What follows belongs to an exercise in optimizing a design on an open flow for small area, a short achievable clock period and few clock cycles; a production flow would make more cautious choices.
The RTL was checked by simulation tests, not by an equivalence proof against the original design.
The series may have gaps, and a smaller design here may also do less where the tests do not look.

--- flow/design.v ---
`timescale 1ns / 1ns
module program_counter (address, enable, clk, reset);
output reg [3:0] address;
input wire enable;    
input wire clk, reset;
wire [3:0] offset = 4'b0001;
always @ (posedge clk)
  if (reset)
     address <= 4'b0000;
  else if (enable)
     address <= address + offset;
endmodule
`timescale 1ns / 1ns
module instr_mem(data,          
                 data_instr,
				 data_dest,
				 data_src1,
				 data_src2,
				 data_scalar,
				 read_data,     
				 data_from_bus,
				 reset, clk);
output reg [26:0] data;  
output wire [4:0] data_instr;
output wire [6:0] data_dest;
output wire [6:0] data_src1;
output wire [6:0] data_src2;
output wire [7:0] data_scalar;
input wire read_data;
input wire [26:0] data_from_bus;
input wire reset, clk;
always @ (posedge clk)
begin
	if(reset)                
	  begin
		data <= 27'b0;
	  end
	else if(read_data)       
	  begin
		data <= data_from_bus;  
	  end  
end  
assign data_instr  = data[26:22];
assign data_dest   = data[21:15];
assign data_src1   = data[14:8];
assign data_src2   = data[7:1];
assign data_scalar = data[7:0];
endmodule
`timescale 1ns / 1ns
module exe_engine (read_from,      
				   not_read_from,
				   write_to,
				   not_write_to,
				   add_en,
				   scale_en,
				   mult_en,
				   transpose_en,
				   add_or_sub,
                   instr,         
				   reset, clk); 
output reg read_from,
           not_read_from,      
		   write_to,
		   not_write_to,
		   add_en,
		   scale_en,
		   mult_en,
		   transpose_en,
		   add_or_sub;
input wire [4:0] instr;
input clk, reset;
parameter add       = 3'b000;
parameter sub       = 3'b001;
parameter scale     = 3'b010;
parameter mult      = 3'b011;
parameter transpose = 3'b100;
parameter stop      = 3'b111;
always @ (posedge clk)
begin
	if (reset)
	begin
		read_from     <= 1'b0;
		not_read_from <= 1'b1;
		write_to      <= 1'b0;
		not_write_to  <= 1'b1;
		add_en        <= 1'b0;
		scale_en      <= 1'b0;
		mult_en       <= 1'b0;
		transpose_en  <= 1'b0;
		add_or_sub    <= 1'b0;
	end
	else
	begin
	read_from     <= instr[0];
	write_to      <= instr[1];
	not_read_from <= !instr[0];
	not_write_to  <= !instr[1];
	case (instr[4:2])  
		add       : begin  
					    add_en       <= 1'b1;  
					    scale_en     <= 1'b0;
					    mult_en      <= 1'b0;
					    transpose_en <= 1'b0;
					    add_or_sub   <= 1'b0;  
					end
		sub       : begin  
					    add_en       <= 1'b1;  
					    scale_en     <= 1'b0;
					    mult_en      <= 1'b0;
					    transpose_en <= 1'b0;
					    add_or_sub   <= 1'b1;  
				    end
		scale  	  : begin  
					    add_en       <= 1'b0; 
					    scale_en     <= 1'b1;  
					    mult_en      <= 1'b0;
					    transpose_en <= 1'b0;
					    add_or_sub   <= 1'b0;  
					end
		mult      : begin  
					    add_en       <= 1'b0; 
					    scale_en     <= 1'b0; 
					    mult_en      <= 1'b1;  
					    transpose_en <= 1'b0;
					    add_or_sub   <= 1'b0;  
					end
		transpose : begin  
					    add_en       <= 1'b0; 
					    scale_en     <= 1'b0; 
					    mult_en      <= 1'b0; 
					    transpose_en <= 1'b1;  
					    add_or_sub   <= 1'b0;  
					end
		default   : begin  
					    add_en       <= 1'b0; 
					    scale_en     <= 1'b0; 
					    mult_en      <= 1'b0; 
					    transpose_en <= 1'b0; 
					    add_or_sub   <= 1'b0;
					end
	endcase  
	end
end  
endmodule
`timescale 1ns / 1ns
module output_reg(data, write_data, data_to_write, reset, clk);
output wire [255:0] data;  
input wire write_data;
input wire [255:0] data_to_write;
input wire reset, clk;
reg [255:0] mem ;  
always @ (posedge clk)
  begin
	if(reset)
	  begin
		mem <= 256'b0;  
	  end  
	else
	  begin
		if(write_data)  
		  begin
			mem <= data_to_write;  
		  end   
	  end  
  end  
assign data = mem;
endmodule
`timescale 1ns / 1ns
module add_sub (m_out,  
                m1,     
				m2, 
				select_op, enable, reset, clk); 
output reg [255:0] m_out;  
input wire [255:0] m1; 
input wire [255:0] m2;
input wire select_op, enable, clk, reset;
reg [15:0] mA [3:0][3:0];  
reg [15:0] mB [3:0][3:0];  
reg [15:0] mR [3:0][3:0];  
integer row, col;  
integer sum;  
always @ (posedge clk)
  begin
	if(enable)  
	  begin
		for(row = 0; row < 4; row=row+1)  
		  begin
			for(col = 0; col < 4; col=col+1)
			  begin
				mA[row][col] = m1[ (col*16 + row*64) +15 -: 16 ];  
			  end  
		  end  
		for(row = 0; row < 4; row=row+1)  
		  begin
			for(col = 0; col < 4; col=col+1)
			  begin
				mB[row][col] = m2[ (col*16 + row*64) +15 -: 16 ];  
			  end  
		  end  
	    for(row = 0; row < 4; row=row+1)  
	      begin
		    for(col = 0; col < 4; col=col+1)
		      begin
			    if(select_op)             
				  begin
				    mR[row][col] = mA[row][col] - mB[row][col];  
				  end  
			    else                      
				  begin
					mR[row][col] = mA[row][col] + mB[row][col];  
				  end  
		      end  
	      end  
	    for(row = 0; row < 4; row=row+1)  
	      begin
		    for(col = 0; col < 4; col=col+1)
		      begin
		    	m_out[ (col*16 + row*64) +15 -: 16 ] <= mR[row][col];
		      end  
	      end  
	  end  
	else  
	  begin
		m_out <= m_out;  
	  end  
  end  
endmodule
`timescale 1ns / 1ns
module scale_matrix (m_out,      
                     matrix,     
				     scalar, 
				     enable, reset, clk); 
input wire [255:0] matrix; 
input wire [7:0]   scalar;
input wire enable, reset, clk;
reg [15:0] m [3:0][3:0];  
reg [15:0] m_result [3:0][3:0];  
output reg [255:0] m_out;  
integer row, col;  
always @ (posedge clk)
  begin
	if(enable)  
	  begin
		for(row = 0; row < 4; row=row+1)  
		  begin
			for(col = 0; col < 4; col=col+1)
			  begin
				m[row][col] = matrix[ (col*16 + row*64) +15 -: 16 ];  
			  end  
		  end  
	    for(row = 0; row < 4; row=row+1)  
	      begin
		    for(col = 0; col < 4; col=col+1)
		      begin
			    m_result[row][col] = (scalar) * (m[row][col]);
		      end  
	      end  
	    for(row = 0; row < 4; row=row+1)  
	      begin
		    for(col = 0; col < 4; col=col+1)
		      begin
		    	m_out[ (col*16 + row*64) +15 -: 16 ] <= m_result[row][col];
		      end  
	      end  
	  end  
	  else  
	    begin
	      m_out <= m_out;  
	    end  
  end  
endmodule
`timescale 1ns / 1ns
module matrix_mult (m_out,  
                    m1,     
				    m2, 
				    enable, reset, clk); 
output reg [255:0] m_out;  
input wire [255:0] m1; 
input wire [255:0] m2;
input wire enable, clk, reset;
reg [15:0] mA [3:0][3:0];  
reg [15:0] mB [3:0][3:0];  
reg [15:0] mR [3:0][3:0];  
integer row, col, i;  
integer sum;  
always @ (posedge clk)
  begin
	if(enable)  
	  begin
		for(row = 0; row < 4; row=row+1)  
		  begin
			for(col = 0; col < 4; col=col+1)
			  begin
				mA[row][col] = m1[ (col*16 + row*64) +15 -: 16 ];  
			  end  
		  end  
		for(row = 0; row < 4; row=row+1)  
		  begin
			for(col = 0; col < 4; col=col+1)
			  begin
				mB[row][col] = m2[ (col*16 + row*64) +15 -: 16 ];  
			  end  
		  end  
	    for(row = 0; row < 4; row=row+1)  
	      begin
		    for(col = 0; col < 4; col=col+1)
		      begin
				sum = 0;
		    	for(i = 0; i < 4; i=i+1)
				  begin
				    sum = sum + mA[row][i] * mB[i][col];
					mR[row][col] = sum;
				  end  
		      end  
	      end  
	    for(row = 0; row < 4; row=row+1)  
	      begin
		    for(col = 0; col < 4; col=col+1)
		      begin
		    	m_out[ (col*16 + row*64) +15 -: 16 ] <= mR[row][col];
		      end  
	      end  
	  end  
	  else  
	    begin
	      m_out <= m_out;  
	    end  
  end  
endmodule
`timescale 1ns / 1ns
module transpose (m_out,      
                  matrix,     
			      enable, reset, clk); 
input wire [255:0] matrix; 
input wire enable, reset, clk;
reg [15:0] m [3:0][3:0];  
reg [15:0] m_result [3:0][3:0];  
output reg [255:0] m_out;  
integer row, col;  
always @ (posedge clk)
  begin
	if(enable)  
	  begin
		for(row = 0; row < 4; row=row+1)  
		  begin
			for(col = 0; col < 4; col=col+1)
			  begin
				m[row][col] = matrix[ (col*16 + row*64) +15 -: 16 ];  
			  end  
		  end  
	    for(row = 0; row < 4; row=row+1)  
	      begin
		    for(col = 0; col < 4; col=col+1)
		      begin
			    m_result[row][col] = m[col][row];  
		      end  
	      end  
	    for(row = 0; row < 4; row=row+1)  
	      begin
		    for(col = 0; col < 4; col=col+1)
		      begin
		    	m_out[ (col*16 + row*64) +15 -: 16 ] <= m_result[row][col];
		      end  
	      end  
	  end  
	else  
	  begin
	    m_out <= m_out;  
	  end  
  end  
endmodule
`timescale 1ns / 1ns
module matrix_cpu (
    input  wire         clk,
    input  wire         reset,
    input  wire         start,
    output wire         done,
    output wire [3:0]   imem_addr,
    input  wire [26:0]  imem_data,
    output wire [6:0]   mem_rd1_addr,
    input  wire [255:0] mem_rd1_data,
    output wire [6:0]   mem_rd2_addr,
    input  wire [255:0] mem_rd2_data,
    output wire         mem_we,
    output wire [6:0]   mem_waddr,
    output wire [255:0] mem_wdata
);
localparam S_IDLE   = 3'd0;
localparam S_FETCH  = 3'd1;
localparam S_DECODE = 3'd2;
localparam S_EXEC   = 3'd3;
localparam S_WB     = 3'd4;
reg [2:0] state;
wire launch = (state == S_IDLE) && start;
wire [3:0] address_of_next_instruction;
program_counter pc (address_of_next_instruction,
                    (state == S_FETCH),
                    clk, reset | launch);
assign imem_addr = address_of_next_instruction;
wire [26:0] current_opcode;
wire [4:0] instr;
wire [6:0] dest;
wire [6:0] src1;
wire [6:0] src2;
wire [7:0] scalar;
instr_mem instruction_mem (current_opcode,
                           instr,
                           dest,
                           src1,
                           src2,
                           scalar,
                           (state == S_FETCH),
                           imem_data,
                           reset, clk);
wire r_reg, not_r_reg, w_reg, not_w_reg;
wire enable_add, enable_scale, enable_mult, enable_transpose, add_or_sub;
exe_engine execution_engine(r_reg,
                            not_r_reg,
                            w_reg,
                            not_w_reg,
                            enable_add,
                            enable_scale,
                            enable_mult,
                            enable_transpose,
                            add_or_sub,
                            instr,
                            reset, clk);
wire [255:0] reg_data;
wire [255:0] output_of_math;
wire any_en = enable_add | enable_scale | enable_mult | enable_transpose;
output_reg output_register(reg_data,
                           (state == S_WB) & w_reg & any_en,
                           output_of_math,
                           reset, clk);
assign mem_rd1_addr = src1;
assign mem_rd2_addr = src2;
reg [255:0] src1_data;
reg [255:0] src2_data;
always @ (posedge clk)
  begin
    if (state == S_DECODE)
      begin
        src1_data <= instr[0] ? reg_data : mem_rd1_data;
        src2_data <= mem_rd2_data;
      end
  end
wire [255:0] add_out, scale_out, mult_out, transpose_out;
wire in_exec = (state == S_EXEC);
add_sub addition_subtraction(add_out,
                             src1_data,
                             src2_data,
                             add_or_sub, enable_add & in_exec, reset, clk);
scale_matrix scale (scale_out,
                    src1_data,
                    scalar,
                    enable_scale & in_exec,
                    reset, clk);
matrix_mult multiplier(mult_out,
                       src1_data,
                       src2_data,
                       enable_mult & in_exec, reset, clk);
transpose transp(transpose_out,
                 src1_data,
                 enable_transpose & in_exec,
                 reset, clk);
assign output_of_math = enable_add   ? add_out   :
                        enable_scale ? scale_out :
                        enable_mult  ? mult_out  :
                                       transpose_out;
assign mem_we    = (state == S_WB) & not_w_reg & any_en;
assign mem_waddr = dest;
assign mem_wdata = output_of_math;
always @ (posedge clk)
  begin
    if (reset)
      state <= S_IDLE;
    else
      case (state)
        S_IDLE   : if (start) state <= S_FETCH;
        S_FETCH  : state <= S_DECODE;
        S_DECODE : state <= (instr[4:2] == 3'b111) ? S_IDLE : S_EXEC;
        S_EXEC   : state <= S_WB;
        S_WB     : state <= S_FETCH;
        default  : state <= S_IDLE;
      endcase
  end
assign done = (state == S_IDLE);
endmodule
--- flow/run.sh ---
#!/bin/bash
# synth_recipe.tcl (not shown) runs the flow's synth.tcl, then flattens the netlist and writes it again
# the make line also repeats each setting of config.mk as NAME=value (left out here)
make -C /OpenROAD-flow-scripts/flow DESIGN_CONFIG=/design/flow/config.mk WORK_HOME=/design/flow/orfs CLKGATE_MAP_FILE= SYNTH_SCRIPT=/design/flow/synth_recipe.tcl finish
--- flow/config.mk ---
export PLATFORM = sky130hd
export DESIGN_NAME = matrix_cpu
export DESIGN_NICKNAME = matrix_cpu
export VERILOG_FILES = /design/flow/design.v
export SDC_FILE = /design/flow/constraint.sdc
export NUM_CORES = 8
export LEC_CHECK = 0
export CAP_MARGIN = 80
export CORE_MARGIN = 2
export CORE_UTILIZATION = 50
export SLEW_MARGIN = 80
--- flow/constraint.sdc ---
create_clock -name core_clock -period 11.0 [get_ports {clk}]
set_input_delay 2.2000 -clock core_clock [delete_from_list [all_inputs] [get_ports {clk}]]
set_output_delay 2.2000 -clock core_clock [all_outputs]
set_load 0.01 [all_outputs]
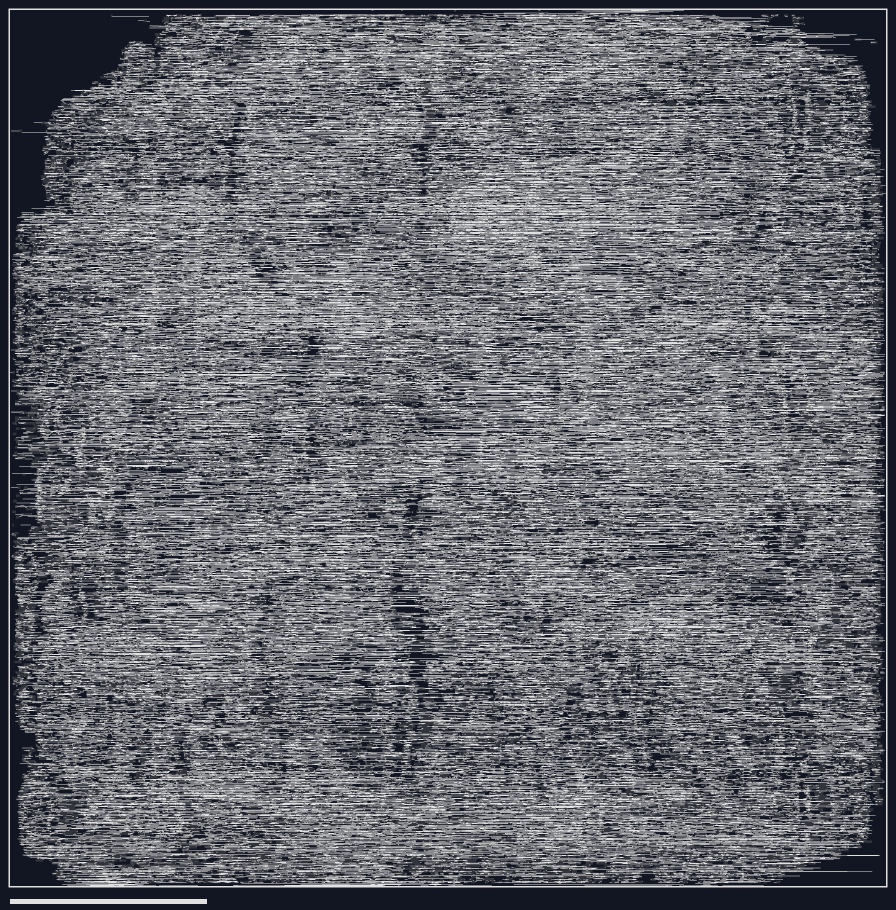
Figure 1: run 1, met1 routing.
The bar under the picture is 200 um long. Cells faint in the background.
The wires run mostly horizontal. The layer carries 655 mm of wire. The layer holds 36% of the routed length.
total number of vias: 317321
total detailed-routing wirelength: 1820000 um
global-route track usage on met1: 0.573

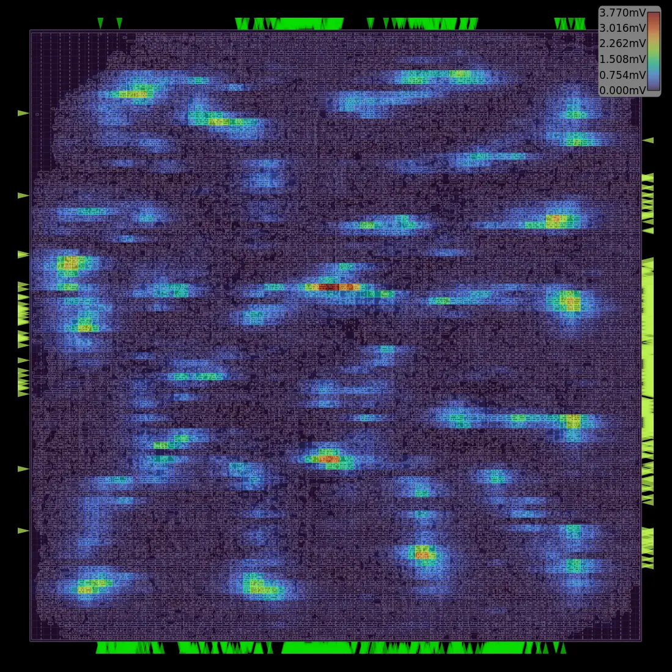
Figure 2: run 1, IR drop map.

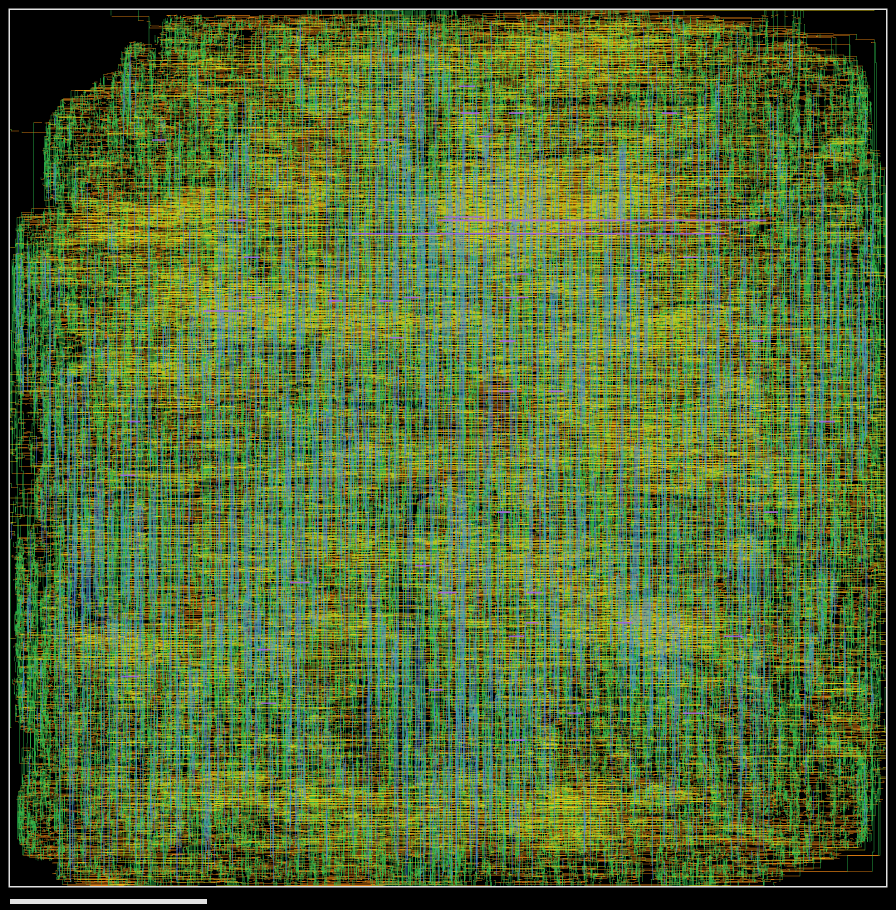
Figure 3: run 1, routed metal, one color a layer.
The bar under the picture is 200 um long.
Key: metal 5 = purple [wire length 1380 um]; metal 2 = green [wire length 737 mm]; metal 1 = orange [wire length 655 mm]; metal 4 = blue [wire length 177 mm]; metal 3 = yellow [wire length 255 mm]
wire length per cell after detailed routing: 33.2 um
all-layer global routing usage: 0.461

[run 1: critical path, delay by kind of cell, from the launching register on]
kind / cells / cell delay (ns)
buffers and inverters: 15 / 2.76
AND/OR/NAND/NOR: 3 / 0.33
adder cells (fa/ha/maj): 11 / 5.61
flip-flops: 1 / 0.33
XOR/XNOR: 1 / 0.09
AO/OA/AOI/OAI: 2 / 0.29
[run 1: cells by family after synthesis]
family | synth area share
AO/OA/AOI/OAI | 0.0287
XOR/XNOR | 0.0677
adder cells (fa/ha/maj) | 0.482
buffers and inverters | 0.117
flip-flops | 0.133
multiplexers | 0.0143
AND/OR/NAND/NOR | 0.157
[run 1: Yosys cell counts (11+ instances only)]
library cell and count:
inv_1 9568, fa_1 7216, nand2_1 5802, and2_1 4779, ha_1 3509, xnor2_1 2454
clkbuf_1 2051, edfxtp_1 1536, nor2_1 921, nor2b_1 588, xor2_1 564, a21oi_1 441
dfxtp_1 297, mux2i_1 272, o31ai_1 269, a211oi_1 261, mux2_2 256, buf_2 253
buf_1 166, nor3_1 161, a21o_1 148, o21ai_0 134, o21bai_1 114, o21a_1 58
nand2b_1 57, nand3_1 53, o21ai_1 52, and3_1 40, a31oi_1 35, or3_1 35
nor4_1 29, o41ai_1 22, buf_4 21, o41a_1 20, or2_2 16, nor3b_1 14
a311oi_1 13, o41ai_2 13, inv_2 12, nand4_1 12, a211o_1 11, a21boi_0 11
[run 1: flip-flops by register name (all words and copies together), names as in the netlist]
name and count:
transp.m_out 256, src2_data 256, execution_engine.not_write_to 1, multiplier.m_out 256, execution_engine.mult_en 1, src1_data 256, execution_engine.add_en 1, scale.m_out 256
state 3, execution_engine.add_or_sub 1, execution_engine.write_to 1, output_register.mem 256, execution_engine.scale_en 1, pc.address 4, instruction_mem.data 27, execution_engine.transpose_en 1
addition_subtraction.m_out 256
[run 1: layer usage]
layer | part of all wire | routed length (um)
met1 | 0.36 | 655000
met2 | 0.40 | 737000
met3 | 0.14 | 255000
met4 | 0.097 | 177000
met5 | 0.00076 | 1380
[run 1: cell type report]
type                       count  share of cell area
clock inverter               144             0.00312
tap                        10432              0.0282
antenna                      445             0.00240
clock buffer                 310              0.0144
multi-input combinational  28481               0.655
timing repair buffer        3813               0.106
sequential                  1833               0.112
inverter                    9582              0.0782
[run 1: worst paths after layout]
| check | end | slack (ns) | cells past startpoint |
|---|---|---|---|
| worst max-delay path | multiplier.m_out[31]$_DFFE_PP_ | 1.27 | 32 |
| worst min-delay path | instruction_mem.data[12]$_SDFFE_PP0P_ | 0.46 | 2 |
| worst max register to register | multiplier.m_out[31]$_DFFE_PP_ | 1.27 | 32 |
| worst min register to register | instruction_mem.data[12]$_SDFFE_PP0P_ | 0.46 | 2 |
[run 1: metrics by stage]
step | TNS [ns] | instances | hold slack (ns)
2_1_floorplan | -1360.78 | 42392 | 0.421
3_3_place_gp | 0 | 52331 | 0.441
3_5_place_dp | 0 | 54079 | 0.449
4_1_cts | 0 | 54533 | 0.458
5_1_grt | 0 | 54833 | 0.481
6_report | 0 | 55040 | 0.456
==> parameters.txt, run 1 <==
Parameter                              Value

Floorplan
  Height of the chip ... 888 um
  Die width ... 888 um
  Boundary Pins ... 825
  Initial core utilization ... 0.502
  Die area ... between 0.7 and 0.8 mm^2
  Core area ... 0.779 mm^2

Worst hold path
  Hold Startpoint ... instruction_mem.data[12]$_SDFFE_PP0P_
  Class of the tightest hold or removal check ... flop to flop

Final layout
  Most common library cell in the layout ignoring fill and taps ... inv_1
  Post-synthesis to final-layout area growth ... 18.6%
  Final core utilization ... 0.595
  Fraction of final layout cells with drive strength greater than 1 ... 0.113
  Area of combinational cells with multiple inputs ... 0.304 mm^2
  Layout net count ... 55220
  Post-route cell area ... roughly 0.46 mm^2
  Most frequent cells in the layout ... inv_1, fa_1, nand2_1
  Fillers ... 67171

Placed design
  Pre-CTS setup slack ... 1.60 ns
  Number of buffer cells added on primary ports ... 824
  Standard cell area after detailed placement ... 0.451 mm^2

Routing
  Number of iterations in the first detailed-routing pass ... 7
  Antenna Violating Nets Remaining ... 0
  DRC violations left ... 0
  Number of violations reported at the end of detailed-routing iteration 0 ... about 38000
  DR vias/cell ... 5.77

Worst setup path
  Setup CP Type ... flop to flop
  CP Capture Type ... flop
  Cell occurring most often along the worst timing path ... fa_1
  Required time of the critical path ... ~12 ns
  Slowest library cell on the worst path ... fa_1
  Maximum fanout along the worst path ... 6

Logic synthesis
  Top cell type by total area after synthesis ... fa_1
  Area of the mapped netlist ... just under 0.4 mm^2
  Top flip-flop cell by instance count after synthesis ... edfxtp_1
  Fraction of post-synthesis cell area in the top cell type by area ... 0.370
  Fraction of registers with async set or reset after synthesis ... 0
  Mapped Avg Cell Area ... 9.22 um^2
  Number of enable flip-flop cells after synthesis ... 1536
  Count of state elements after synthesis ... roughly 1800
  Sequential area share after synthesis ... 0.133
  Warning count from the yosys run ... 19

GRT
  Wire length of the first global-routing pass ... 2530000 um
  Global route hottest layer ... met2

Clocking
  CTS H-tree depth ... 4
  Number of buffers created by CTS ... 242
  Worst-path clk slew ... 0.06 ns
  Sinks on the clock net ... 1833
  Setup Fix Bufs, Post-CTS ... 0

STA
  Achievable clock frequency ... around 100 MHz
  Setup clock skew after layout ... 0.150 ns
  Unrepaired setup endpoints after global routing ... false
  Shortest period the worst path allows ... 9.73 ns
  Total setup violations reported at the end of the flow ... 0
  Hold violation total from the final report ... 0
  Final WS setup ... 1.27 ns

Status
  Status ... complete, no violations
Testbench counts for the RTL of run 1, summed over its fixed seeds: cycles 28,476.
==> run 2: a larger rewrite; changed files in full <==
removed: flow/run.sh
==> flow/design.v <==
`timescale 1ns / 1ns
module program_counter (address, enable, clear, clk, reset);
output reg [3:0] address;
input wire enable, clear;
input wire clk, reset;
always @ (posedge clk)
  if (reset | clear)
     address <= 4'b0000;
  else if (enable)
     address <= address + 4'b0001;
endmodule
`timescale 1ns / 1ns
module exe_engine (
    input  wire        reset, start, busy,
    input  wire [26:0] instr,
    input  wire        xv, x_last, x_w,
    input  wire [6:0]  x_dest,
    input  wire        w_mem, w_out,
    input  wire [6:0]  wdest,
    output wire        accept, consume, fwd_a, fwd_b, stop_now
);
wire [2:0] op   = instr[26:24];
wire compute    = ~op[2] | (op[1:0] == 2'b00);      
wire is_stop    = (op == 3'b111);
wire r_out      = instr[22];
wire uses_s2    = ~op[2] & ~(op[1] & ~op[0]);       
wire [6:0] s1   = instr[14:8];
wire [6:0] s2   = instr[7:1];
wire x_free = ~xv | x_last;
wire haz = xv & ( x_w & r_out |
                 ~x_w & (~r_out & (s1 == x_dest) | uses_s2 & (s2 == x_dest)));
wire run = ~reset & (busy | start);
assign accept   = run & compute & x_free & ~haz;
assign consume  = accept | run & ~compute & ~is_stop;
assign stop_now = run & is_stop & (~xv | x_last & x_w);
assign fwd_a    = r_out ? w_out : w_mem & (s1 == wdest);
assign fwd_b    = w_mem & (s2 == wdest);
endmodule
`timescale 1ns / 1ns
module output_reg(data, write_data, data_to_write, reset, clk);
output reg [255:0] data;
input wire write_data;
input wire [255:0] data_to_write;
input wire reset, clk;
always @ (posedge clk)
  if (reset)
    data <= 256'b0;
  else if (write_data)
    data <= data_to_write;
endmodule
`timescale 1ns / 1ns
module matrix_mult (
    output wire [255:0] m_out,
    input  wire [255:0] a, z,
    input  wire [95:0]  y,
    input  wire         cin
);
genvar r, c;
generate
for (c = 0; c < 4; c = c + 1) begin : col
    for (r = 0; r < 4; r = r + 1) begin : row
        mac16 u (.x(a[r*64 + c*16 +: 16]), .bo(y[c*24 +: 8]), .bt(y[c*24 + 8 +: 8]), .bn(y[c*24 + 16 +: 8]),
                 .z(z[r*64 + c*16 +: 16]), .cin(cin),
                 .o(m_out[r*64 + c*16 +: 16]));
    end
end
endgenerate
endmodule
module mac16(input [15:0] x, input [7:0] bo, bt, bn, input [15:0] z, input cin, output [15:0] o);
wire p1;
wire p2;
wire p3;
wire p4;
wire p5;
wire p6;
wire p7;
wire p8;
wire p9;
wire p10;
wire p11;
wire p12;
wire p13;
wire p14;
wire p15;
wire p16;
wire p17;
wire p18;
wire p19;
wire p20;
wire p21;
wire p22;
wire p23;
wire p24;
wire p25;
wire p26;
wire p27;
wire p28;
wire p29;
wire p30;
wire p31;
wire p32;
wire p33;
wire p34;
wire p35;
wire p36;
wire p37;
wire p38;
wire p39;
wire p40;
wire p41;
wire p42;
wire p43;
wire p44;
wire p45;
wire p46;
wire p47;
wire p48;
wire p49;
wire p50;
wire p51;
wire p52;
wire p53;
wire p54;
wire p55;
wire p56;
wire p57;
wire p58;
wire p59;
wire p60;
wire p61;
wire p62;
wire p63;
wire p64;
wire p65;
wire p66;
wire p67;
wire p68;
wire p69;
wire p70;
wire p71;
wire p72;
wire s73;
wire c74;
wire s75;
wire c76;
wire s77;
wire c78;
wire s79;
wire c80;
wire s81;
wire c82;
wire s83;
wire c84;
wire s85;
wire c86;
wire s87;
wire c88;
wire s89;
wire c90;
wire s91;
wire c92;
wire s93;
wire c94;
wire s95;
wire c96;
wire s97;
wire c98;
wire s99;
wire c100;
wire s101;
wire c102;
wire s103;
wire c104;
wire s105;
wire c106;
wire s107;
wire c108;
wire s109;
wire c110;
wire s111;
wire c112;
wire s113;
wire c114;
wire s115;
wire c116;
wire s117;
wire c118;
wire s119;
wire c120;
wire s121;
wire c122;
wire s123;
wire c124;
wire s125;
wire c126;
wire s127;
wire c128;
wire s129;
wire c130;
wire s131;
wire c132;
wire s133;
wire c134;
wire s135;
wire c136;
wire s137;
wire c138;
wire s139;
wire c140;
wire s141;
wire c142;
wire s143;
wire c144;
wire s145;
wire c146;
wire s147;
wire c148;
wire s149;
wire c150;
wire s151;
wire c152;
wire s153;
wire c154;
wire s155;
wire c156;
wire s157;
wire c158;
wire s159;
wire c160;
wire s161;
wire c162;
wire s163;
wire c164;
wire s165;
wire c166;
wire s167;
wire c168;
wire s169;
wire c170;
wire s171;
wire c172;
wire s173;
wire c174;
wire s175;
wire c176;
wire s177;
wire c178;
wire s179;
wire c180;
wire s181;
wire c182;
wire s183;
wire c184;
wire s185;
wire c186;
wire s187;
wire c188;
wire s189;
wire c190;
wire s191;
wire c192;
wire s193;
wire c194;
wire s195;
wire c196;
wire s197;
wire c198;
wire s199;
wire c200;
wire s201;
wire c202;
wire s203;
wire c204;
wire s205;
wire c206;
wire s207;
wire c208;
wire s209;
wire c210;
wire s211;
wire c212;
wire s213;
wire c214;
wire s215;
wire c216;
wire s217;
wire c218;
assign p1 = bn[0] ^ ((bo[0] & x[0]) | (bt[0] & 1'b0));
assign p2 = bn[0] ^ ((bo[0] & x[1]) | (bt[0] & x[0]));
assign p3 = bn[0] ^ ((bo[0] & x[2]) | (bt[0] & x[1]));
assign p4 = bn[0] ^ ((bo[0] & x[3]) | (bt[0] & x[2]));
assign p5 = bn[0] ^ ((bo[0] & x[4]) | (bt[0] & x[3]));
assign p6 = bn[0] ^ ((bo[0] & x[5]) | (bt[0] & x[4]));
assign p7 = bn[0] ^ ((bo[0] & x[6]) | (bt[0] & x[5]));
assign p8 = bn[0] ^ ((bo[0] & x[7]) | (bt[0] & x[6]));
assign p9 = bn[0] ^ ((bo[0] & x[8]) | (bt[0] & x[7]));
assign p10 = bn[0] ^ ((bo[0] & x[9]) | (bt[0] & x[8]));
assign p11 = bn[0] ^ ((bo[0] & x[10]) | (bt[0] & x[9]));
assign p12 = bn[0] ^ ((bo[0] & x[11]) | (bt[0] & x[10]));
assign p13 = bn[0] ^ ((bo[0] & x[12]) | (bt[0] & x[11]));
assign p14 = bn[0] ^ ((bo[0] & x[13]) | (bt[0] & x[12]));
assign p15 = bn[0] ^ ((bo[0] & x[14]) | (bt[0] & x[13]));
assign p16 = bn[0] ^ ((bo[0] & x[15]) | (bt[0] & x[14]));
assign p17 = bn[1] ^ ((bo[1] & x[0]) | (bt[1] & 1'b0));
assign p18 = bn[1] ^ ((bo[1] & x[1]) | (bt[1] & x[0]));
assign p19 = bn[1] ^ ((bo[1] & x[2]) | (bt[1] & x[1]));
assign p20 = bn[1] ^ ((bo[1] & x[3]) | (bt[1] & x[2]));
assign p21 = bn[1] ^ ((bo[1] & x[4]) | (bt[1] & x[3]));
assign p22 = bn[1] ^ ((bo[1] & x[5]) | (bt[1] & x[4]));
assign p23 = bn[1] ^ ((bo[1] & x[6]) | (bt[1] & x[5]));
assign p24 = bn[1] ^ ((bo[1] & x[7]) | (bt[1] & x[6]));
assign p25 = bn[1] ^ ((bo[1] & x[8]) | (bt[1] & x[7]));
assign p26 = bn[1] ^ ((bo[1] & x[9]) | (bt[1] & x[8]));
assign p27 = bn[1] ^ ((bo[1] & x[10]) | (bt[1] & x[9]));
assign p28 = bn[1] ^ ((bo[1] & x[11]) | (bt[1] & x[10]));
assign p29 = bn[1] ^ ((bo[1] & x[12]) | (bt[1] & x[11]));
assign p30 = bn[1] ^ ((bo[1] & x[13]) | (bt[1] & x[12]));
assign p31 = bn[2] ^ ((bo[2] & x[0]) | (bt[2] & 1'b0));
assign p32 = bn[2] ^ ((bo[2] & x[1]) | (bt[2] & x[0]));
assign p33 = bn[2] ^ ((bo[2] & x[2]) | (bt[2] & x[1]));
assign p34 = bn[2] ^ ((bo[2] & x[3]) | (bt[2] & x[2]));
assign p35 = bn[2] ^ ((bo[2] & x[4]) | (bt[2] & x[3]));
assign p36 = bn[2] ^ ((bo[2] & x[5]) | (bt[2] & x[4]));
assign p37 = bn[2] ^ ((bo[2] & x[6]) | (bt[2] & x[5]));
assign p38 = bn[2] ^ ((bo[2] & x[7]) | (bt[2] & x[6]));
assign p39 = bn[2] ^ ((bo[2] & x[8]) | (bt[2] & x[7]));
assign p40 = bn[2] ^ ((bo[2] & x[9]) | (bt[2] & x[8]));
assign p41 = bn[2] ^ ((bo[2] & x[10]) | (bt[2] & x[9]));
assign p42 = bn[2] ^ ((bo[2] & x[11]) | (bt[2] & x[10]));
assign p43 = bn[3] ^ ((bo[3] & x[0]) | (bt[3] & 1'b0));
assign p44 = bn[3] ^ ((bo[3] & x[1]) | (bt[3] & x[0]));
assign p45 = bn[3] ^ ((bo[3] & x[2]) | (bt[3] & x[1]));
assign p46 = bn[3] ^ ((bo[3] & x[3]) | (bt[3] & x[2]));
assign p47 = bn[3] ^ ((bo[3] & x[4]) | (bt[3] & x[3]));
assign p48 = bn[3] ^ ((bo[3] & x[5]) | (bt[3] & x[4]));
assign p49 = bn[3] ^ ((bo[3] & x[6]) | (bt[3] & x[5]));
assign p50 = bn[3] ^ ((bo[3] & x[7]) | (bt[3] & x[6]));
assign p51 = bn[3] ^ ((bo[3] & x[8]) | (bt[3] & x[7]));
assign p52 = bn[3] ^ ((bo[3] & x[9]) | (bt[3] & x[8]));
assign p53 = bn[4] ^ ((bo[4] & x[0]) | (bt[4] & 1'b0));
assign p54 = bn[4] ^ ((bo[4] & x[1]) | (bt[4] & x[0]));
assign p55 = bn[4] ^ ((bo[4] & x[2]) | (bt[4] & x[1]));
assign p56 = bn[4] ^ ((bo[4] & x[3]) | (bt[4] & x[2]));
assign p57 = bn[4] ^ ((bo[4] & x[4]) | (bt[4] & x[3]));
assign p58 = bn[4] ^ ((bo[4] & x[5]) | (bt[4] & x[4]));
assign p59 = bn[4] ^ ((bo[4] & x[6]) | (bt[4] & x[5]));
assign p60 = bn[4] ^ ((bo[4] & x[7]) | (bt[4] & x[6]));
assign p61 = bn[5] ^ ((bo[5] & x[0]) | (bt[5] & 1'b0));
assign p62 = bn[5] ^ ((bo[5] & x[1]) | (bt[5] & x[0]));
assign p63 = bn[5] ^ ((bo[5] & x[2]) | (bt[5] & x[1]));
assign p64 = bn[5] ^ ((bo[5] & x[3]) | (bt[5] & x[2]));
assign p65 = bn[5] ^ ((bo[5] & x[4]) | (bt[5] & x[3]));
assign p66 = bn[5] ^ ((bo[5] & x[5]) | (bt[5] & x[4]));
assign p67 = bn[6] ^ ((bo[6] & x[0]) | (bt[6] & 1'b0));
assign p68 = bn[6] ^ ((bo[6] & x[1]) | (bt[6] & x[0]));
assign p69 = bn[6] ^ ((bo[6] & x[2]) | (bt[6] & x[1]));
assign p70 = bn[6] ^ ((bo[6] & x[3]) | (bt[6] & x[2]));
assign p71 = bn[7] ^ ((bo[7] & x[0]) | (bt[7] & 1'b0));
assign p72 = bn[7] ^ ((bo[7] & x[1]) | (bt[7] & x[0]));
assign s73 = p15 ^ p29;
assign c74 = p15 & p29;
assign s75 = p16 ^ p30;
assign c76 = p16 & p30;
assign s77 = p9 ^ p23;
assign c78 = p9 & p23;
assign s79 = p10 ^ p24;
assign c80 = p10 & p24;
assign s81 = p11 ^ p25 ^ p37;
assign c82 = (p11 & p25) | (p11 & p37) | (p25 & p37);
assign s83 = p47 ^ p55;
assign c84 = p47 & p55;
assign s85 = p12 ^ p26 ^ p38;
assign c86 = (p12 & p26) | (p12 & p38) | (p26 & p38);
assign s87 = p48 ^ p56;
assign c88 = p48 & p56;
assign s89 = p13 ^ p27 ^ p39;
assign c90 = (p13 & p27) | (p13 & p39) | (p27 & p39);
assign s91 = p49 ^ p57 ^ p63;
assign c92 = (p49 & p57) | (p49 & p63) | (p57 & p63);
assign s93 = p67 ^ bn[6];
assign c94 = p67 & bn[6];
assign s95 = p14 ^ p28 ^ p40;
assign c96 = (p14 & p28) | (p14 & p40) | (p28 & p40);
assign s97 = p50 ^ p58 ^ p64;
assign c98 = (p50 & p58) | (p50 & p64) | (p58 & p64);
assign s99 = p68 ^ z[13];
assign c100 = p68 & z[13];
assign s101 = s73 ^ p41 ^ p51;
assign c102 = (s73 & p41) | (s73 & p51) | (p41 & p51);
assign s103 = p59 ^ p65 ^ p69;
assign c104 = (p59 & p65) | (p59 & p69) | (p65 & p69);
assign s105 = p71 ^ bn[7] ^ z[14];
assign c106 = (p71 & bn[7]) | (p71 & z[14]) | (bn[7] & z[14]);
assign s107 = c74 ^ s75 ^ p42;
assign c108 = (c74 & s75) | (c74 & p42) | (s75 & p42);
assign s109 = p52 ^ p60 ^ p66;
assign c110 = (p52 & p60) | (p52 & p66) | (p60 & p66);
assign s111 = p70 ^ p72 ^ z[15];
assign c112 = (p70 & p72) | (p70 & z[15]) | (p72 & z[15]);
assign s113 = p5 ^ p19;
assign c114 = p5 & p19;
assign s115 = p6 ^ p20;
assign c116 = p6 & p20;
assign s117 = p7 ^ p21 ^ p33;
assign c118 = (p7 & p21) | (p7 & p33) | (p21 & p33);
assign s119 = p43 ^ bn[3];
assign c120 = p43 & bn[3];
assign s121 = p8 ^ p22 ^ p34;
assign c122 = (p8 & p22) | (p8 & p34) | (p22 & p34);
assign s123 = p44 ^ z[7];
assign c124 = p44 & z[7];
assign s125 = s77 ^ p35 ^ p45;
assign c126 = (s77 & p35) | (s77 & p45) | (p35 & p45);
assign s127 = p53 ^ bn[4] ^ z[8];
assign c128 = (p53 & bn[4]) | (p53 & z[8]) | (bn[4] & z[8]);
assign s129 = c78 ^ s79 ^ p36;
assign c130 = (c78 & s79) | (c78 & p36) | (s79 & p36);
assign s131 = p46 ^ p54 ^ z[9];
assign c132 = (p46 & p54) | (p46 & z[9]) | (p54 & z[9]);
assign s133 = c80 ^ s81 ^ s83;
assign c134 = (c80 & s81) | (c80 & s83) | (s81 & s83);
assign s135 = p61 ^ bn[5] ^ z[10];
assign c136 = (p61 & bn[5]) | (p61 & z[10]) | (bn[5] & z[10]);
assign s137 = c82 ^ c84 ^ s85;
assign c138 = (c82 & c84) | (c82 & s85) | (c84 & s85);
assign s139 = s87 ^ p62 ^ z[11];
assign c140 = (s87 & p62) | (s87 & z[11]) | (p62 & z[11]);
assign s141 = c86 ^ c88 ^ s89;
assign c142 = (c86 & c88) | (c86 & s89) | (c88 & s89);
assign s143 = s91 ^ s93 ^ z[12];
assign c144 = (s91 & s93) | (s91 & z[12]) | (s93 & z[12]);
assign s145 = c90 ^ c92 ^ c94;
assign c146 = (c90 & c92) | (c90 & c94) | (c92 & c94);
assign s147 = s95 ^ s97 ^ s99;
assign c148 = (s95 & s97) | (s95 & s99) | (s97 & s99);
assign s149 = c96 ^ c98 ^ c100;
assign c150 = (c96 & c98) | (c96 & c100) | (c98 & c100);
assign s151 = s101 ^ s103 ^ s105;
assign c152 = (s101 & s103) | (s101 & s105) | (s103 & s105);
assign s153 = c102 ^ c104 ^ c106;
assign c154 = (c102 & c104) | (c102 & c106) | (c104 & c106);
assign s155 = s107 ^ s109 ^ s111;
assign c156 = (s107 & s109) | (s107 & s111) | (s109 & s111);
assign s157 = p1 ^ bn[0];
assign c158 = p1 & bn[0];
assign s159 = p3 ^ p17;
assign c160 = p3 & p17;
assign s161 = p4 ^ p18;
assign c162 = p4 & p18;
assign s163 = s113 ^ p31 ^ bn[2];
assign c164 = (s113 & p31) | (s113 & bn[2]) | (p31 & bn[2]);
assign s165 = c114 ^ s115 ^ p32;
assign c166 = (c114 & s115) | (c114 & p32) | (s115 & p32);
assign s167 = c116 ^ s117 ^ s119;
assign c168 = (c116 & s117) | (c116 & s119) | (s117 & s119);
assign s169 = c118 ^ c120 ^ s121;
assign c170 = (c118 & c120) | (c118 & s121) | (c120 & s121);
assign s171 = c122 ^ c124 ^ s125;
assign c172 = (c122 & c124) | (c122 & s125) | (c124 & s125);
assign s173 = c126 ^ c128 ^ s129;
assign c174 = (c126 & c128) | (c126 & s129) | (c128 & s129);
assign s175 = c130 ^ c132 ^ s133;
assign c176 = (c130 & c132) | (c130 & s133) | (c132 & s133);
assign s177 = c134 ^ c136 ^ s137;
assign c178 = (c134 & c136) | (c134 & s137) | (c136 & s137);
assign s179 = c138 ^ c140 ^ s141;
assign c180 = (c138 & c140) | (c138 & s141) | (c140 & s141);
assign s181 = c142 ^ c144 ^ s145;
assign c182 = (c142 & c144) | (c142 & s145) | (c144 & s145);
assign s183 = c146 ^ c148 ^ s149;
assign c184 = (c146 & c148) | (c146 & s149) | (c148 & s149);
assign s185 = c150 ^ c152 ^ s153;
assign c186 = (c150 & c152) | (c150 & s153) | (c152 & s153);
assign s187 = s157 ^ z[0];
assign c188 = s157 & z[0];
assign s189 = c158 ^ p2 ^ z[1];
assign c190 = (c158 & p2) | (c158 & z[1]) | (p2 & z[1]);
assign s191 = s159 ^ bn[1] ^ z[2];
assign c192 = (s159 & bn[1]) | (s159 & z[2]) | (bn[1] & z[2]);
assign s193 = c160 ^ s161 ^ z[3];
assign c194 = (c160 & s161) | (c160 & z[3]) | (s161 & z[3]);
assign s195 = c162 ^ s163 ^ z[4];
assign c196 = (c162 & s163) | (c162 & z[4]) | (s163 & z[4]);
assign s197 = c164 ^ s165 ^ z[5];
assign c198 = (c164 & s165) | (c164 & z[5]) | (s165 & z[5]);
assign s199 = c166 ^ s167 ^ z[6];
assign c200 = (c166 & s167) | (c166 & z[6]) | (s167 & z[6]);
assign s201 = c168 ^ s169 ^ s123;
assign c202 = (c168 & s169) | (c168 & s123) | (s169 & s123);
assign s203 = c170 ^ s171 ^ s127;
assign c204 = (c170 & s171) | (c170 & s127) | (s171 & s127);
assign s205 = c172 ^ s173 ^ s131;
assign c206 = (c172 & s173) | (c172 & s131) | (s173 & s131);
assign s207 = c174 ^ s175 ^ s135;
assign c208 = (c174 & s175) | (c174 & s135) | (s175 & s135);
assign s209 = c176 ^ s177 ^ s139;
assign c210 = (c176 & s177) | (c176 & s139) | (s177 & s139);
assign s211 = c178 ^ s179 ^ s143;
assign c212 = (c178 & s179) | (c178 & s143) | (s179 & s143);
assign s213 = c180 ^ s181 ^ s147;
assign c214 = (c180 & s181) | (c180 & s147) | (s181 & s147);
assign s215 = c182 ^ s183 ^ s151;
assign c216 = (c182 & s183) | (c182 & s151) | (s183 & s151);
assign s217 = c184 ^ s185 ^ s155;
assign c218 = (c184 & s185) | (c184 & s155) | (s185 & s155);
wire [15:0] ra = {c216, c214, c212, c210, c208, c206, c204, c202, c200, c198, c196, c194, c192, c190, c188, s187};
wire [15:0] rb = {s217, s215, s213, s211, s209, s207, s205, s203, s201, s199, s197, s195, s193, s191, s189, cin};
assign o = ra + rb;
endmodule
`timescale 1ns / 1ns
module matrix_cpu (
    input  wire         clk,
    input  wire         reset,
    input  wire         start,
    output wire         done,
    output wire [3:0]   imem_addr,
    input  wire [26:0]  imem_data,
    output wire [6:0]   mem_rd1_addr,
    input  wire [255:0] mem_rd1_data,
    output wire [6:0]   mem_rd2_addr,
    input  wire [255:0] mem_rd2_data,
    output wire         mem_we,
    output wire [6:0]   mem_waddr,
    output wire [255:0] mem_wdata
);
wire [255:0] out_q;         
reg  [255:0] opa;           
reg  [95:0]  ycur;          
reg  [191:0] ynext;         
function [23:0] booth;
    input [15:0] y;
    integer d;
    reg [16:0] yy;
    begin
        yy = {y, 1'b0};
        for (d = 0; d < 8; d = d + 1) begin
            booth[d]      = yy[2*d+1] ^ yy[2*d];                        
            booth[8 + d]  = (yy[2*d+2 -: 3] == 3'b011) | (yy[2*d+2 -: 3] == 3'b100);  
            booth[16 + d] = yy[2*d+2];                                   
        end
    end
endfunction
reg  [255:0] zr;            
reg  [255:0] res;           
reg          busy;          
wire [3:0]   pc;
reg          xv;            
reg          c_mul, c_sub;
reg          x_w;
reg  [6:0]   x_dest;
reg  [1:0]   k;             
reg          w_mem, w_out;
reg  [6:0]   wdest;
wire x_last = ~c_mul | (k == 2'd3);
wire        accept, consume, fwd_a, fwd_b, stop_now;
exe_engine ctl (
    .reset(reset), .start(start), .busy(busy), .instr(imem_data),
    .xv(xv), .x_last(x_last), .x_w(x_w), .x_dest(x_dest),
    .w_mem(w_mem), .w_out(w_out), .wdest(wdest),
    .accept(accept), .consume(consume), .fwd_a(fwd_a), .fwd_b(fwd_b),
    .stop_now(stop_now)
);
program_counter pcr (.address(pc), .clk(clk), .reset(reset),
                     .clear(~busy & ~start | stop_now),
                     .enable(consume));
assign imem_addr    = pc;
assign mem_rd1_addr = imem_data[14:8];
assign mem_rd2_addr = imem_data[7:1];
wire [2:0] op   = imem_data[26:24];
wire i_add = (op == 3'b000);
wire i_sub = (op == 3'b001);
wire i_scl = (op == 3'b010);
wire i_mul = (op == 3'b011);
wire i_tr  = (op == 3'b100);
wire [255:0] s1 = fwd_a ? res : (imem_data[22] ? out_q : mem_rd1_data);
wire [255:0] s2 = fwd_b ? res : mem_rd2_data;
wire [255:0] mac_out;
genvar r, c, j;
generate
for (r = 0; r < 4; r = r + 1) begin : g_r
    for (c = 0; c < 4; c = c + 1) begin : g_c
        always @(posedge clk)
            opa[r*64 + c*16 +: 16] <= accept ? s1[r*64 + c*16 +: 16]
                                             : opa[r*64 + ((c+1)%4)*16 +: 16];
        always @(posedge clk)
            zr[r*64 + c*16 +: 16] <= ~accept ? mac_out[r*64 + c*16 +: 16] :
                                     (i_add | i_sub) ? s2[r*64 + c*16 +: 16] ^ {16{i_sub}} :
                                     i_tr ? s1[c*64 + r*16 +: 16] : 16'd0;
    end
end
for (c = 0; c < 4; c = c + 1) begin : g_y
    wire [15:0] y_first = i_mul ? s2[c*64 + c*16 +: 16] :
                          i_scl ? {8'b0, imem_data[7:0]} :
                          {15'd0, i_add | i_sub};
    wire [15:0] y_now = accept ? y_first : ynext[c*48 +: 16];
    always @(posedge clk)
        ycur[c*24 +: 24] <= booth(y_now);
    for (j = 1; j < 4; j = j + 1) begin : g_yj
        always @(posedge clk)
            ynext[c*48 + (j-1)*16 +: 16] <= accept ? s2[((c+j)%4)*64 + c*16 +: 16] :
                                            (j < 3) ? ynext[c*48 + j*16 +: 16] : 16'd0;
    end
end
endgenerate
always @(posedge clk) begin
    if (accept) begin
        c_mul    <= i_mul;
        c_sub    <= i_sub;
        x_w      <= imem_data[23];
        x_dest   <= imem_data[21:15];
    end
end
matrix_mult mm (.m_out(mac_out), .a(opa), .y(ycur), .z(zr), .cin(c_sub));
always @(posedge clk)
    res <= mac_out;
always @(posedge clk) begin
    if (reset) begin
        busy   <= 1'b0;
        xv     <= 1'b0;
        w_mem  <= 1'b0;
        w_out  <= 1'b0;
        k      <= 2'd0;
    end else begin
        busy   <= (busy | start) & ~stop_now;
        xv     <= accept | xv & ~x_last;
        w_mem  <= xv & x_last & ~x_w;
        w_out  <= xv & x_last & x_w;
        if (xv & c_mul) k <= k + 2'd1;
    end
end
always @(posedge clk)
    if (xv & x_last) wdest <= x_dest;
output_reg outr (.data(out_q), .write_data(w_out), .data_to_write(res),
                 .reset(reset), .clk(clk));
assign done      = ~busy;
assign mem_we    = w_mem;
assign mem_waddr = wdest;
assign mem_wdata = res;
endmodule
==> flow/flow/run.sh <==
#!/bin/bash
set -euo pipefail
export SETUP_SLACK_MARGIN=6.5
bash standard.sh > make.log 2>&1
==> flow/standard.sh <==
#!/bin/bash
# synth_recipe.tcl (not shown) runs the flow's synth.tcl, then flattens the netlist and writes it again
# the make line also repeats each setting of config.mk as NAME=value (left out here)
make -C /OpenROAD-flow-scripts/flow DESIGN_CONFIG=/design/flow/config.mk WORK_HOME=/design/flow/orfs CLKGATE_MAP_FILE= SYNTH_SCRIPT=/design/flow/synth_recipe.tcl "${@:-finish}"
==> flow/config.mk <==
export PLATFORM = sky130hd
export DESIGN_NAME = matrix_cpu
export DESIGN_NICKNAME = matrix_cpu
export VERILOG_FILES = /design/flow/design.v
export SDC_FILE = /design/flow/constraint.sdc
export NUM_CORES = 8
export LEC_CHECK = 0
export CAP_MARGIN = 20
export CORE_MARGIN = 2
export CORE_UTILIZATION = 55
export SLEW_MARGIN = 20
==> parameters.txt, run 2 <==
Parameter                              Value

Status
  Status ... complete, no violations

Routing
  Antenna Violating Nets Remaining ... 0
  Number of iterations in the first detailed-routing pass ... 7
  Number of violations reported at the end of detailed-routing iteration 0 ... 13261

Worst setup path
  Number of cell instances on the worst register-to-register path ... 16
  Setup CP Type ... flop to flop
  Maximum fanout along the worst path ... 4
  Required time of the critical path ... 11.77 ns

Final layout
  Fraction of final layout cells with drive strength greater than 1 ... 0.145
  Post-synthesis to final-layout area growth ... 23.1%
  Post-route cell area ... 0.132 mm^2
  Final std cells w/o fill ... 15110
  Layout net count ... between 10000 and 15000

Logic synthesis
  Area of the mapped netlist ... 0.107 mm^2
  Number of enable flip-flop cells after synthesis ... 17
  Mapped Avg Cell Area ... 9.10 um^2
  Top flip-flop cell by instance count after synthesis ... dfxtp_1
  Fraction of registers with async set or reset after synthesis ... 0

Floorplan
  Die area ... 0.199 mm^2
  Core area ... slightly below 0.2 mm^2
  Initial core utilization ... 0.552
  Boundary Pins ... 825

Clocking
  CTS H-tree depth ... 4
  Worst-path clk slew ... ~0.070 ns

STA
  Achievable clock frequency ... 206 MHz
  Total setup violations reported at the end of the flow ... 0
  Unrepaired setup endpoints after global routing ... true
  Hold violation total from the final report ... 0
  Setup clock skew after layout ... 0.0313 ns

Worst hold path
  Min-Delay Path Depth ... 2
  Class of the tightest hold or removal check ... flop to flop
  End of the worst hold path ... ynext[75]$_DFF_P_

Placed design
  Pre-CTS setup slack ... 4.23 ns
  Standard cell area after detailed placement ... approximately 0.12 mm^2
  Number of buffer cells added on primary ports ... 824

GRT
  Wire length of the first global-routing pass ... 726000 um
Testbench counts for the RTL of run 2, summed over its fixed seeds: cycles 12,545.
[run 2: changes by cell type after synthesis, moves of 256 or more]
cell      previous run  this run
a22oi_1              0      1037
and2_1            4779        52
clkbuf_1          2051       539
dfxtp_1            297      1322
edfxtp_1          1536        17
fa_1              7216       752
ha_1              3509       490
inv_1             9568      1349
mux2i_1            272       803
nand2_1           5802       617
nor2b_1            588        60
o31ai_1            269        13
xnor2_1           2454      1205
[run 2: how the worst max path moves through the flow]
stage                                  end  slack [ns]
after floorplan             zr[63]$_DFF_P_        6.46
after global placement    ycur[36]$_DFF_P_        4.24
after detailed placement  ycur[36]$_DFF_P_        4.23
after CTS                   zr[47]$_DFF_P_        6.19
after global routing        zr[95]$_DFF_P_        6.09
final                       zr[95]$_DFF_P_        6.15
[run 2: logic make-up (layout without fill, tap and decap cells)]
| kind of cell | Yosys count | count (layout) | synth area share |
|---|---|---|---|
| simple gates | 1688 | 1690 | 0.0648 |
| flops | 1339 | 1339 | 0.251 |
| other cells | 0 | 45 | 0 |
| mux | 975 | 975 | 0.0956 |
| compound gates | 2472 | 2472 | 0.160 |
| xor+xnor | 1768 | 1768 | 0.144 |
| buf+inv | 2310 | 3037 | 0.0861 |
| fa+ha+maj | 1242 | 1242 | 0.197 |
[run 2: layout make-up]
type                       count  area [um^2]
fill                       15533        62200
inverter                    1355         5120
multi-input combinational   8147        74600
tap                         2542         3180
clock buffer                 224         4530
sequential                  1339        27400
clock inverter                56          927
timing repair buffer        1402        16200
antenna                       45          113
[run 2: routing by layer]
metal	share of wire	vias to the layer above	track usage
met5	0.00042	-	0
met2	0.41	7862	0.721
li1	-	40576	-
met4	0.11	34	0.467
met3	0.13	2382	0.174
met1	0.35	48581	0.616
[run 2: per-stage QoR]
step                 util  hold WS, ns
floorplan               -        0.401
global placement    0.600        0.413
detailed placement  0.600        0.417
CTS                 0.665        0.422
global route        0.679        0.447
finish              0.680        0.426
[run 2: worst max-delay path, stage by stage (launching register included)]
cell and delay [ns]:
dfxtp_4 0.40, buf_16 0.17, buf_12 0.13, a22oi_2 0.20, xnor2_2 0.10, fa_1 0.56
fa_1 0.43, fa_1 0.50, inv_2 0.04, fa_1 0.50, inv_1 0.05, ha_2 0.18
or3_4 0.40, o221a_4 0.31, o41ai_4 0.42, xnor2_2 0.16, o21a_1 0.20
[run 2: repair_timing]
item	4_1_cts	5_1_grt
gates resized for setup	926	399
pin swaps	189	241
endpoints found under the setup margin	900	280
gates cloned	66	7
setup buffers	213	95
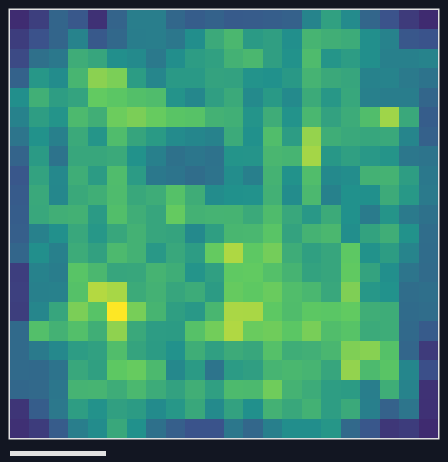
Figure 4: run 2, wiring heat map.
The bar under the picture is 100 um long. 22 x 22 tiles, from dark purple (low) to yellow (high), scaled to the fullest tile. Values are wire area over tile area, all layers added.
62% of the tiles are over half the peak. The fullest tile reaches 0.91. The mean over all tiles is 0.49.
total number of vias: 99435
total detailed-routing wirelength: 526000 um
wire length per cell after detailed routing: 34.8 um
all-layer global routing usage: 0.513

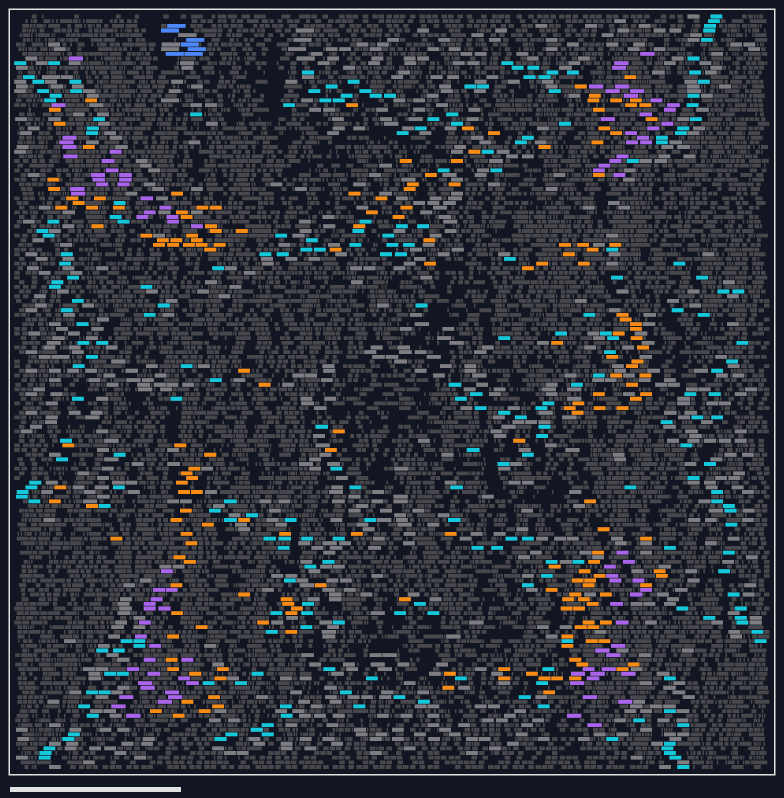
Figure 5: run 2, sequential cells grouped by signal name.
The bar under the picture is 100 um long. Other sequential cells in the stronger gray, the rest of the logic in the fainter gray.
Key: ycur = purple [placed flops 96, where spread over the die]; res = cyan [placed flops 256, where spread over the die]; ynext = orange [placed flops 192, where spread over the die]; wdest = blue [placed flops 7, where north-west]
Another 788 sequential cells are not colored.
final core utilization: 0.680
Seq area share: 0.208

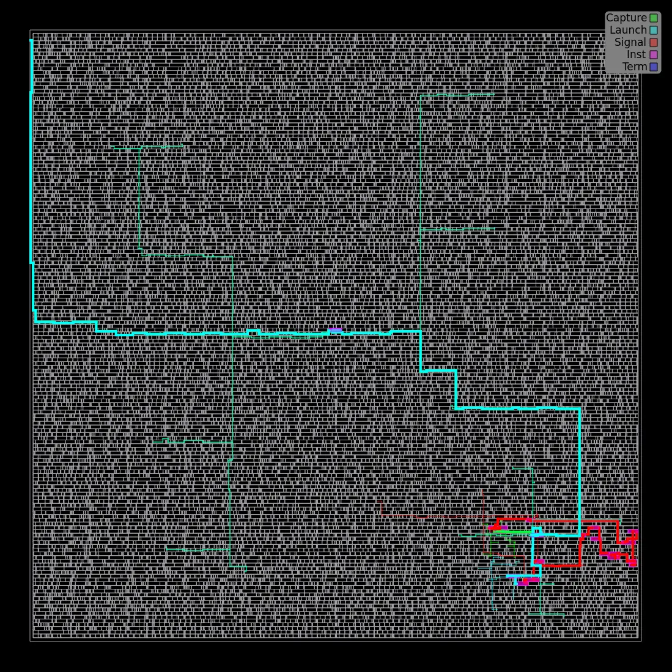
Figure 6: run 2, the worst timing path.
Total Neg Setup Slack: 0 ns
Final WS setup: 6.15 ns
shortest period the worst path allows: 4.85 ns

--- run 3 (diff from run 2) ---
==> flow/flow/run.sh (replaced) <==
#!/bin/bash
set -euo pipefail
export SETUP_SLACK_MARGIN=6.3
export BUFFER_PORTS_ARGS="-buffer_cell sky130_fd_sc_hd__buf_2"
bash standard.sh > make.log 2>&1
==> parameters.txt, run 3 <==
Parameter                              Value

Worst setup path
  Maximum fanout along the worst path ... 12
  Setup CP Type ... flop to flop
  Number of cell instances on the worst register-to-register path ... 17
  Required time of the critical path ... 11.78 ns

Routing
  DR vias/cell ... 6.60
  Number of iterations in the first detailed-routing pass ... 7
  Wire length per cell after detailed routing ... about 35 um
  Antenna Violating Nets Remaining ... 0

GRT
  All-layer global routing usage ... 0.516
  Wire length of the first global-routing pass ... around 730000 um
  Global routing usage on met3 ... 0.172
  Global route hottest layer ... met2
  Met2 track utilization from global routing ... 0.726

Logic synthesis
  Basic-gate share of the synthesized area counting and, or, nand and nor cells ... 0.0648
  Area share of xor/xnor cells in the synthesized design ... 0.144
  Area of the mapped netlist ... 0.107 mm^2
  Synth top cells by count ... inv_1, dfxtp_1, xnor2_1
  Most common cell in the synthesized netlist ... inv_1
  Synthesized-area fraction occupied by adder cells ... 0.197
  Fraction of post-synthesis cell area in the top cell type by area ... 0.247
  Main combinational cell family by area after synthesis ... adder cells
  Number of enable flip-flop cells after synthesis ... 17
  Top flip-flop cell by instance count after synthesis ... dfxtp_1
  Warning count from the yosys run ... 3

STA
  Unrepaired setup endpoints after global routing ... true
  Setup clock skew after layout ... 0.0331 ns
  Worst hold-check slack ... 0.435 ns
  Achievable clock frequency ... 204 MHz
  Total setup violations reported at the end of the flow ... 0
  Total Neg Setup Slack ... 0 ns

Final layout
  Layout net count ... ~14000
  Area of combinational cells with multiple inputs ... roughly 0.074 mm^2
  Post-synthesis to final-layout area growth ... 18.5%

Worst hold path
  Class of the tightest hold or removal check ... flop to flop
  End of the worst hold path ... ynext[18]$_DFF_P_
  Hold Startpoint ... ynext[34]$_SDFF_PN0_

Clocking
  Number of buffers created by CTS ... 159

Status
  Status ... complete, no violations

Floorplan
  Boundary Pins ... 825
  Die area ... between 0.15 and 0.2 mm^2
==> run 3: critical path, cell delays in order, from the launching register on <==
cell and delay, ns:
dfxtp_4 0.52, a22oi_2 0.16, xor2_2 0.20, fa_1 0.51, fa_1 0.49, inv_1 0.05, fa_1 0.49, inv_2 0.04
fa_1 0.51, inv_2 0.05, ha_4 0.16, or3_4 0.40, a2111oi_4 0.39, o31ai_2 0.12, a21o_1 0.24, a21oi_4 0.20
xnor2_2 0.10, o21a_1 0.17
==> run 3: per-stage QoR <==
step	utilization	instances	setup slack, ns	area, um^2
after floorplan	-	11794	6.30	108000
after global placement	0.579	14426	4.25	113000
after detailed placement	0.579	14427	4.14	113000
after CTS	0.639	14958	6.13	124000
after global routing	0.654	15067	6.00	127000
final	0.654	15084	6.09	127000
==> run 3: how the worst max path moves through the flow <==
stage,start,to,cells past startpoint
detailed placement,imem_data[22],ycur[58]$_DFF_P_,13
finish,opa[229]$_DFF_P_,zr[239]$_DFF_P_,17
CTS,ycur[48]$_DFF_P_,zr[239]$_DFF_P_,18
floorplan,ycur[75]$_DFF_P_,zr[63]$_DFF_P_,20
global route,ycur[58]$_DFF_P_,zr[239]$_DFF_P_,18
global placement,imem_data[22],ycur[35]$_DFF_P_,13
==> run 3: routing by layer <==
metal | wire [um] | part of all wire | vias to the layer above
li1 | - | - | 40531
met1 | 185000 | 0.35 | 48944
met2 | 215000 | 0.40 | 7740
met3 | 71700 | 0.13 | 2286
met4 | 61500 | 0.12 | 26
met5 | 175 | 0.00033 | -
==> run 3: final cells by class <==
class	count	share of cell area
clock buffer	219	0.0357
clock inverter	78	0.00748
antenna	39	0.000767
sequential	1339	0.215
inverter	1355	0.0404
timing repair buffer	1363	0.0917
timing repair inverter	2	0.000138
multi-input combinational	8147	0.584
tap	2542	0.0250
==> run 3: kinds of logic after synthesis <==
kind of cell / count (synthesis)
and+or+nand+nor: 1688
muxes: 975
adders and majority gates: 1242
buffers and inverters: 2310
DFF: 1339
AOI/OAI and AO/OA: 2472
xor gates and xnor gates: 1768
==> run 3: what timing repair did <==
| action | 4_1_cts | 5_1_grt |
|---|---|---|
| endpoints found under the setup margin | 805 | 181 |
| hold buffers | 0 | 0 |
| pin swaps | 160 | 252 |
| setup buffers | 177 | 75 |
| resized for setup | 641 | 427 |
| cloned | 57 | 12 |
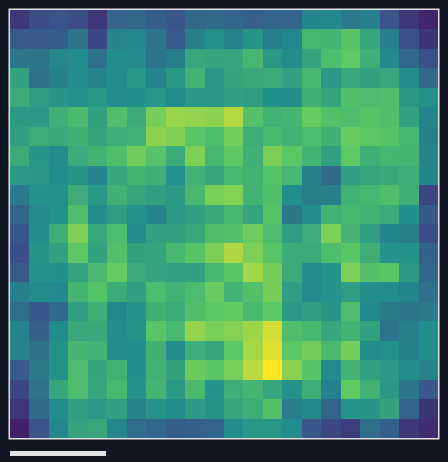
Figure 7: run 3, wiring heat map.
The bar under the picture is 100 um long. 22 x 22 tiles, from dark purple (low) to yellow (high), scaled to the fullest tile. Values are wire area over tile area, all layers added.
The mean over all tiles is 0.50. The fullest tile reaches 0.90. 66% of the tiles are over half the peak.

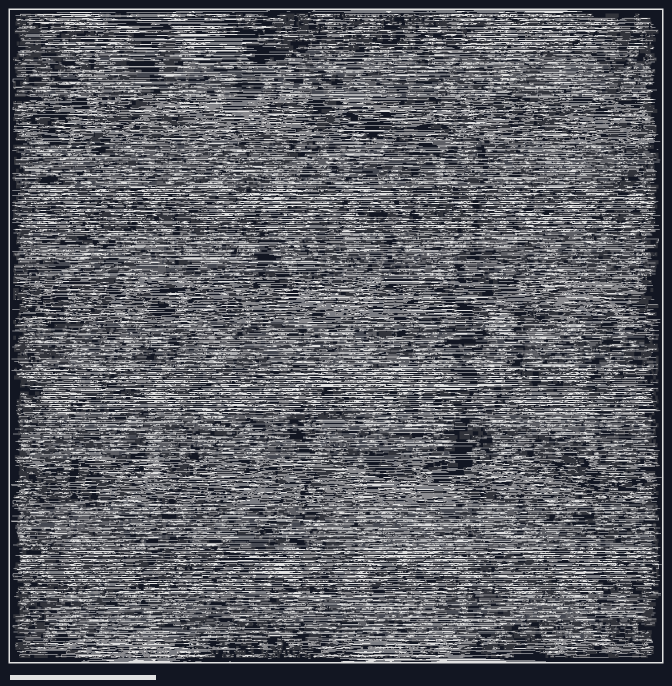
Figure 8: run 3, met1 routing.
The bar under the picture is 100 um long. Cells faint in the background.
13184 nets have wire on it. The longest straight run is 138 um. The layer holds 35% of the routed length.
global-route track usage on met1: 0.619
total number of vias: 99527
total detailed-routing wirelength: 534000 um

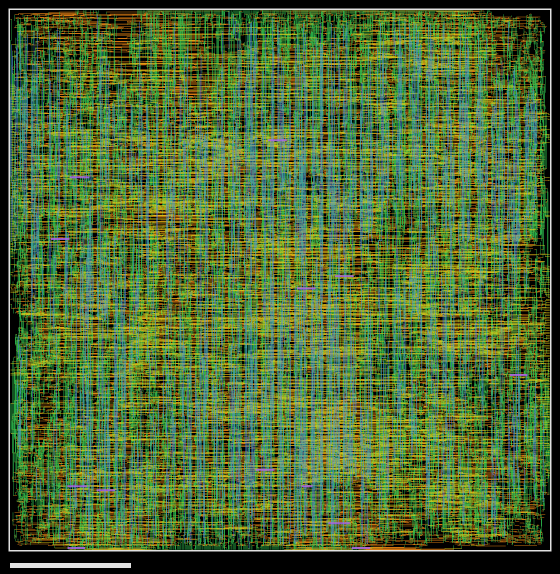
Figure 9: run 3, routed metal, one color a layer.
The bar under the picture is 100 um long.
Key: metal 1 = orange [wire length 185 mm]; metal 5 = purple [wire length 176 um]; metal 2 = green [wire length 215 mm]; metal 4 = blue [wire length 61.5 mm]; metal 3 = yellow [wire length 71.7 mm]

--- run 4 (diff from run 3) ---
==> flow/flow/run.sh (replaced) <==
#!/bin/bash
set -euo pipefail
export SETUP_SLACK_MARGIN=6.0
export BUFFER_PORTS_ARGS="-buffer_cell sky130_fd_sc_hd__buf_2"
bash standard.sh > make.log 2>&1
==> parameters.txt, run 4 <==
Parameter                              Value

Status
  Status ... complete, no violations

Logic synthesis
  Most common cell in the synthesized netlist ... inv_1
  Number of enable flip-flop cells after synthesis ... 17
  Fraction of registers with async set or reset after synthesis ... 0
  Synth top cells by count ... inv_1, dfxtp_1, xnor2_1

Final layout
  Post-route cell area ... 0.122 mm^2
  Layout net count ... between 10000 and 15000
  Fillers ... 16686
  Most common library cell in the layout ignoring fill and taps ... inv_1
  Fraction of final layout cells with drive strength greater than 1 ... 0.155

Placed design
  Number of buffer cells added on primary ports ... 824

Worst setup path
  Required time of the critical path ... 11.73 ns
  Number of cell instances on the worst register-to-register path ... 16
  Endpoint of the worst-slack reg-to-reg timing path ... zr[31]$_DFF_P_
  CP Capture Type ... flop

Routing
  Total number of vias ... 95908
  Antenna Violating Nets Remaining ... 0
  Number of iterations in the first detailed-routing pass ... 8

GRT
  All-layer global routing usage ... 0.474

Clocking
  Worst-path clk slew ... roughly 0.060 ns
  CTS H-tree depth ... 4
  Number of buffers created by CTS ... 159

Worst hold path
  End of the worst hold path ... ynext[56]$_DFF_P_

Floorplan
  Height of the chip ... about 450 um
  Core area ... 0.194 mm^2

STA
  Total setup violations reported at the end of the flow ... 0
-- run 4: cell counts after synthesis --
No cell type changed its count.
-- run 4: cell families (layout without fill, tap and decap cells) --
family,count (synthesis),after routing,synth area share
and+or+nand+nor,1688,1689,0.0648
adders and majority gates,1242,1242,0.197
muxes,975,975,0.0956
AOI/OAI and AO/OA,2472,2472,0.160
xor gates and xnor gates,1768,1768,0.144
DFF,1339,1339,0.251
buffers and inverters,2310,2823,0.0861
other,0,30,0
-- run 4: how the worst max path moves through the flow --
stage	end	slack [ns]	cells after the start
2_1_floorplan	zr[15]$_DFF_P_	6.03	18
3_3_place_gp	ycur[84]$_DFF_P_	3.85	14
3_5_place_dp	ycur[82]$_DFF_P_	3.80	14
4_1_cts	zr[191]$_DFF_P_	6.00	19
5_1_grt	zr[175]$_DFF_P_	5.89	16
6_report	zr[31]$_DFF_P_	6.02	16
-- run 4: layout make-up --
class | instances | share of cell area
diodes | 30 | 0.000616
repair buffers | 1178 | 0.0718
multi-input cells | 8146 | 0.590
well taps | 2542 | 0.0261
clock inverters | 65 | 0.00848
flip-flops and latches | 1339 | 0.224
inverters | 1355 | 0.0420
repair inverters | 1 | 0.0000719
clock buffers | 224 | 0.0372
-- run 4: per-stage QoR --
step / setup WS [ns] / instances
after detailed placement: 3.80 / 14408
after CTS: 6.00 / 14765
final: 6.02 / 14880
after floorplan: 6.03 / 11794
after global routing: 5.89 / 14862
after global placement: 3.85 / 14408
-- run 4: worst max-delay path, delay by kind of cell (launching register included) --
family | cells | cell delay, ns
AOI/OAI and AO/OA | 4 | 0.87
buffers and inverters | 4 | 0.50
adders and majority gates | 5 | 2.28
xor gates and xnor gates | 2 | 0.42
DFF | 1 | 0.57
and+or+nand+nor | 1 | 0.17
-- run 4: timing repair --
action / CTS / global route
setup buffers: 53 / 59
endpoints found under the setup margin: 718 / 232
resized for setup: 233 / 256
hold buffers: 0 / 0
pin swaps: 5 / 56
cloned: 15 / 25
-- run 4: per-layer routing --
metal | vias up | wire length, um | GRT usage
li1 | 40089 | - | -
met1 | 47346 | 181000 | 0.595
met2 | 6683 | 204000 | 0.687
met3 | 1754 | 59200 | 0.126
met4 | 36 | 49100 | 0.379
met5 | - | 251 | 0
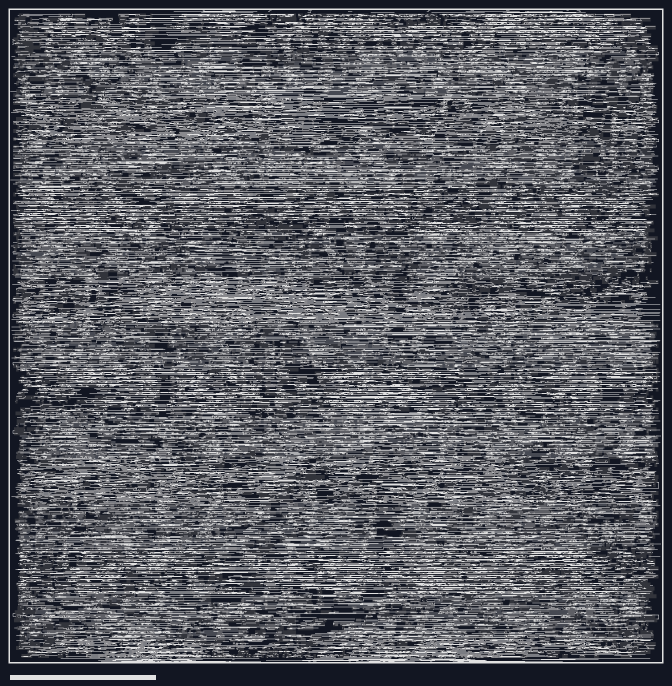
Figure 10: run 4, met1 routing.
The bar under the picture is 100 um long. Cells faint in the background.
The wires run mostly horizontal. The layer holds 37% of the routed length.

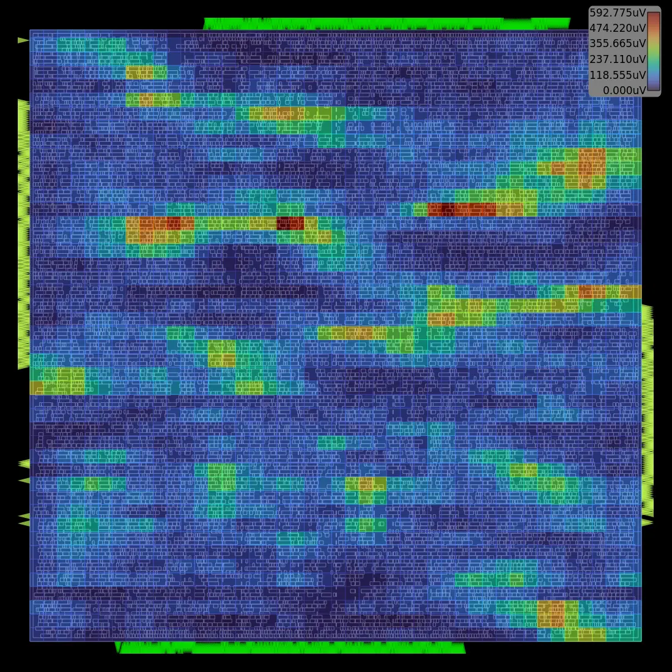
Figure 11: run 4, IR drop map.

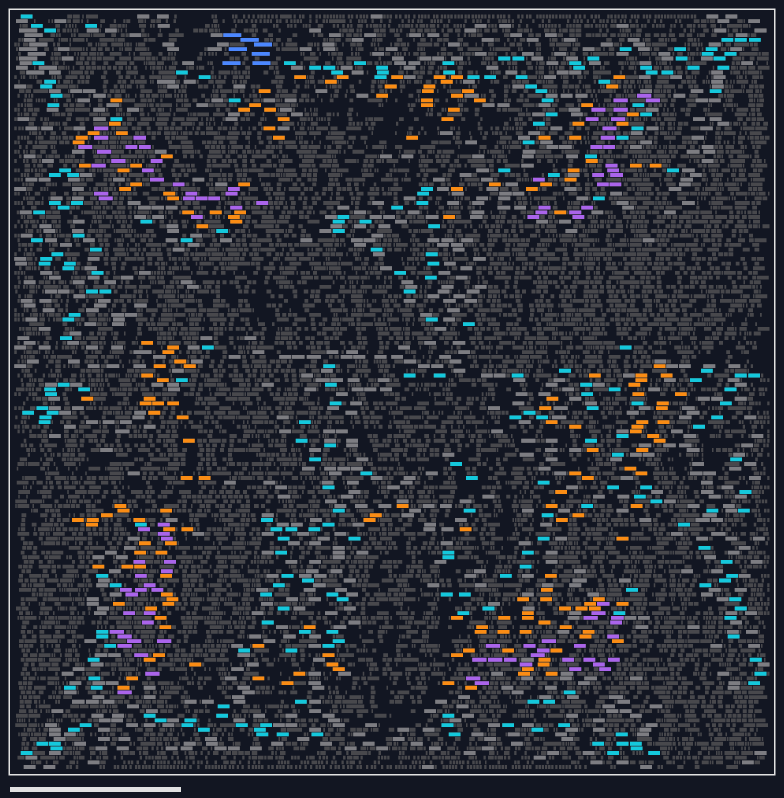
Figure 12: run 4, sequential cells grouped by signal name.
The bar under the picture is 100 um long. Other sequential cells in the stronger gray, the rest of the logic in the fainter gray.
Key: ynext = orange [placed flops 192, where spread over the die]; ycur = purple [placed flops 96, where spread over the die]; res = cyan [placed flops 256, where spread over the die]; wdest = blue [placed flops 7]
Seq area share: 0.224
area taken by flip-flops and latches: 0.0273 mm^2
final core utilization: 0.627

--- run 5 (diff from run 4) ---
--- a/flow/config.mk
+++ b/flow/config.mk
@@ -9,3 +9,3 @@
 export CORE_MARGIN = 2
-export CORE_UTILIZATION = 55
+export CORE_UTILIZATION = 65
 export SLEW_MARGIN = 20
==> parameters.txt, run 5 <==
Parameter                              Value

Status
  Status ... complete, no violations

Floorplan
  Initial core utilization ... 0.653
  Height of the chip ... 410 um
  Die area ... around 0.17 mm^2

Logic synthesis
  Count of state elements after synthesis ... 1339
  Fraction of post-synthesis cell area in the top cell type by area ... 0.247
  Area of the mapped netlist ... 0.107 mm^2
  Top cell type by total area after synthesis ... dfxtp_1
  Number of enable flip-flop cells after synthesis ... 17
  Fraction of registers with async set or reset after synthesis ... 0

Final layout
  Final core utilization ... 0.733
  Fillers ... 12403
  Area of combinational cells with multiple inputs ... a little over 0.07 mm^2

Routing
  Highest metal layer with signal wires ... met5
  Number of violations reported at the end of detailed-routing iteration 0 ... about 15000
  Number of iterations in the first detailed-routing pass ... 8
  Detailed-routing wirelength on met1 ... 160000 um

Clocking
  CTS H-tree depth ... 4
  Sinks on the clock net ... roughly 1300
  Hold buffers post-CTS ... 0

Worst hold path
  Hold Startpoint ... ynext[143]$_SDFF_PN0_

Worst setup path
  Source of the critical timing path ... imem_data[24]

GRT
  Wire length of the first global-routing pass ... about 660000 um
==> run 5: what timing repair did <==
| item | in CTS | in global routing |
|---|---|---|
| setup endpoints to repair | 318 | 119 |
| endpoints found under the hold margin | 0 | 0 |
| buffers inserted | 62 | 28 |
| pin swaps | 7 | 54 |
| resized for setup | 230 | 236 |
| gates cloned | 19 | 14 |
==> run 5: worst paths after layout <==
| path | endpoint | slack, ns | depth (start not counted) |
|---|---|---|---|
| max | ycur[34]$_DFF_P_ | 5.91 | 12 |
| min | ynext[127]$_DFF_P_ | 0.43 | 2 |
| max reg2reg | zr[143]$_DFF_P_ | 6.05 | 15 |
| min reg2reg | ynext[127]$_DFF_P_ | 0.43 | 2 |
==> run 5: critical path, cell delays in order <==
cell and delay, ns:
buf_12 0.18, nand2_1 0.11, or2_2 0.11, buf_4 0.46, clkinv_1 0.42, buf_4 0.45, a21oi_2 0.93, a21oi_1 0.10
nand2_1 0.14, nand2_1 0.10, ha_1 0.18, mux2_1 0.31
==> run 5: cell families after synthesis <==
logic type	count (synthesis)	share of synthesized area
fa+ha+maj	1242	0.197
compound gates	2472	0.160
simple gates	1688	0.0648
flops	1339	0.251
buf+inv	2310	0.0861
xor+xnor	1768	0.144
mux	975	0.0956
==> run 5: area by class of cell <==
type / instances / share of cell area
flip-flops and latches: 1339 / 0.226
clock buffers: 207 / 0.0367
inverters: 1355 / 0.0424
repair inverters: 1 / 0.0000727
diodes: 57 / 0.00118
repair buffers: 1125 / 0.0677
well taps: 2189 / 0.0227
clock inverters: 71 / 0.00675
multi-input cells: 8147 / 0.596
==> run 5: stage by stage <==
stage               hold WS (ns)  setup WS (ns)  instance area [um^2]
floorplan                  0.401           6.03                107000
global placement           0.408           4.64                112000
detailed placement         0.412           4.58                112000
CTS                        0.423           5.95                119000
global route               0.445           5.95                120000
finish                     0.428           5.91                121000
==> run 5: layer usage <==
metal,track usage,vias to the layer above
li1,-,40005
met1,0.651,47180
met2,0.749,8663
met3,0.222,2491
met4,0.454,34
met5,0.0175,-
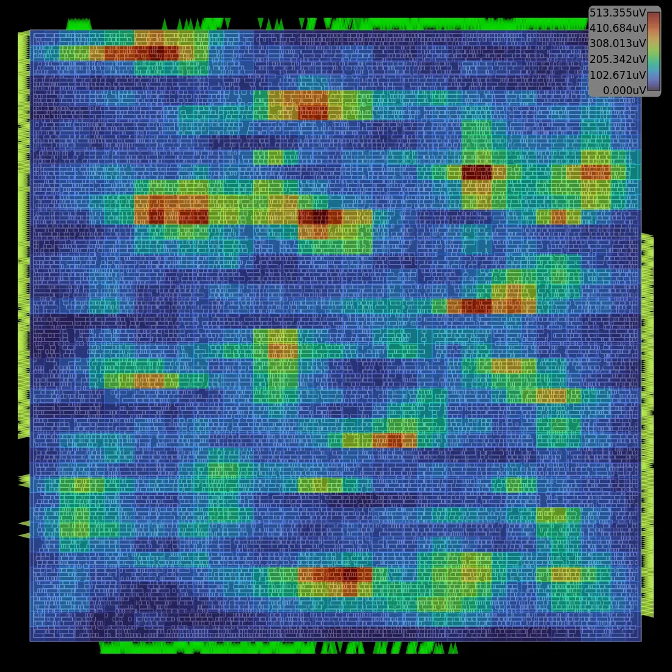
Figure 13: run 5, IR drop map.

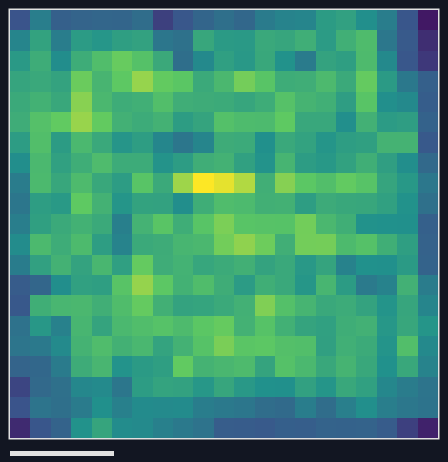
Figure 14: run 5, wiring heat map.
The bar under the picture is 100 um long. 21 x 21 tiles, from dark purple (low) to yellow (high), scaled to the fullest tile. Values are wire area over tile area, all layers added.
The fullest tile reaches 0.97. 70% of the tiles are over half the peak. The mean over all tiles is 0.54. The densest ninth of the die: center.
wire length per cell after detailed routing: 32.8 um
total detailed-routing wirelength: 475000 um
all-layer global routing usage: 0.542
total number of vias: 98373

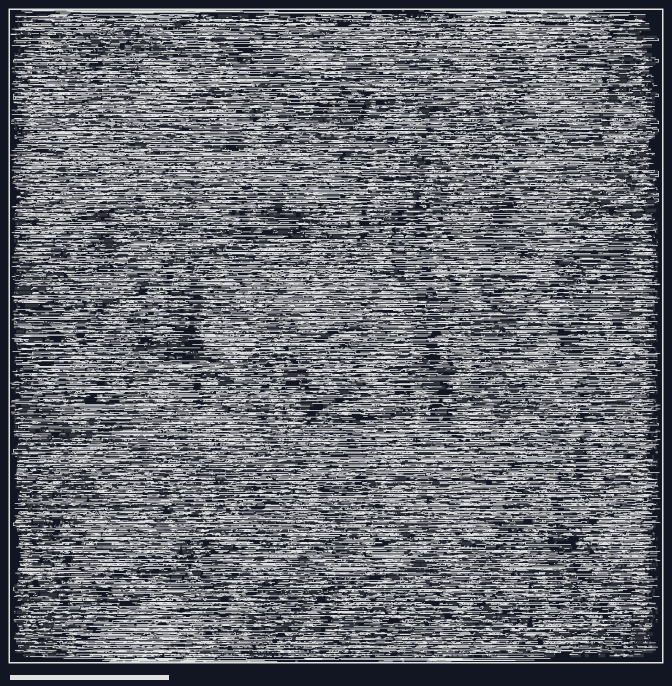
Figure 15: run 5, met1 routing.
The bar under the picture is 100 um long. Cells faint in the background.
The layer carries 160 mm of wire. 12887 nets have wire on it.

--- run 6 (diff from run 5) ---
--- a/flow/config.mk
+++ b/flow/config.mk
@@ -7,5 +7,7 @@
 export LEC_CHECK = 0
-export CAP_MARGIN = 20
+export CAP_MARGIN = 10
 export CORE_MARGIN = 2
-export CORE_UTILIZATION = 65
-export SLEW_MARGIN = 20
+export CORE_UTILIZATION = 55
+export CTS_CLUSTER_DIAMETER = 90
+export CTS_CLUSTER_SIZE = 22
+export SLEW_MARGIN = 10
==> parameters.txt, run 6 <==
Parameter                              Value

Routing
  DR vias/cell ... approximately 6.5
  Number of violations reported at the end of detailed-routing iteration 0 ... 12525
  DRC violations left ... 0
  Wire length per cell after detailed routing ... 33.4 um
  Antenna Violating Nets Remaining ... 0

STA
  Total Neg Setup Slack ... 0 ns
  Unrepaired setup endpoints after global routing ... true
  Achievable clock frequency ... 198 MHz

Logic synthesis
  Count of state elements after synthesis ... 1339
  Number of enable flip-flop cells after synthesis ... 17
  Sequential area share after synthesis ... 0.251
  Warning count from the yosys run ... 3

Final layout
  Most common library cell in the layout ignoring fill and taps ... inv_1
  Fillers ... 16949
  Layout net count ... 13887

Status
  Status ... complete, no violations

Clocking
  CTS H-tree depth ... 3
  Hold buffers post-CTS ... 0
  Worst-path clk slew ... approximately 0.10 ns

Floorplan
  Height of the chip ... 446 um
  Initial core utilization ... 0.552
  Boundary Pins ... 825

Placed design
  Number of buffer cells added on primary ports ... 824

Worst setup path
  Source of the critical timing path ... imem_data[22]
  Required time of the critical path ... 11.65 ns
  CP Capture Type ... flop
  Cell-by-cell trace of the critical path ... buf_16 > nand3b_1 > o41ai_4 > buf_12 > buf_12 > o21ai_1 > a221oi_1 > nor2_1
[run 6: cell counts after synthesis]
No cell type changed its count.
[run 6: worst paths after layout]
path	end	slack [ns]	depth (start not counted)
setup reg to reg	zr[159]$_DFF_P_	6.05	15
hold reg to reg	ynext[79]$_DFF_P_	0.41	2
hold / removal	ynext[79]$_DFF_P_	0.41	2
setup / recovery	zr[144]$_DFF_P_	5.95	8
[run 6: kinds of logic (layout without fill, tap and decap cells)]
kind of cell | count (synthesis) | in the layout | synth area share
xor+xnor | 1768 | 1768 | 0.144
simple gates | 1688 | 1689 | 0.0648
buf+inv | 2310 | 2668 | 0.0861
compound gates | 2472 | 2472 | 0.160
other cells | 0 | 26 | 0
fa+ha+maj | 1242 | 1242 | 0.197
flops | 1339 | 1339 | 0.251
mux | 975 | 975 | 0.0956
[run 6: routing by layer]
| layer | up-vias | wire length, um | track usage |
|---|---|---|---|
| li1 | 39876 | - | - |
| met5 | - | 234 | 0 |
| met2 | 6668 | 204000 | 0.687 |
| met3 | 1656 | 58400 | 0.123 |
| met4 | 34 | 48400 | 0.375 |
| met1 | 47449 | 181000 | 0.598 |
[run 6: metrics by stage]
step | worst slack [ns] | std cells | util | hold WS [ns] | cell area (um^2)
5_1_grt | 5.91 | 14700 | 0.613 | 0.445 | 119000
4_1_cts | 6.00 | 14625 | 0.603 | 0.430 | 117000
3_3_place_gp | 3.85 | 14408 | 0.578 | 0.412 | 112000
3_5_place_dp | 3.82 | 14408 | 0.578 | 0.416 | 112000
6_report | 5.95 | 14721 | 0.613 | 0.407 | 119000
2_1_floorplan | 6.03 | 11794 | - | 0.401 | 107000
[run 6: repair_timing]
action                                  4_1_cts  5_1_grt
endpoints found under the hold margin         0        0
gates resized for setup                     238      255
cloned                                       20       19
pin swaps                                     4       53
endpoints found under the setup margin      721      184
setup buffers                                58       50
[run 6: tightest hold or removal path, cell delays in order (launching register included)]
cell	delay [ns]
dfxtp_1	0.31
nand2_1	0.05
o21ai_1	0.06
[run 6: final cells by class]
cell class	instances	area (um^2)	area share
Antenna cell	26	65.1	0.000546
Tap cell	2542	3180	0.0267
Timing Repair Buffer	1173	8690	0.0730
Timing Repair inverter	1	8.76	0.0000735
Clock buffer	98	2270	0.0191
Multi-Input combinational cell	8146	71800	0.603
Sequential cell	1339	27300	0.229
Clock inverter	41	632	0.00530
Inverter	1355	5120	0.0430
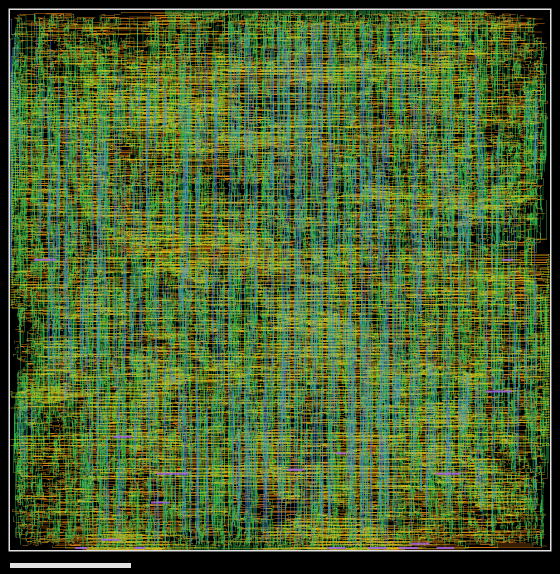
Figure 16: run 6, routed metal, one color a layer.
The bar under the picture is 100 um long.
Key: metal 4 = blue [wire length 48.4 mm]; metal 3 = yellow [wire length 58.4 mm]; metal 5 = purple [wire length 235 um]; metal 1 = orange [wire length 181 mm]; metal 2 = green [wire length 204 mm]

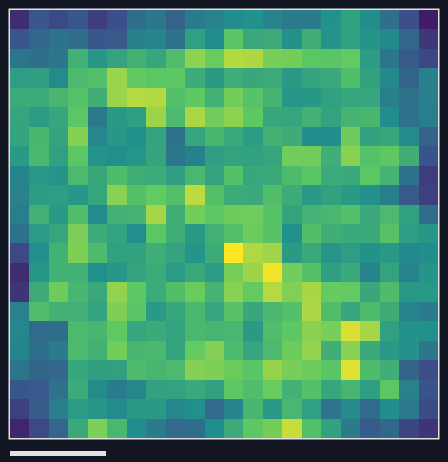
Figure 17: run 6, wiring heat map.
The bar under the picture is 100 um long. 22 x 22 tiles, from dark purple (low) to yellow (high), scaled to the fullest tile. Values are wire area over tile area, all layers added.
The fullest tile reaches 0.77. 73% of the tiles are over half the peak. The mean over all tiles is 0.45.

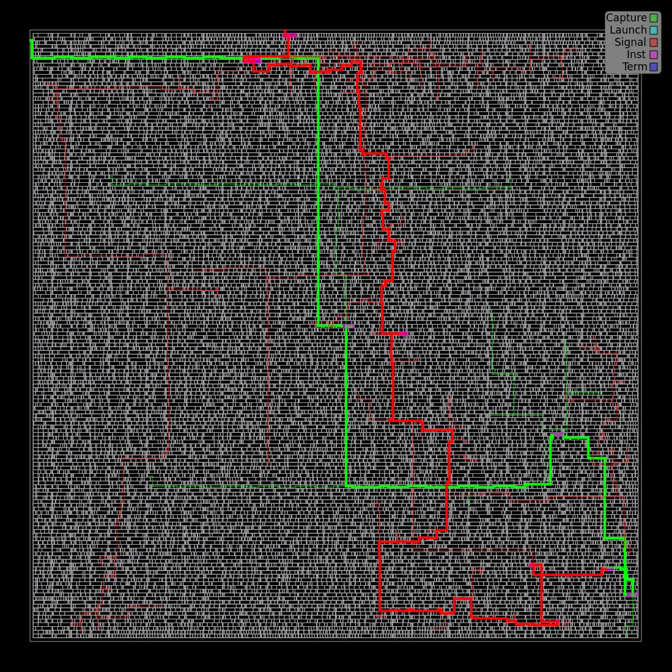
Figure 18: run 6, the worst timing path.
final std cells w/o fill: 14721
shortest period the worst path allows: 5.05 ns
final core utilization: 0.613
Final WS setup: 5.95 ns

--- run 7 (diff from run 6) ---
==> flow/flow/run.sh (replaced) <==
#!/bin/bash
set -euo pipefail
export SETUP_SLACK_MARGIN=6.0
export BUFFER_PORTS_ARGS="-buffer_cell sky130_fd_sc_hd__buf_1"
bash standard.sh > make.log 2>&1
==> parameters.txt, run 7 <==
Parameter                              Value

Status
  Status ... complete, no violations

Logic synthesis
  Fraction of registers with async set or reset after synthesis ... 0
  Count of state elements after synthesis ... 1339
  Warning count from the yosys run ... 3
  Synth top cells by count ... inv_1, dfxtp_1, xnor2_1
  Number of enable flip-flop cells after synthesis ... 17
  Top cell type by total area after synthesis ... dfxtp_1
  Fraction of post-synthesis cell area in the top cell type by area ... 0.247

Worst setup path
  Slowest library cell on the worst path ... mux2i_1
  FF-to-FF setup slack ... 6.06 ns
  Maximum fanout along the worst path ... 29
  Setup CP Type ... primary input to flop
  Maximum single-stage delay on the critical path ... 0.64 ns
  Cell occurring most often along the worst timing path ... buf_6
  Number of cell instances on the worst register-to-register path ... 15
  Required time of the critical path ... between 10 and 15 ns
  Cell-by-cell trace of the critical path ... buf_1 > xnor2_1 > nand4_1 > nor2_4 > buf_6 > buf_6 > mux2i_1 > a211oi_1 > a21oi_2 > inv_1 > ha_1 > mux2_1
  Endpoint of the worst-slack reg-to-reg timing path ... zr[143]$_DFF_P_

Worst hold path
  Min-Delay Path Depth ... 2
  End of the worst hold path ... ynext[25]$_DFF_P_
  Class of the tightest hold or removal check ... flop to flop

Clocking
  Number of buffers created by CTS ... 89
  Hold buffers post-CTS ... 0

Floorplan
  Height of the chip ... around 450 um
  Core area ... 0.194 mm^2

Final layout
  Fraction of final layout cells with drive strength greater than 1 ... 0.0791
  Most frequent cells in the layout ... inv_1, xnor2_1, dfxtp_1
  Most common library cell in the layout ignoring fill and taps ... inv_1
  Layout net count ... around 14000

STA
  Achievable clock frequency ... 200 MHz
  Final WS setup ... 5.99 ns
  Setup clock skew after layout ... 0.0444 ns
  Unrepaired setup endpoints after global routing ... true

Placed design
  Number of buffer cells added on primary ports ... ~820

Routing
  Number of iterations in the first detailed-routing pass ... 8
  Number of violations reported at the end of detailed-routing iteration 0 ... 12012
-- run 7: cell counts after synthesis --
Identical to the previous run, type by type.
-- run 7: critical path, delay by kind of cell --
family                     cells  cell delay [ns]
buffers and inverters          4             1.35
muxes                          2             0.92
AOI/OAI and AO/OA              2             0.40
and+or+nand+nor                2             0.33
adders and majority gates      1             0.20
xor gates and xnor gates       1             0.19
-- run 7: timing repair --
item | CTS | global route
endpoints found under the setup margin | 461 | 160
resized for setup | 274 | 236
pin swaps | 5 | 46
setup buffers | 48 | 38
cloned | 15 | 18
-- run 7: cell type report --
| class | instances | area, um^2 |
|---|---|---|
| multi-input combinational | 8145 | 71900 |
| inverter | 1355 | 5110 |
| sequential | 1339 | 27300 |
| antenna | 31 | 77.6 |
| timing repair buffer | 1153 | 7410 |
| clock inverter | 48 | 617 |
| fill | 17123 | 76400 |
| tap | 2542 | 3180 |
| clock buffer | 102 | 2340 |
-- run 7: layer usage --
| layer | routed length, um | GRT usage |
|---|---|---|
| met5 | 173 | 0 |
| met4 | 53100 | 0.424 |
| met3 | 62900 | 0.134 |
| met2 | 205000 | 0.687 |
| met1 | 181000 | 0.598 |
-- run 7: cell families after synthesis --
group,share of synthesized area
flops,0.251
xor+xnor,0.144
mux,0.0956
simple gates,0.0648
fa+ha+maj,0.197
buf+inv,0.0861
compound gates,0.160
-- run 7: how the worst max path moves through the flow --
stage | startpoint | end | slack, ns | cells after the start
floorplan | ycur[9]$_DFF_P_ | zr[15]$_DFF_P_ | 6.03 | 18
global placement | imem_data[4] | zr[142]$_DFF_P_ | 4.66 | 10
detailed placement | imem_data[22] | zr[26]$_DFF_P_ | 4.70 | 9
CTS | imem_data[7] | ycur[14]$_DFF_P_ | 5.93 | 14
global route | ycur[57]$_DFF_P_ | zr[239]$_DFF_P_ | 5.92 | 20
finish | imem_data[5] | ycur[11]$_DFF_P_ | 5.99 | 12
-- run 7: per-stage QoR --
stage	hold WS [ns]	utilization	area, um^2	instances
2_1_floorplan	0.401	-	107000	11794
3_3_place_gp	0.417	0.572	111000	14414
3_5_place_dp	0.415	0.573	111000	14415
4_1_cts	0.426	0.598	116000	14628
5_1_grt	0.448	0.607	118000	14692
6_report	0.420	0.607	118000	14715
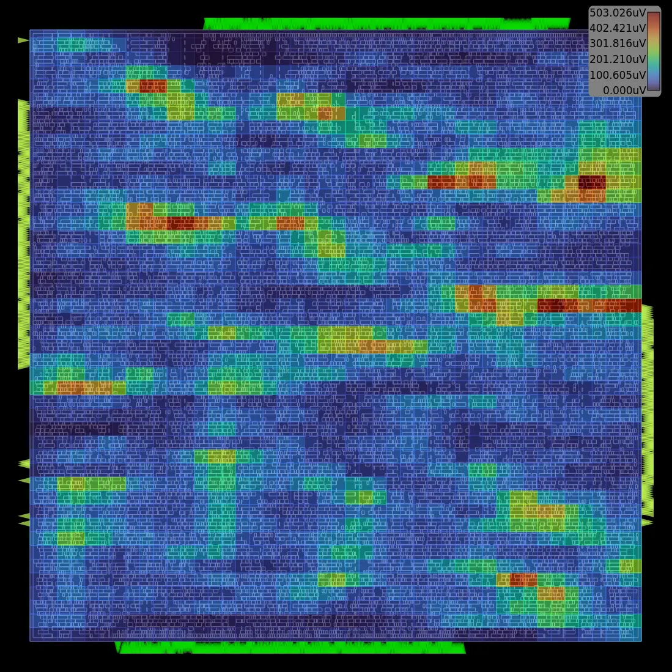
Figure 19: run 7, IR drop map.

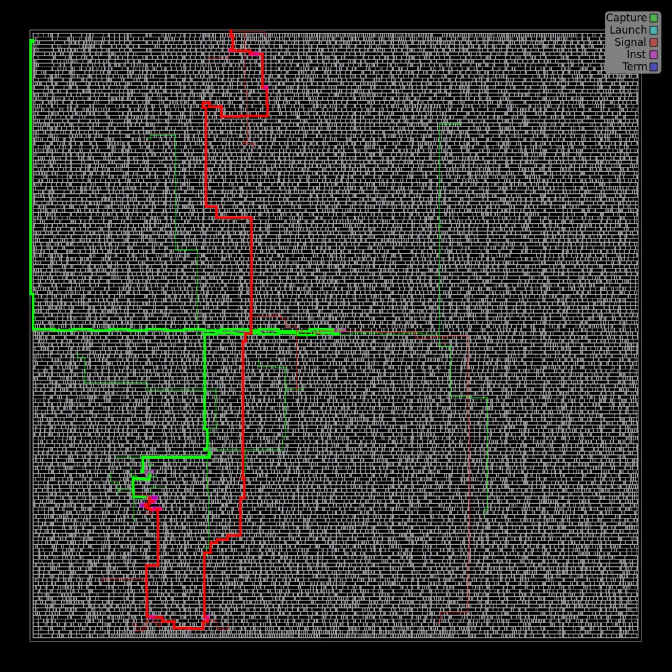
Figure 20: run 7, the worst timing path.
shortest period the worst path allows: 5.01 ns
final core utilization: 0.607
final std cells w/o fill: 14715

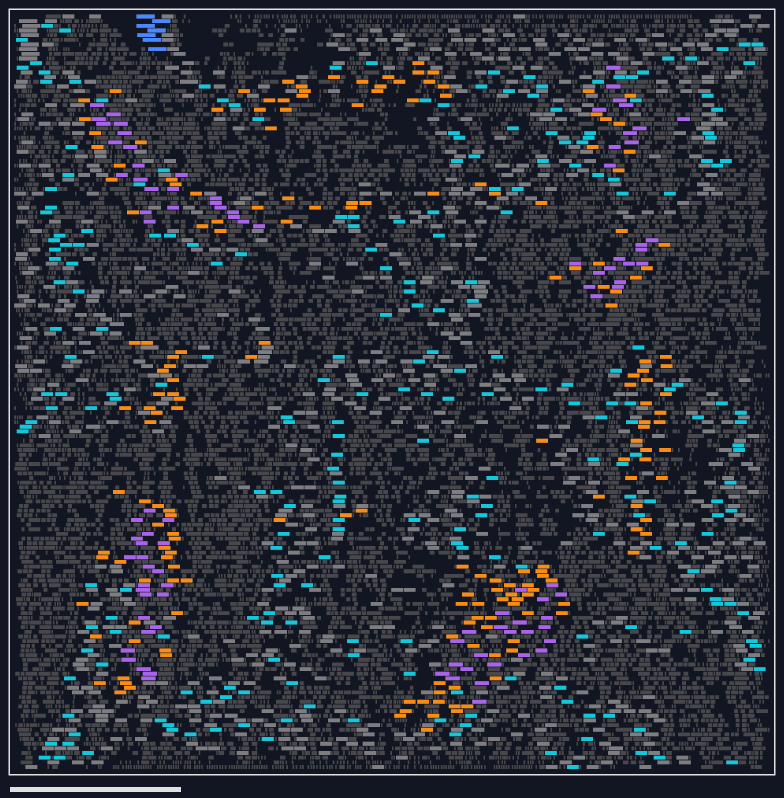
Figure 21: run 7, sequential cells grouped by signal name.
The bar under the picture is 100 um long. Other sequential cells in the stronger gray, the rest of the logic in the fainter gray.
Key: ynext = orange [placed flops 192, where spread over the die]; res = cyan [placed flops 256, where spread over the die]; ycur = purple [placed flops 96, where spread over the die]; wdest = blue [placed flops 7, where north-west]
area taken by flip-flops and latches: 0.0273 mm^2
Seq area share: 0.232

--- run 8 (diff from run 7) ---
--- a/flow/config.mk
+++ b/flow/config.mk
@@ -12,2 +12,3 @@
 export CTS_CLUSTER_SIZE = 22
+export PLACE_DENSITY = 0.7
 export SLEW_MARGIN = 10
==> parameters.txt, run 8 <==
Parameter                              Value

Worst hold path
  Hold Startpoint ... ynext[76]$_DFF_P_

Logic synthesis
  Main combinational cell family by area after synthesis ... adder cells
  Warning count from the yosys run ... 3
  Number of enable flip-flop cells after synthesis ... 17
  Mapped Avg Cell Area ... between 9 and 10 um^2
  Synth top cells by count ... inv_1, dfxtp_1, xnor2_1
  Area share of xor/xnor cells in the synthesized design ... 0.144

Clocking
  Number of buffers created by CTS ... 86
  CTS H-tree depth ... 3
  Sinks on the clock net ... 1339

Placed design
  Number of buffer cells added on primary ports ... roughly 820

GRT
  Global routing usage on met3 ... 0.145
  Met2 track utilization from global routing ... 0.677
  Wire length of the first global-routing pass ... 680000 um

Worst setup path
  Delay-heaviest family, CP ... multiplexers
  Slowest library cell on the worst path ... mux2i_1

Final layout
  Layout net count ... 13879
  Fraction of final layout cells with drive strength greater than 1 ... 0.0803

Status
  Status ... complete, no violations

STA
  Achievable clock frequency ... 198 MHz
  Total Neg Setup Slack ... 0 ns
  Shortest period the worst path allows ... 5.04 ns

Routing
  Number of iterations in the first detailed-routing pass ... 8
  Antenna Violating Nets Remaining ... 0
## run 8: cell counts after synthesis
No cell type changed its count.
## run 8: layer usage
metal / up-vias / part of all wire / routed length, um
met5: - / 0.00036 / 176
met4: 26 / 0.11 / 53900
met3: 1931 / 0.13 / 64800
met2: 7276 / 0.41 / 201000
met1: 47067 / 0.35 / 175000
li1: 39863 / - / -
## run 8: timing repair
item                                    in CTS  in global routing
endpoints found under the setup margin     708                210
hold endpoints to repair                     0                  0
pin swaps                                    7                 62
setup buffers                               46                 64
gates resized for setup                    278                258
cloned                                      14                 17
## run 8: stage by stage
stage | cell area [um^2] | util | instances | hold WS (ns)
final | 118000 | 0.608 | 14708 | 0.427
after global routing | 118000 | 0.607 | 14692 | 0.453
after CTS | 116000 | 0.597 | 14606 | 0.435
after detailed placement | 111000 | 0.573 | 14408 | 0.419
after global placement | 111000 | 0.573 | 14407 | 0.416
after floorplan | 107000 | - | 11794 | 0.401
## run 8: worst max path at each step
stage | startpoint | end | depth (start not counted)
3_3_place_gp | imem_data[22] | ycur[58]$_DFF_P_ | 13
2_1_floorplan | ycur[9]$_DFF_P_ | zr[15]$_DFF_P_ | 18
4_1_cts | imem_data[22] | zr[38]$_DFF_P_ | 10
5_1_grt | ycur[80]$_DFF_P_ | zr[191]$_DFF_P_ | 20
3_5_place_dp | imem_data[22] | ycur[60]$_DFF_P_ | 13
6_report | imem_data[3] | ycur[10]$_DFF_P_ | 11
## run 8: logic make-up after synthesis
kind of cell	Yosys count
and+or+nand+nor	1688
muxes	975
buffers and inverters	2310
xor gates and xnor gates	1768
adders and majority gates	1242
AOI/OAI and AO/OA	2472
DFF	1339
## run 8: cell type report
type,count,area [um^2],share of cell area
inverter,1355,5110,0.0433
multi-input combinational,8146,72100,0.611
clock buffer,98,2290,0.0194
antenna,21,52.6,0.000445
clock inverter,40,492,0.00416
timing repair inverter,1,8.76,0.0000742
sequential,1339,27300,0.231
tap,2542,3180,0.0269
timing repair buffer,1166,7560,0.0640
## run 8: tightest hold or removal path: stages, from the launching register on
cell	delay [ns]
dfxtp_1	0.31
nand2_1	0.05
o21ai_1	0.05
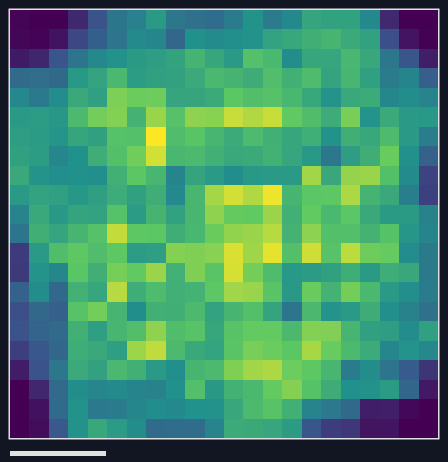
Figure 22: run 8, wiring heat map.
The bar under the picture is 100 um long. 22 x 22 tiles, from dark purple (low) to yellow (high), scaled to the fullest tile. Values are wire area over tile area, all layers added.
The fullest tile reaches 0.82. The mean over all tiles is 0.46. The densest ninth of the die: center. 2.9% of the tiles are nearly empty.
wire length per cell after detailed routing: 33.7 um
all-layer global routing usage: 0.476
total number of vias: 96163

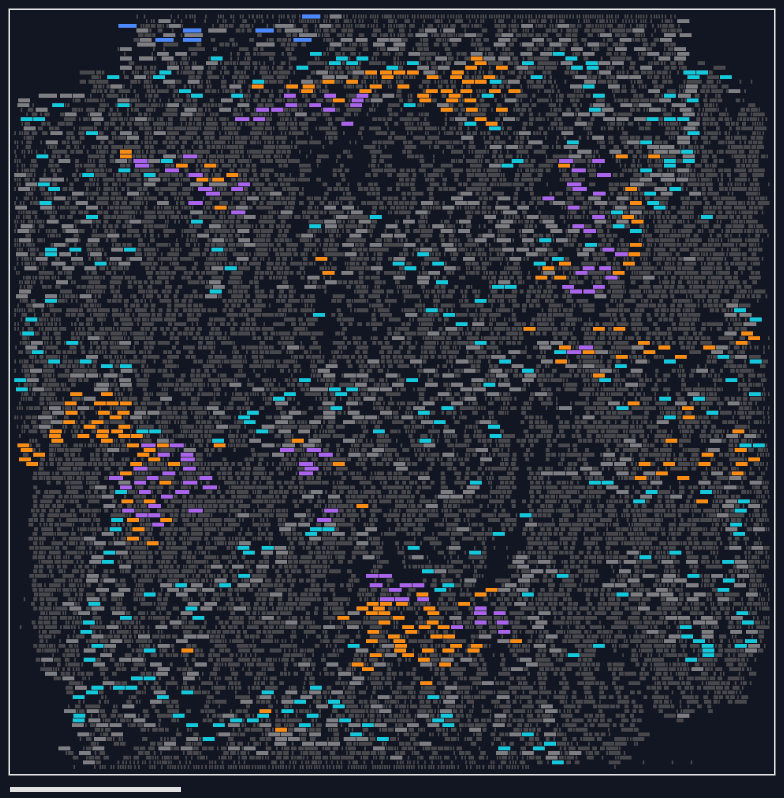
Figure 23: run 8, sequential cells grouped by signal name.
The bar under the picture is 100 um long. Other sequential cells in the stronger gray, the rest of the logic in the fainter gray.
Key: ynext = orange [placed flops 192, where spread over the die]; res = cyan [placed flops 256, where spread over the die]; wdest = blue [placed flops 7, where north-west]; ycur = purple [placed flops 96]
Another 788 sequential cells are not colored.
area taken by flip-flops and latches: 0.0273 mm^2

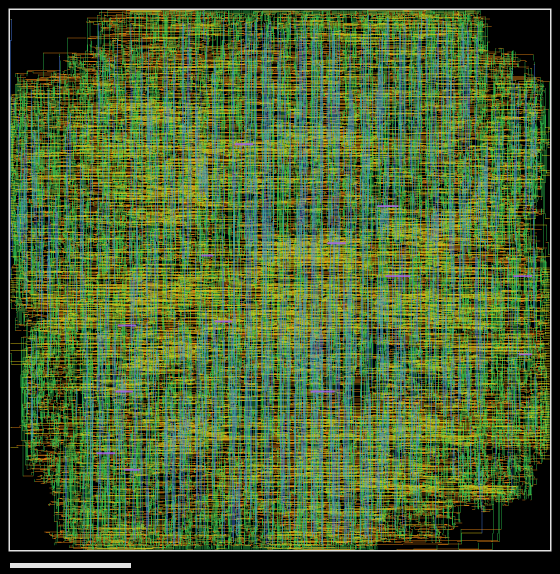
Figure 24: run 8, routed metal, one color a layer.
The bar under the picture is 100 um long.
Key: metal 2 = green [wire length 201 mm]; metal 3 = yellow [wire length 64.8 mm]; metal 5 = purple [wire length 177 um]; metal 4 = blue [wire length 53.9 mm]; metal 1 = orange [wire length 175 mm]

--- run 9 (diff from run 8) ---
==> flow/flow/run.sh (replaced) <==
#!/bin/bash
set -euo pipefail
export SETUP_SLACK_MARGIN=6.2
export BUFFER_PORTS_ARGS="-buffer_cell sky130_fd_sc_hd__buf_1"
bash standard.sh > make.log 2>&1
==> parameters.txt, run 9 <==
Parameter                              Value

Routing
  Number of iterations in the first detailed-routing pass ... 9
  DRC violations left ... 0
  Total detailed-routing wirelength ... 519000 um
  Wire length per cell after detailed routing ... 35.0 um
  Number of violations reported at the end of detailed-routing iteration 0 ... ~15000
  Total number of vias ... 98653

Worst setup path
  FF-to-FF setup slack ... 6.07 ns
  Cell-by-cell trace of the critical path ... clkbuf_4 > buf_12 > buf_6 > mux2i_1 > o21ai_0 > a221oi_1 > nor2_1
  Setup CP Type ... primary input to flop
  Source of the critical timing path ... imem_data[22]
  Number of cell instances on the worst register-to-register path ... 16
  Slowest library cell on the worst path ... o21ai_0
  Maximum single-stage delay on the critical path ... 0.79 ns

Logic synthesis
  Top flip-flop cell by instance count after synthesis ... dfxtp_1
  Area of the mapped netlist ... 0.107 mm^2
  Most common cell in the synthesized netlist ... inv_1
  Warning count from the yosys run ... 3
  Synth top cells by count ... inv_1, dfxtp_1, xnor2_1
  Fraction of post-synthesis cell area in the top cell type by area ... 0.247
  Fraction of registers with async set or reset after synthesis ... 0
  Mapped Avg Cell Area ... 9.10 um^2
  Number of enable flip-flop cells after synthesis ... 17
  Top cell type by total area after synthesis ... dfxtp_1

Final layout
  Post-synthesis to final-layout area growth ... 12.9%
  Layout net count ... 13988
  Fraction of final layout cells with drive strength greater than 1 ... 0.105
  Most frequent cells in the layout ... inv_1, xnor2_1, dfxtp_1
  Most common library cell in the layout ignoring fill and taps ... inv_1

STA
  Setup clock skew after layout ... 0.0612 ns
  Achievable clock frequency ... 196 MHz
  Total Neg Setup Slack ... 0 ns
  Unrepaired setup endpoints after global routing ... true
  Total setup violations reported at the end of the flow ... 0
  Max-slew violation total from the final report ... 59

Clocking
  Hold buffers post-CTS ... 0
  CTS H-tree depth ... 3
  Sinks on the clock net ... 1339
  Number of buffers created by CTS ... 91

Status
  Status ... failed layout checks
  SO Viols ... slew limit

Floorplan
  Core area ... 0.194 mm^2
  Initial core utilization ... 0.552
  Die area ... 0.199 mm^2
  Die width ... 446 um
  Boundary Pins ... 825

Worst hold path
  Hold Startpoint ... ynext[89]$_SDFF_PN0_
  Class of the tightest hold or removal check ... flop to flop

Placed design
  Number of buffer cells added on primary ports ... 824
-- run 9: cell counts after synthesis --
Identical to the previous run, type by type.
-- run 9: area by class of cell --
cell class / instances / area [um^2]
fill: 16582 / 73200
multi-input combinational: 8147 / 73100
sequential: 1339 / 27400
timing repair buffer: 1269 / 9280
inverter: 1355 / 5130
tap: 2542 / 3180
clock buffer: 98 / 2330
clock inverter: 54 / 776
antenna: 14 / 35.0
timing repair inverter: 1 / 8.76
-- run 9: repair_timing --
action	in CTS	in global routing
gates cloned	43	17
setup endpoints to repair	736	292
setup buffers	115	65
resized for setup	496	342
pin swaps	67	155
-- run 9: how the worst min path moves through the flow --
stage                               to  slack (ns)
floorplan           ynext[152]$_DFF_P_        0.40
global placement     ynext[20]$_DFF_P_        0.42
detailed placement   ynext[76]$_DFF_P_        0.42
CTS                 ynext[123]$_DFF_P_        0.44
global route         ynext[60]$_DFF_P_        0.46
finish               ynext[73]$_DFF_P_        0.43
-- run 9: logic make-up (layout without fill, tap and decap cells) --
| family | after synthesis | in the layout | share of synthesized area |
|---|---|---|---|
| xor+xnor | 1768 | 1768 | 0.144 |
| fa+ha+maj | 1242 | 1242 | 0.197 |
| simple gates | 1688 | 1690 | 0.0648 |
| buf+inv | 2310 | 2777 | 0.0861 |
| other cells | 0 | 14 | 0 |
| flops | 1339 | 1339 | 0.251 |
| mux | 975 | 975 | 0.0956 |
| compound gates | 2472 | 2472 | 0.160 |
-- run 9: metrics by stage --
stage	setup WS, ns	cell area, um^2	hold WS, ns	std cells
final	5.91	121000	0.434	14819
after global routing	5.93	121000	0.461	14807
after CTS	6.01	119000	0.438	14723
after detailed placement	3.83	111000	0.419	14413
after global placement	3.82	111000	0.418	14413
after floorplan	6.13	107000	0.401	11794
-- run 9: worst reg2reg max path, stage by stage, from the launching register on --
cell and delay, ns:
dfxtp_4 0.44, buf_4 0.16, bufbuf_16 0.34, a22oi_1 0.15, xnor2_1 0.25, fa_1 0.50
fa_1 0.48, fa_1 0.50, inv_1 0.06, fa_1 0.51, inv_1 0.04, ha_1 0.35
inv_1 0.08, o31ai_1 0.35, a21oi_2 0.12, xnor2_2 0.35, o21a_1 0.21
-- run 9: layer usage --
layer  up-vias  routed length (um)  track usage
li1      40084                   -            -
met1     48244              178000        0.595
met2      7901              207000        0.704
met3      2384               74000        0.185
met4        40               59500        0.435
met5         -                 389            0
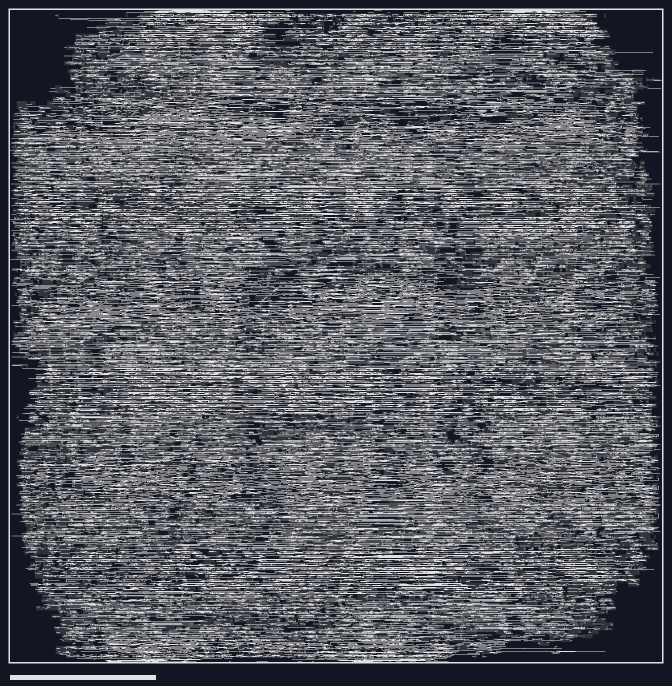
Figure 25: run 9, met1 routing.
The bar under the picture is 100 um long. Cells faint in the background.
The layer holds 34% of the routed length. 13030 nets have wire on it.

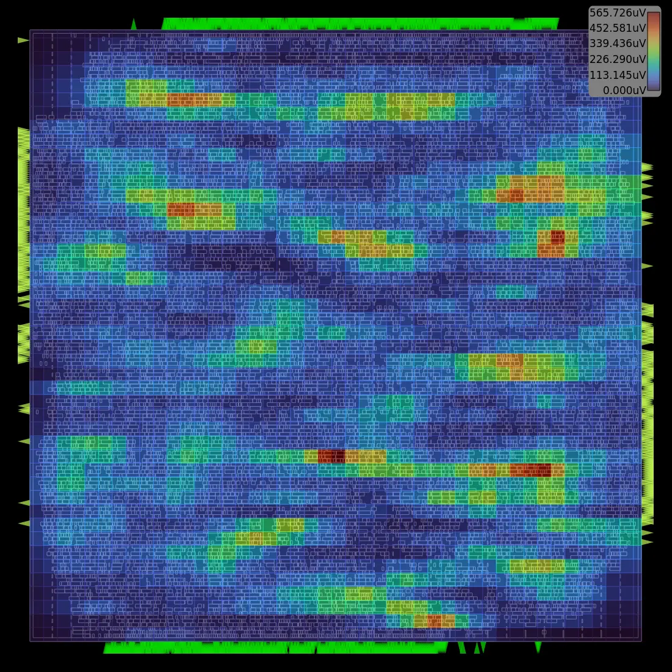
Figure 26: run 9, IR drop map.

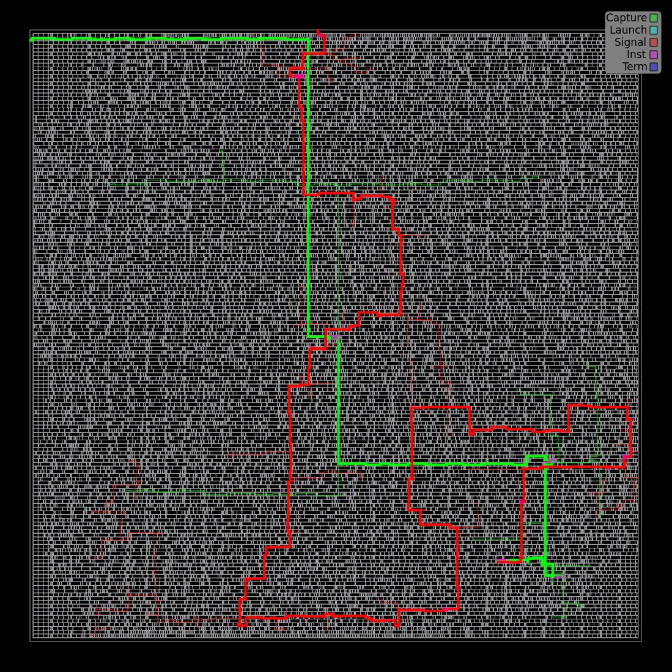
Figure 27: run 9, the worst timing path.
final core utilization: 0.623
Final WS setup: 5.91 ns
shortest period the worst path allows: 5.09 ns
final std cells w/o fill: 14819

--- run 10 (diff from run 9) ---
--- a/flow/config.mk
+++ b/flow/config.mk
@@ -12,3 +12,2 @@
 export CTS_CLUSTER_SIZE = 22
-export PLACE_DENSITY = 0.7
 export SLEW_MARGIN = 10
==> parameters.txt, run 10 <==
Parameter                              Value

Logic synthesis
  Synth top cells by count ... inv_1, dfxtp_1, xnor2_1
  Top cell type by total area after synthesis ... dfxtp_1
  Area of the mapped netlist ... 0.107 mm^2
  Top flip-flop cell by instance count after synthesis ... dfxtp_1
  Mapped Avg Cell Area ... about 9 um^2
  Warning count from the yosys run ... 3
  Most common cell in the synthesized netlist ... inv_1
  Fraction of registers with async set or reset after synthesis ... 0

Worst setup path
  Slowest library cell on the worst path ... o21ai_0
  Setup CP Type ... primary input to flop

Status
  Status ... complete, no violations

Floorplan
  Die width ... 446 um
  Die area ... between 0.15 and 0.2 mm^2
  Boundary Pins ... a little over 800

STA
  Total setup violations reported at the end of the flow ... 0
  Unrepaired setup endpoints after global routing ... true
  Achievable clock frequency ... between 200 and 250 MHz
  Max-slew violation total from the final report ... 0

Placed design
  Number of buffer cells added on primary ports ... 824
  Placed cell count ... 14418

Worst hold path
  Class of the tightest hold or removal check ... flop to flop

Routing
  Number of violations reported at the end of detailed-routing iteration 0 ... roughly 13000

Final layout
  Most frequent cells in the layout ... inv_1, xnor2_1, dfxtp_1
  Most common library cell in the layout ignoring fill and taps ... inv_1
-- run 10: final cells by class --
cell class	count	area (um^2)
clock buffers	94	2210
repair buffers	1204	8190
diodes	18	45.0
repair inverters	1	8.76
inverters	1355	5130
multi-input cells	8147	72600
well taps	2542	3180
clock inverters	50	577
fillers	16993	75000
flip-flops and latches	1339	27400
-- run 10: worst paths after layout --
path | startpoint | slack [ns] | cells past startpoint | end
worst max-delay path | imem_data[22] | 6.13 | 7 | zr[148]$_DFF_P_
worst min-delay path | ynext[47]$_SDFF_PN0_ | 0.43 | 2 | ynext[31]$_DFF_P_
worst max register to register | ycur[75]$_DFF_P_ | 6.21 | 19 | zr[63]$_DFF_P_
worst min register to register | ynext[47]$_SDFF_PN0_ | 0.43 | 2 | ynext[31]$_DFF_P_
-- run 10: logic make-up after synthesis --
kind of cell,after synthesis,share of synthesized area
mux,975,0.0956
xor+xnor,1768,0.144
compound gates,2472,0.160
fa+ha+maj,1242,0.197
flops,1339,0.251
buf+inv,2310,0.0861
simple gates,1688,0.0648
-- run 10: worst max-delay path: cells and delay by family --
| kind | cells | cell delay (ns) |
|---|---|---|
| multiplexers | 1 | 0.15 |
| buffers and inverters | 3 | 1.50 |
| AO/OA/AOI/OAI | 2 | 1.16 |
| AND/OR/NAND/NOR | 1 | 0.14 |
-- run 10: repair_timing --
item / CTS / global route
buffers inserted: 83 / 40
endpoints found under the setup margin: 646 / 172
gates cloned: 30 / 17
gates resized for setup: 405 / 306
pin swaps: 51 / 99
hold endpoints to repair: 0 / 0
-- run 10: routing by layer --
layer / GRT usage / share of wire / vias to the layer above
met2: 0.689 / 0.41 / 6606
met3: 0.129 / 0.12 / 1667
li1: - / - / 39912
met5: 0 / 0.00040 / -
met4: 0.388 / 0.10 / 32
met1: 0.605 / 0.37 / 46876
-- run 10: metrics by stage --
| step | hold WS (ns) | area (um^2) | util | worst slack [ns] |
|---|---|---|---|---|
| floorplan | 0.401 | 107000 | - | 6.13 |
| global placement | 0.415 | 111000 | 0.573 | 4.39 |
| detailed placement | 0.417 | 111000 | 0.573 | 4.39 |
| CTS | 0.432 | 117000 | 0.604 | 6.19 |
| global route | 0.441 | 119000 | 0.614 | 6.05 |
| finish | 0.432 | 119000 | 0.614 | 6.13 |
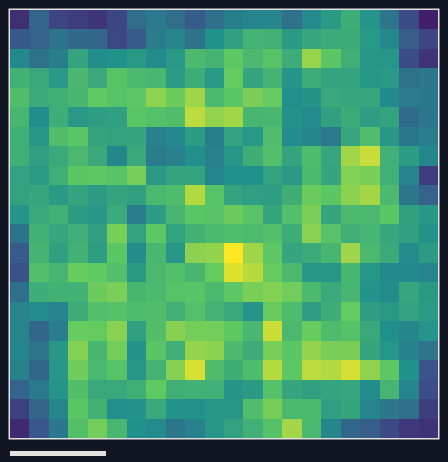
Figure 28: run 10, wiring heat map.
The bar under the picture is 100 um long. 22 x 22 tiles, from dark purple (low) to yellow (high), scaled to the fullest tile. Values are wire area over tile area, all layers added.
The mean over all tiles is 0.46. 74% of the tiles are over half the peak. The fullest tile reaches 0.78.
wire length per cell after detailed routing: 33.8 um
total detailed-routing wirelength: 499000 um

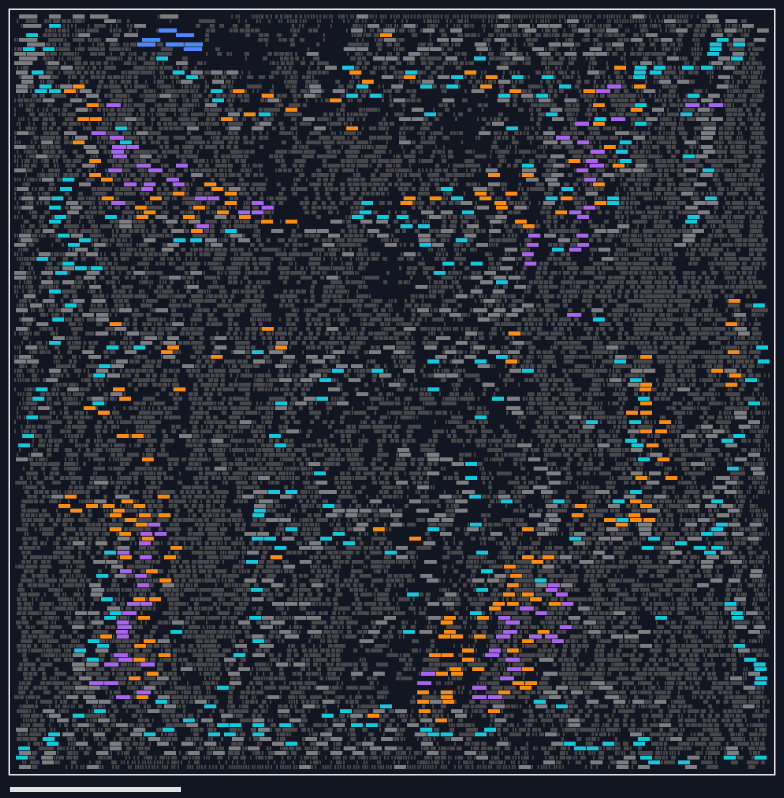
Figure 29: run 10, sequential cells grouped by signal name.
The bar under the picture is 100 um long. Other sequential cells in the stronger gray, the rest of the logic in the fainter gray.
Key: wdest = blue [placed flops 7, where north-west]; ynext = orange [placed flops 192, where spread over the die]; res = cyan [placed flops 256, where spread over the die]; ycur = purple [placed flops 96, where spread over the die]
Another 788 sequential cells are not colored.
area taken by flip-flops and latches: 0.0274 mm^2
Seq area share: 0.230
final core utilization: 0.614

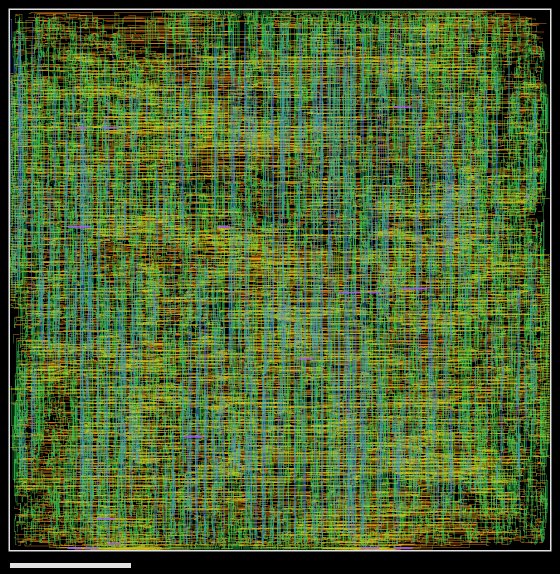
Figure 30: run 10, routed metal, one color a layer.
The bar under the picture is 100 um long.
Key: metal 3 = yellow [wire length 62.1 mm]; metal 2 = green [wire length 204 mm]; metal 5 = purple [wire length 202 um]; metal 1 = orange [wire length 183 mm]; metal 4 = blue [wire length 50.4 mm]
total number of vias: 95093
all-layer global routing usage: 0.480

==> what the ideal ports hide <==
How much do the figures lean on ideal ports? The routed layouts below were timed once more, with nothing changed but the port constraints.
Step 1, drivers: a clkbuf_16 drives clk and a buf_2 each remaining input, both assumed.
Step 2 also shifts input and output timing later by t, the mid clock arrival at the registers, as if the neighbouring blocks saw the same clock.
a / b / c = ideal / step 1 / step 2; a / b = the first two.
run | t (ns) | setup slack, ns | hold slack, ns | worst data-port slew with drivers (ns) | cell pins on the clock port's net
run 1 | 1.260 | 1.273 / 1.273 / 1.273 | 0.456 / 0.456 / 0.456 | 0.31 | 1
run 2 | 0.968 | 6.155 / 6.155 / 5.478 | 0.426 / 0.426 / 0.426 | 0.17 | 1
run 3 | 0.966 | 6.087 / 6.087 / 5.354 | 0.435 / 0.435 / 0.435 | 0.20 | 1
run 4 | 0.947 | 6.019 / 5.953 / 5.007 | 0.431 / 0.431 / 0.431 | 0.24 | 1
run 5 | 0.942 | 5.906 / 5.957 / 5.015 | 0.428 / 0.428 / 0.428 | 0.12 | 1
run 6 | 0.897 | 5.945 / 5.884 / 4.987 | 0.407 / 0.407 / 0.407 | 0.23 | 1
run 7 | 0.884 | 5.989 / 5.982 / 5.183 | 0.420 / 0.420 / 0.420 | 0.20 | 1
run 8 | 0.881 | 5.960 / 6.027 / 5.152 | 0.427 / 0.427 / 0.427 | 0.26 | 1
run 9 | 0.901 | 5.907 / 5.983 / 5.082 | 0.434 / 0.434 / 0.434 | 0.11 | 1
run 10 | 0.889 | 6.128 / 6.192 / 5.303 | 0.432 / 0.432 / 0.432 | 0.21 | 1
For run 4, which loses most, drivers alone change the setup slack by -0.066 ns; drivers and shift together by -1.012 ns.
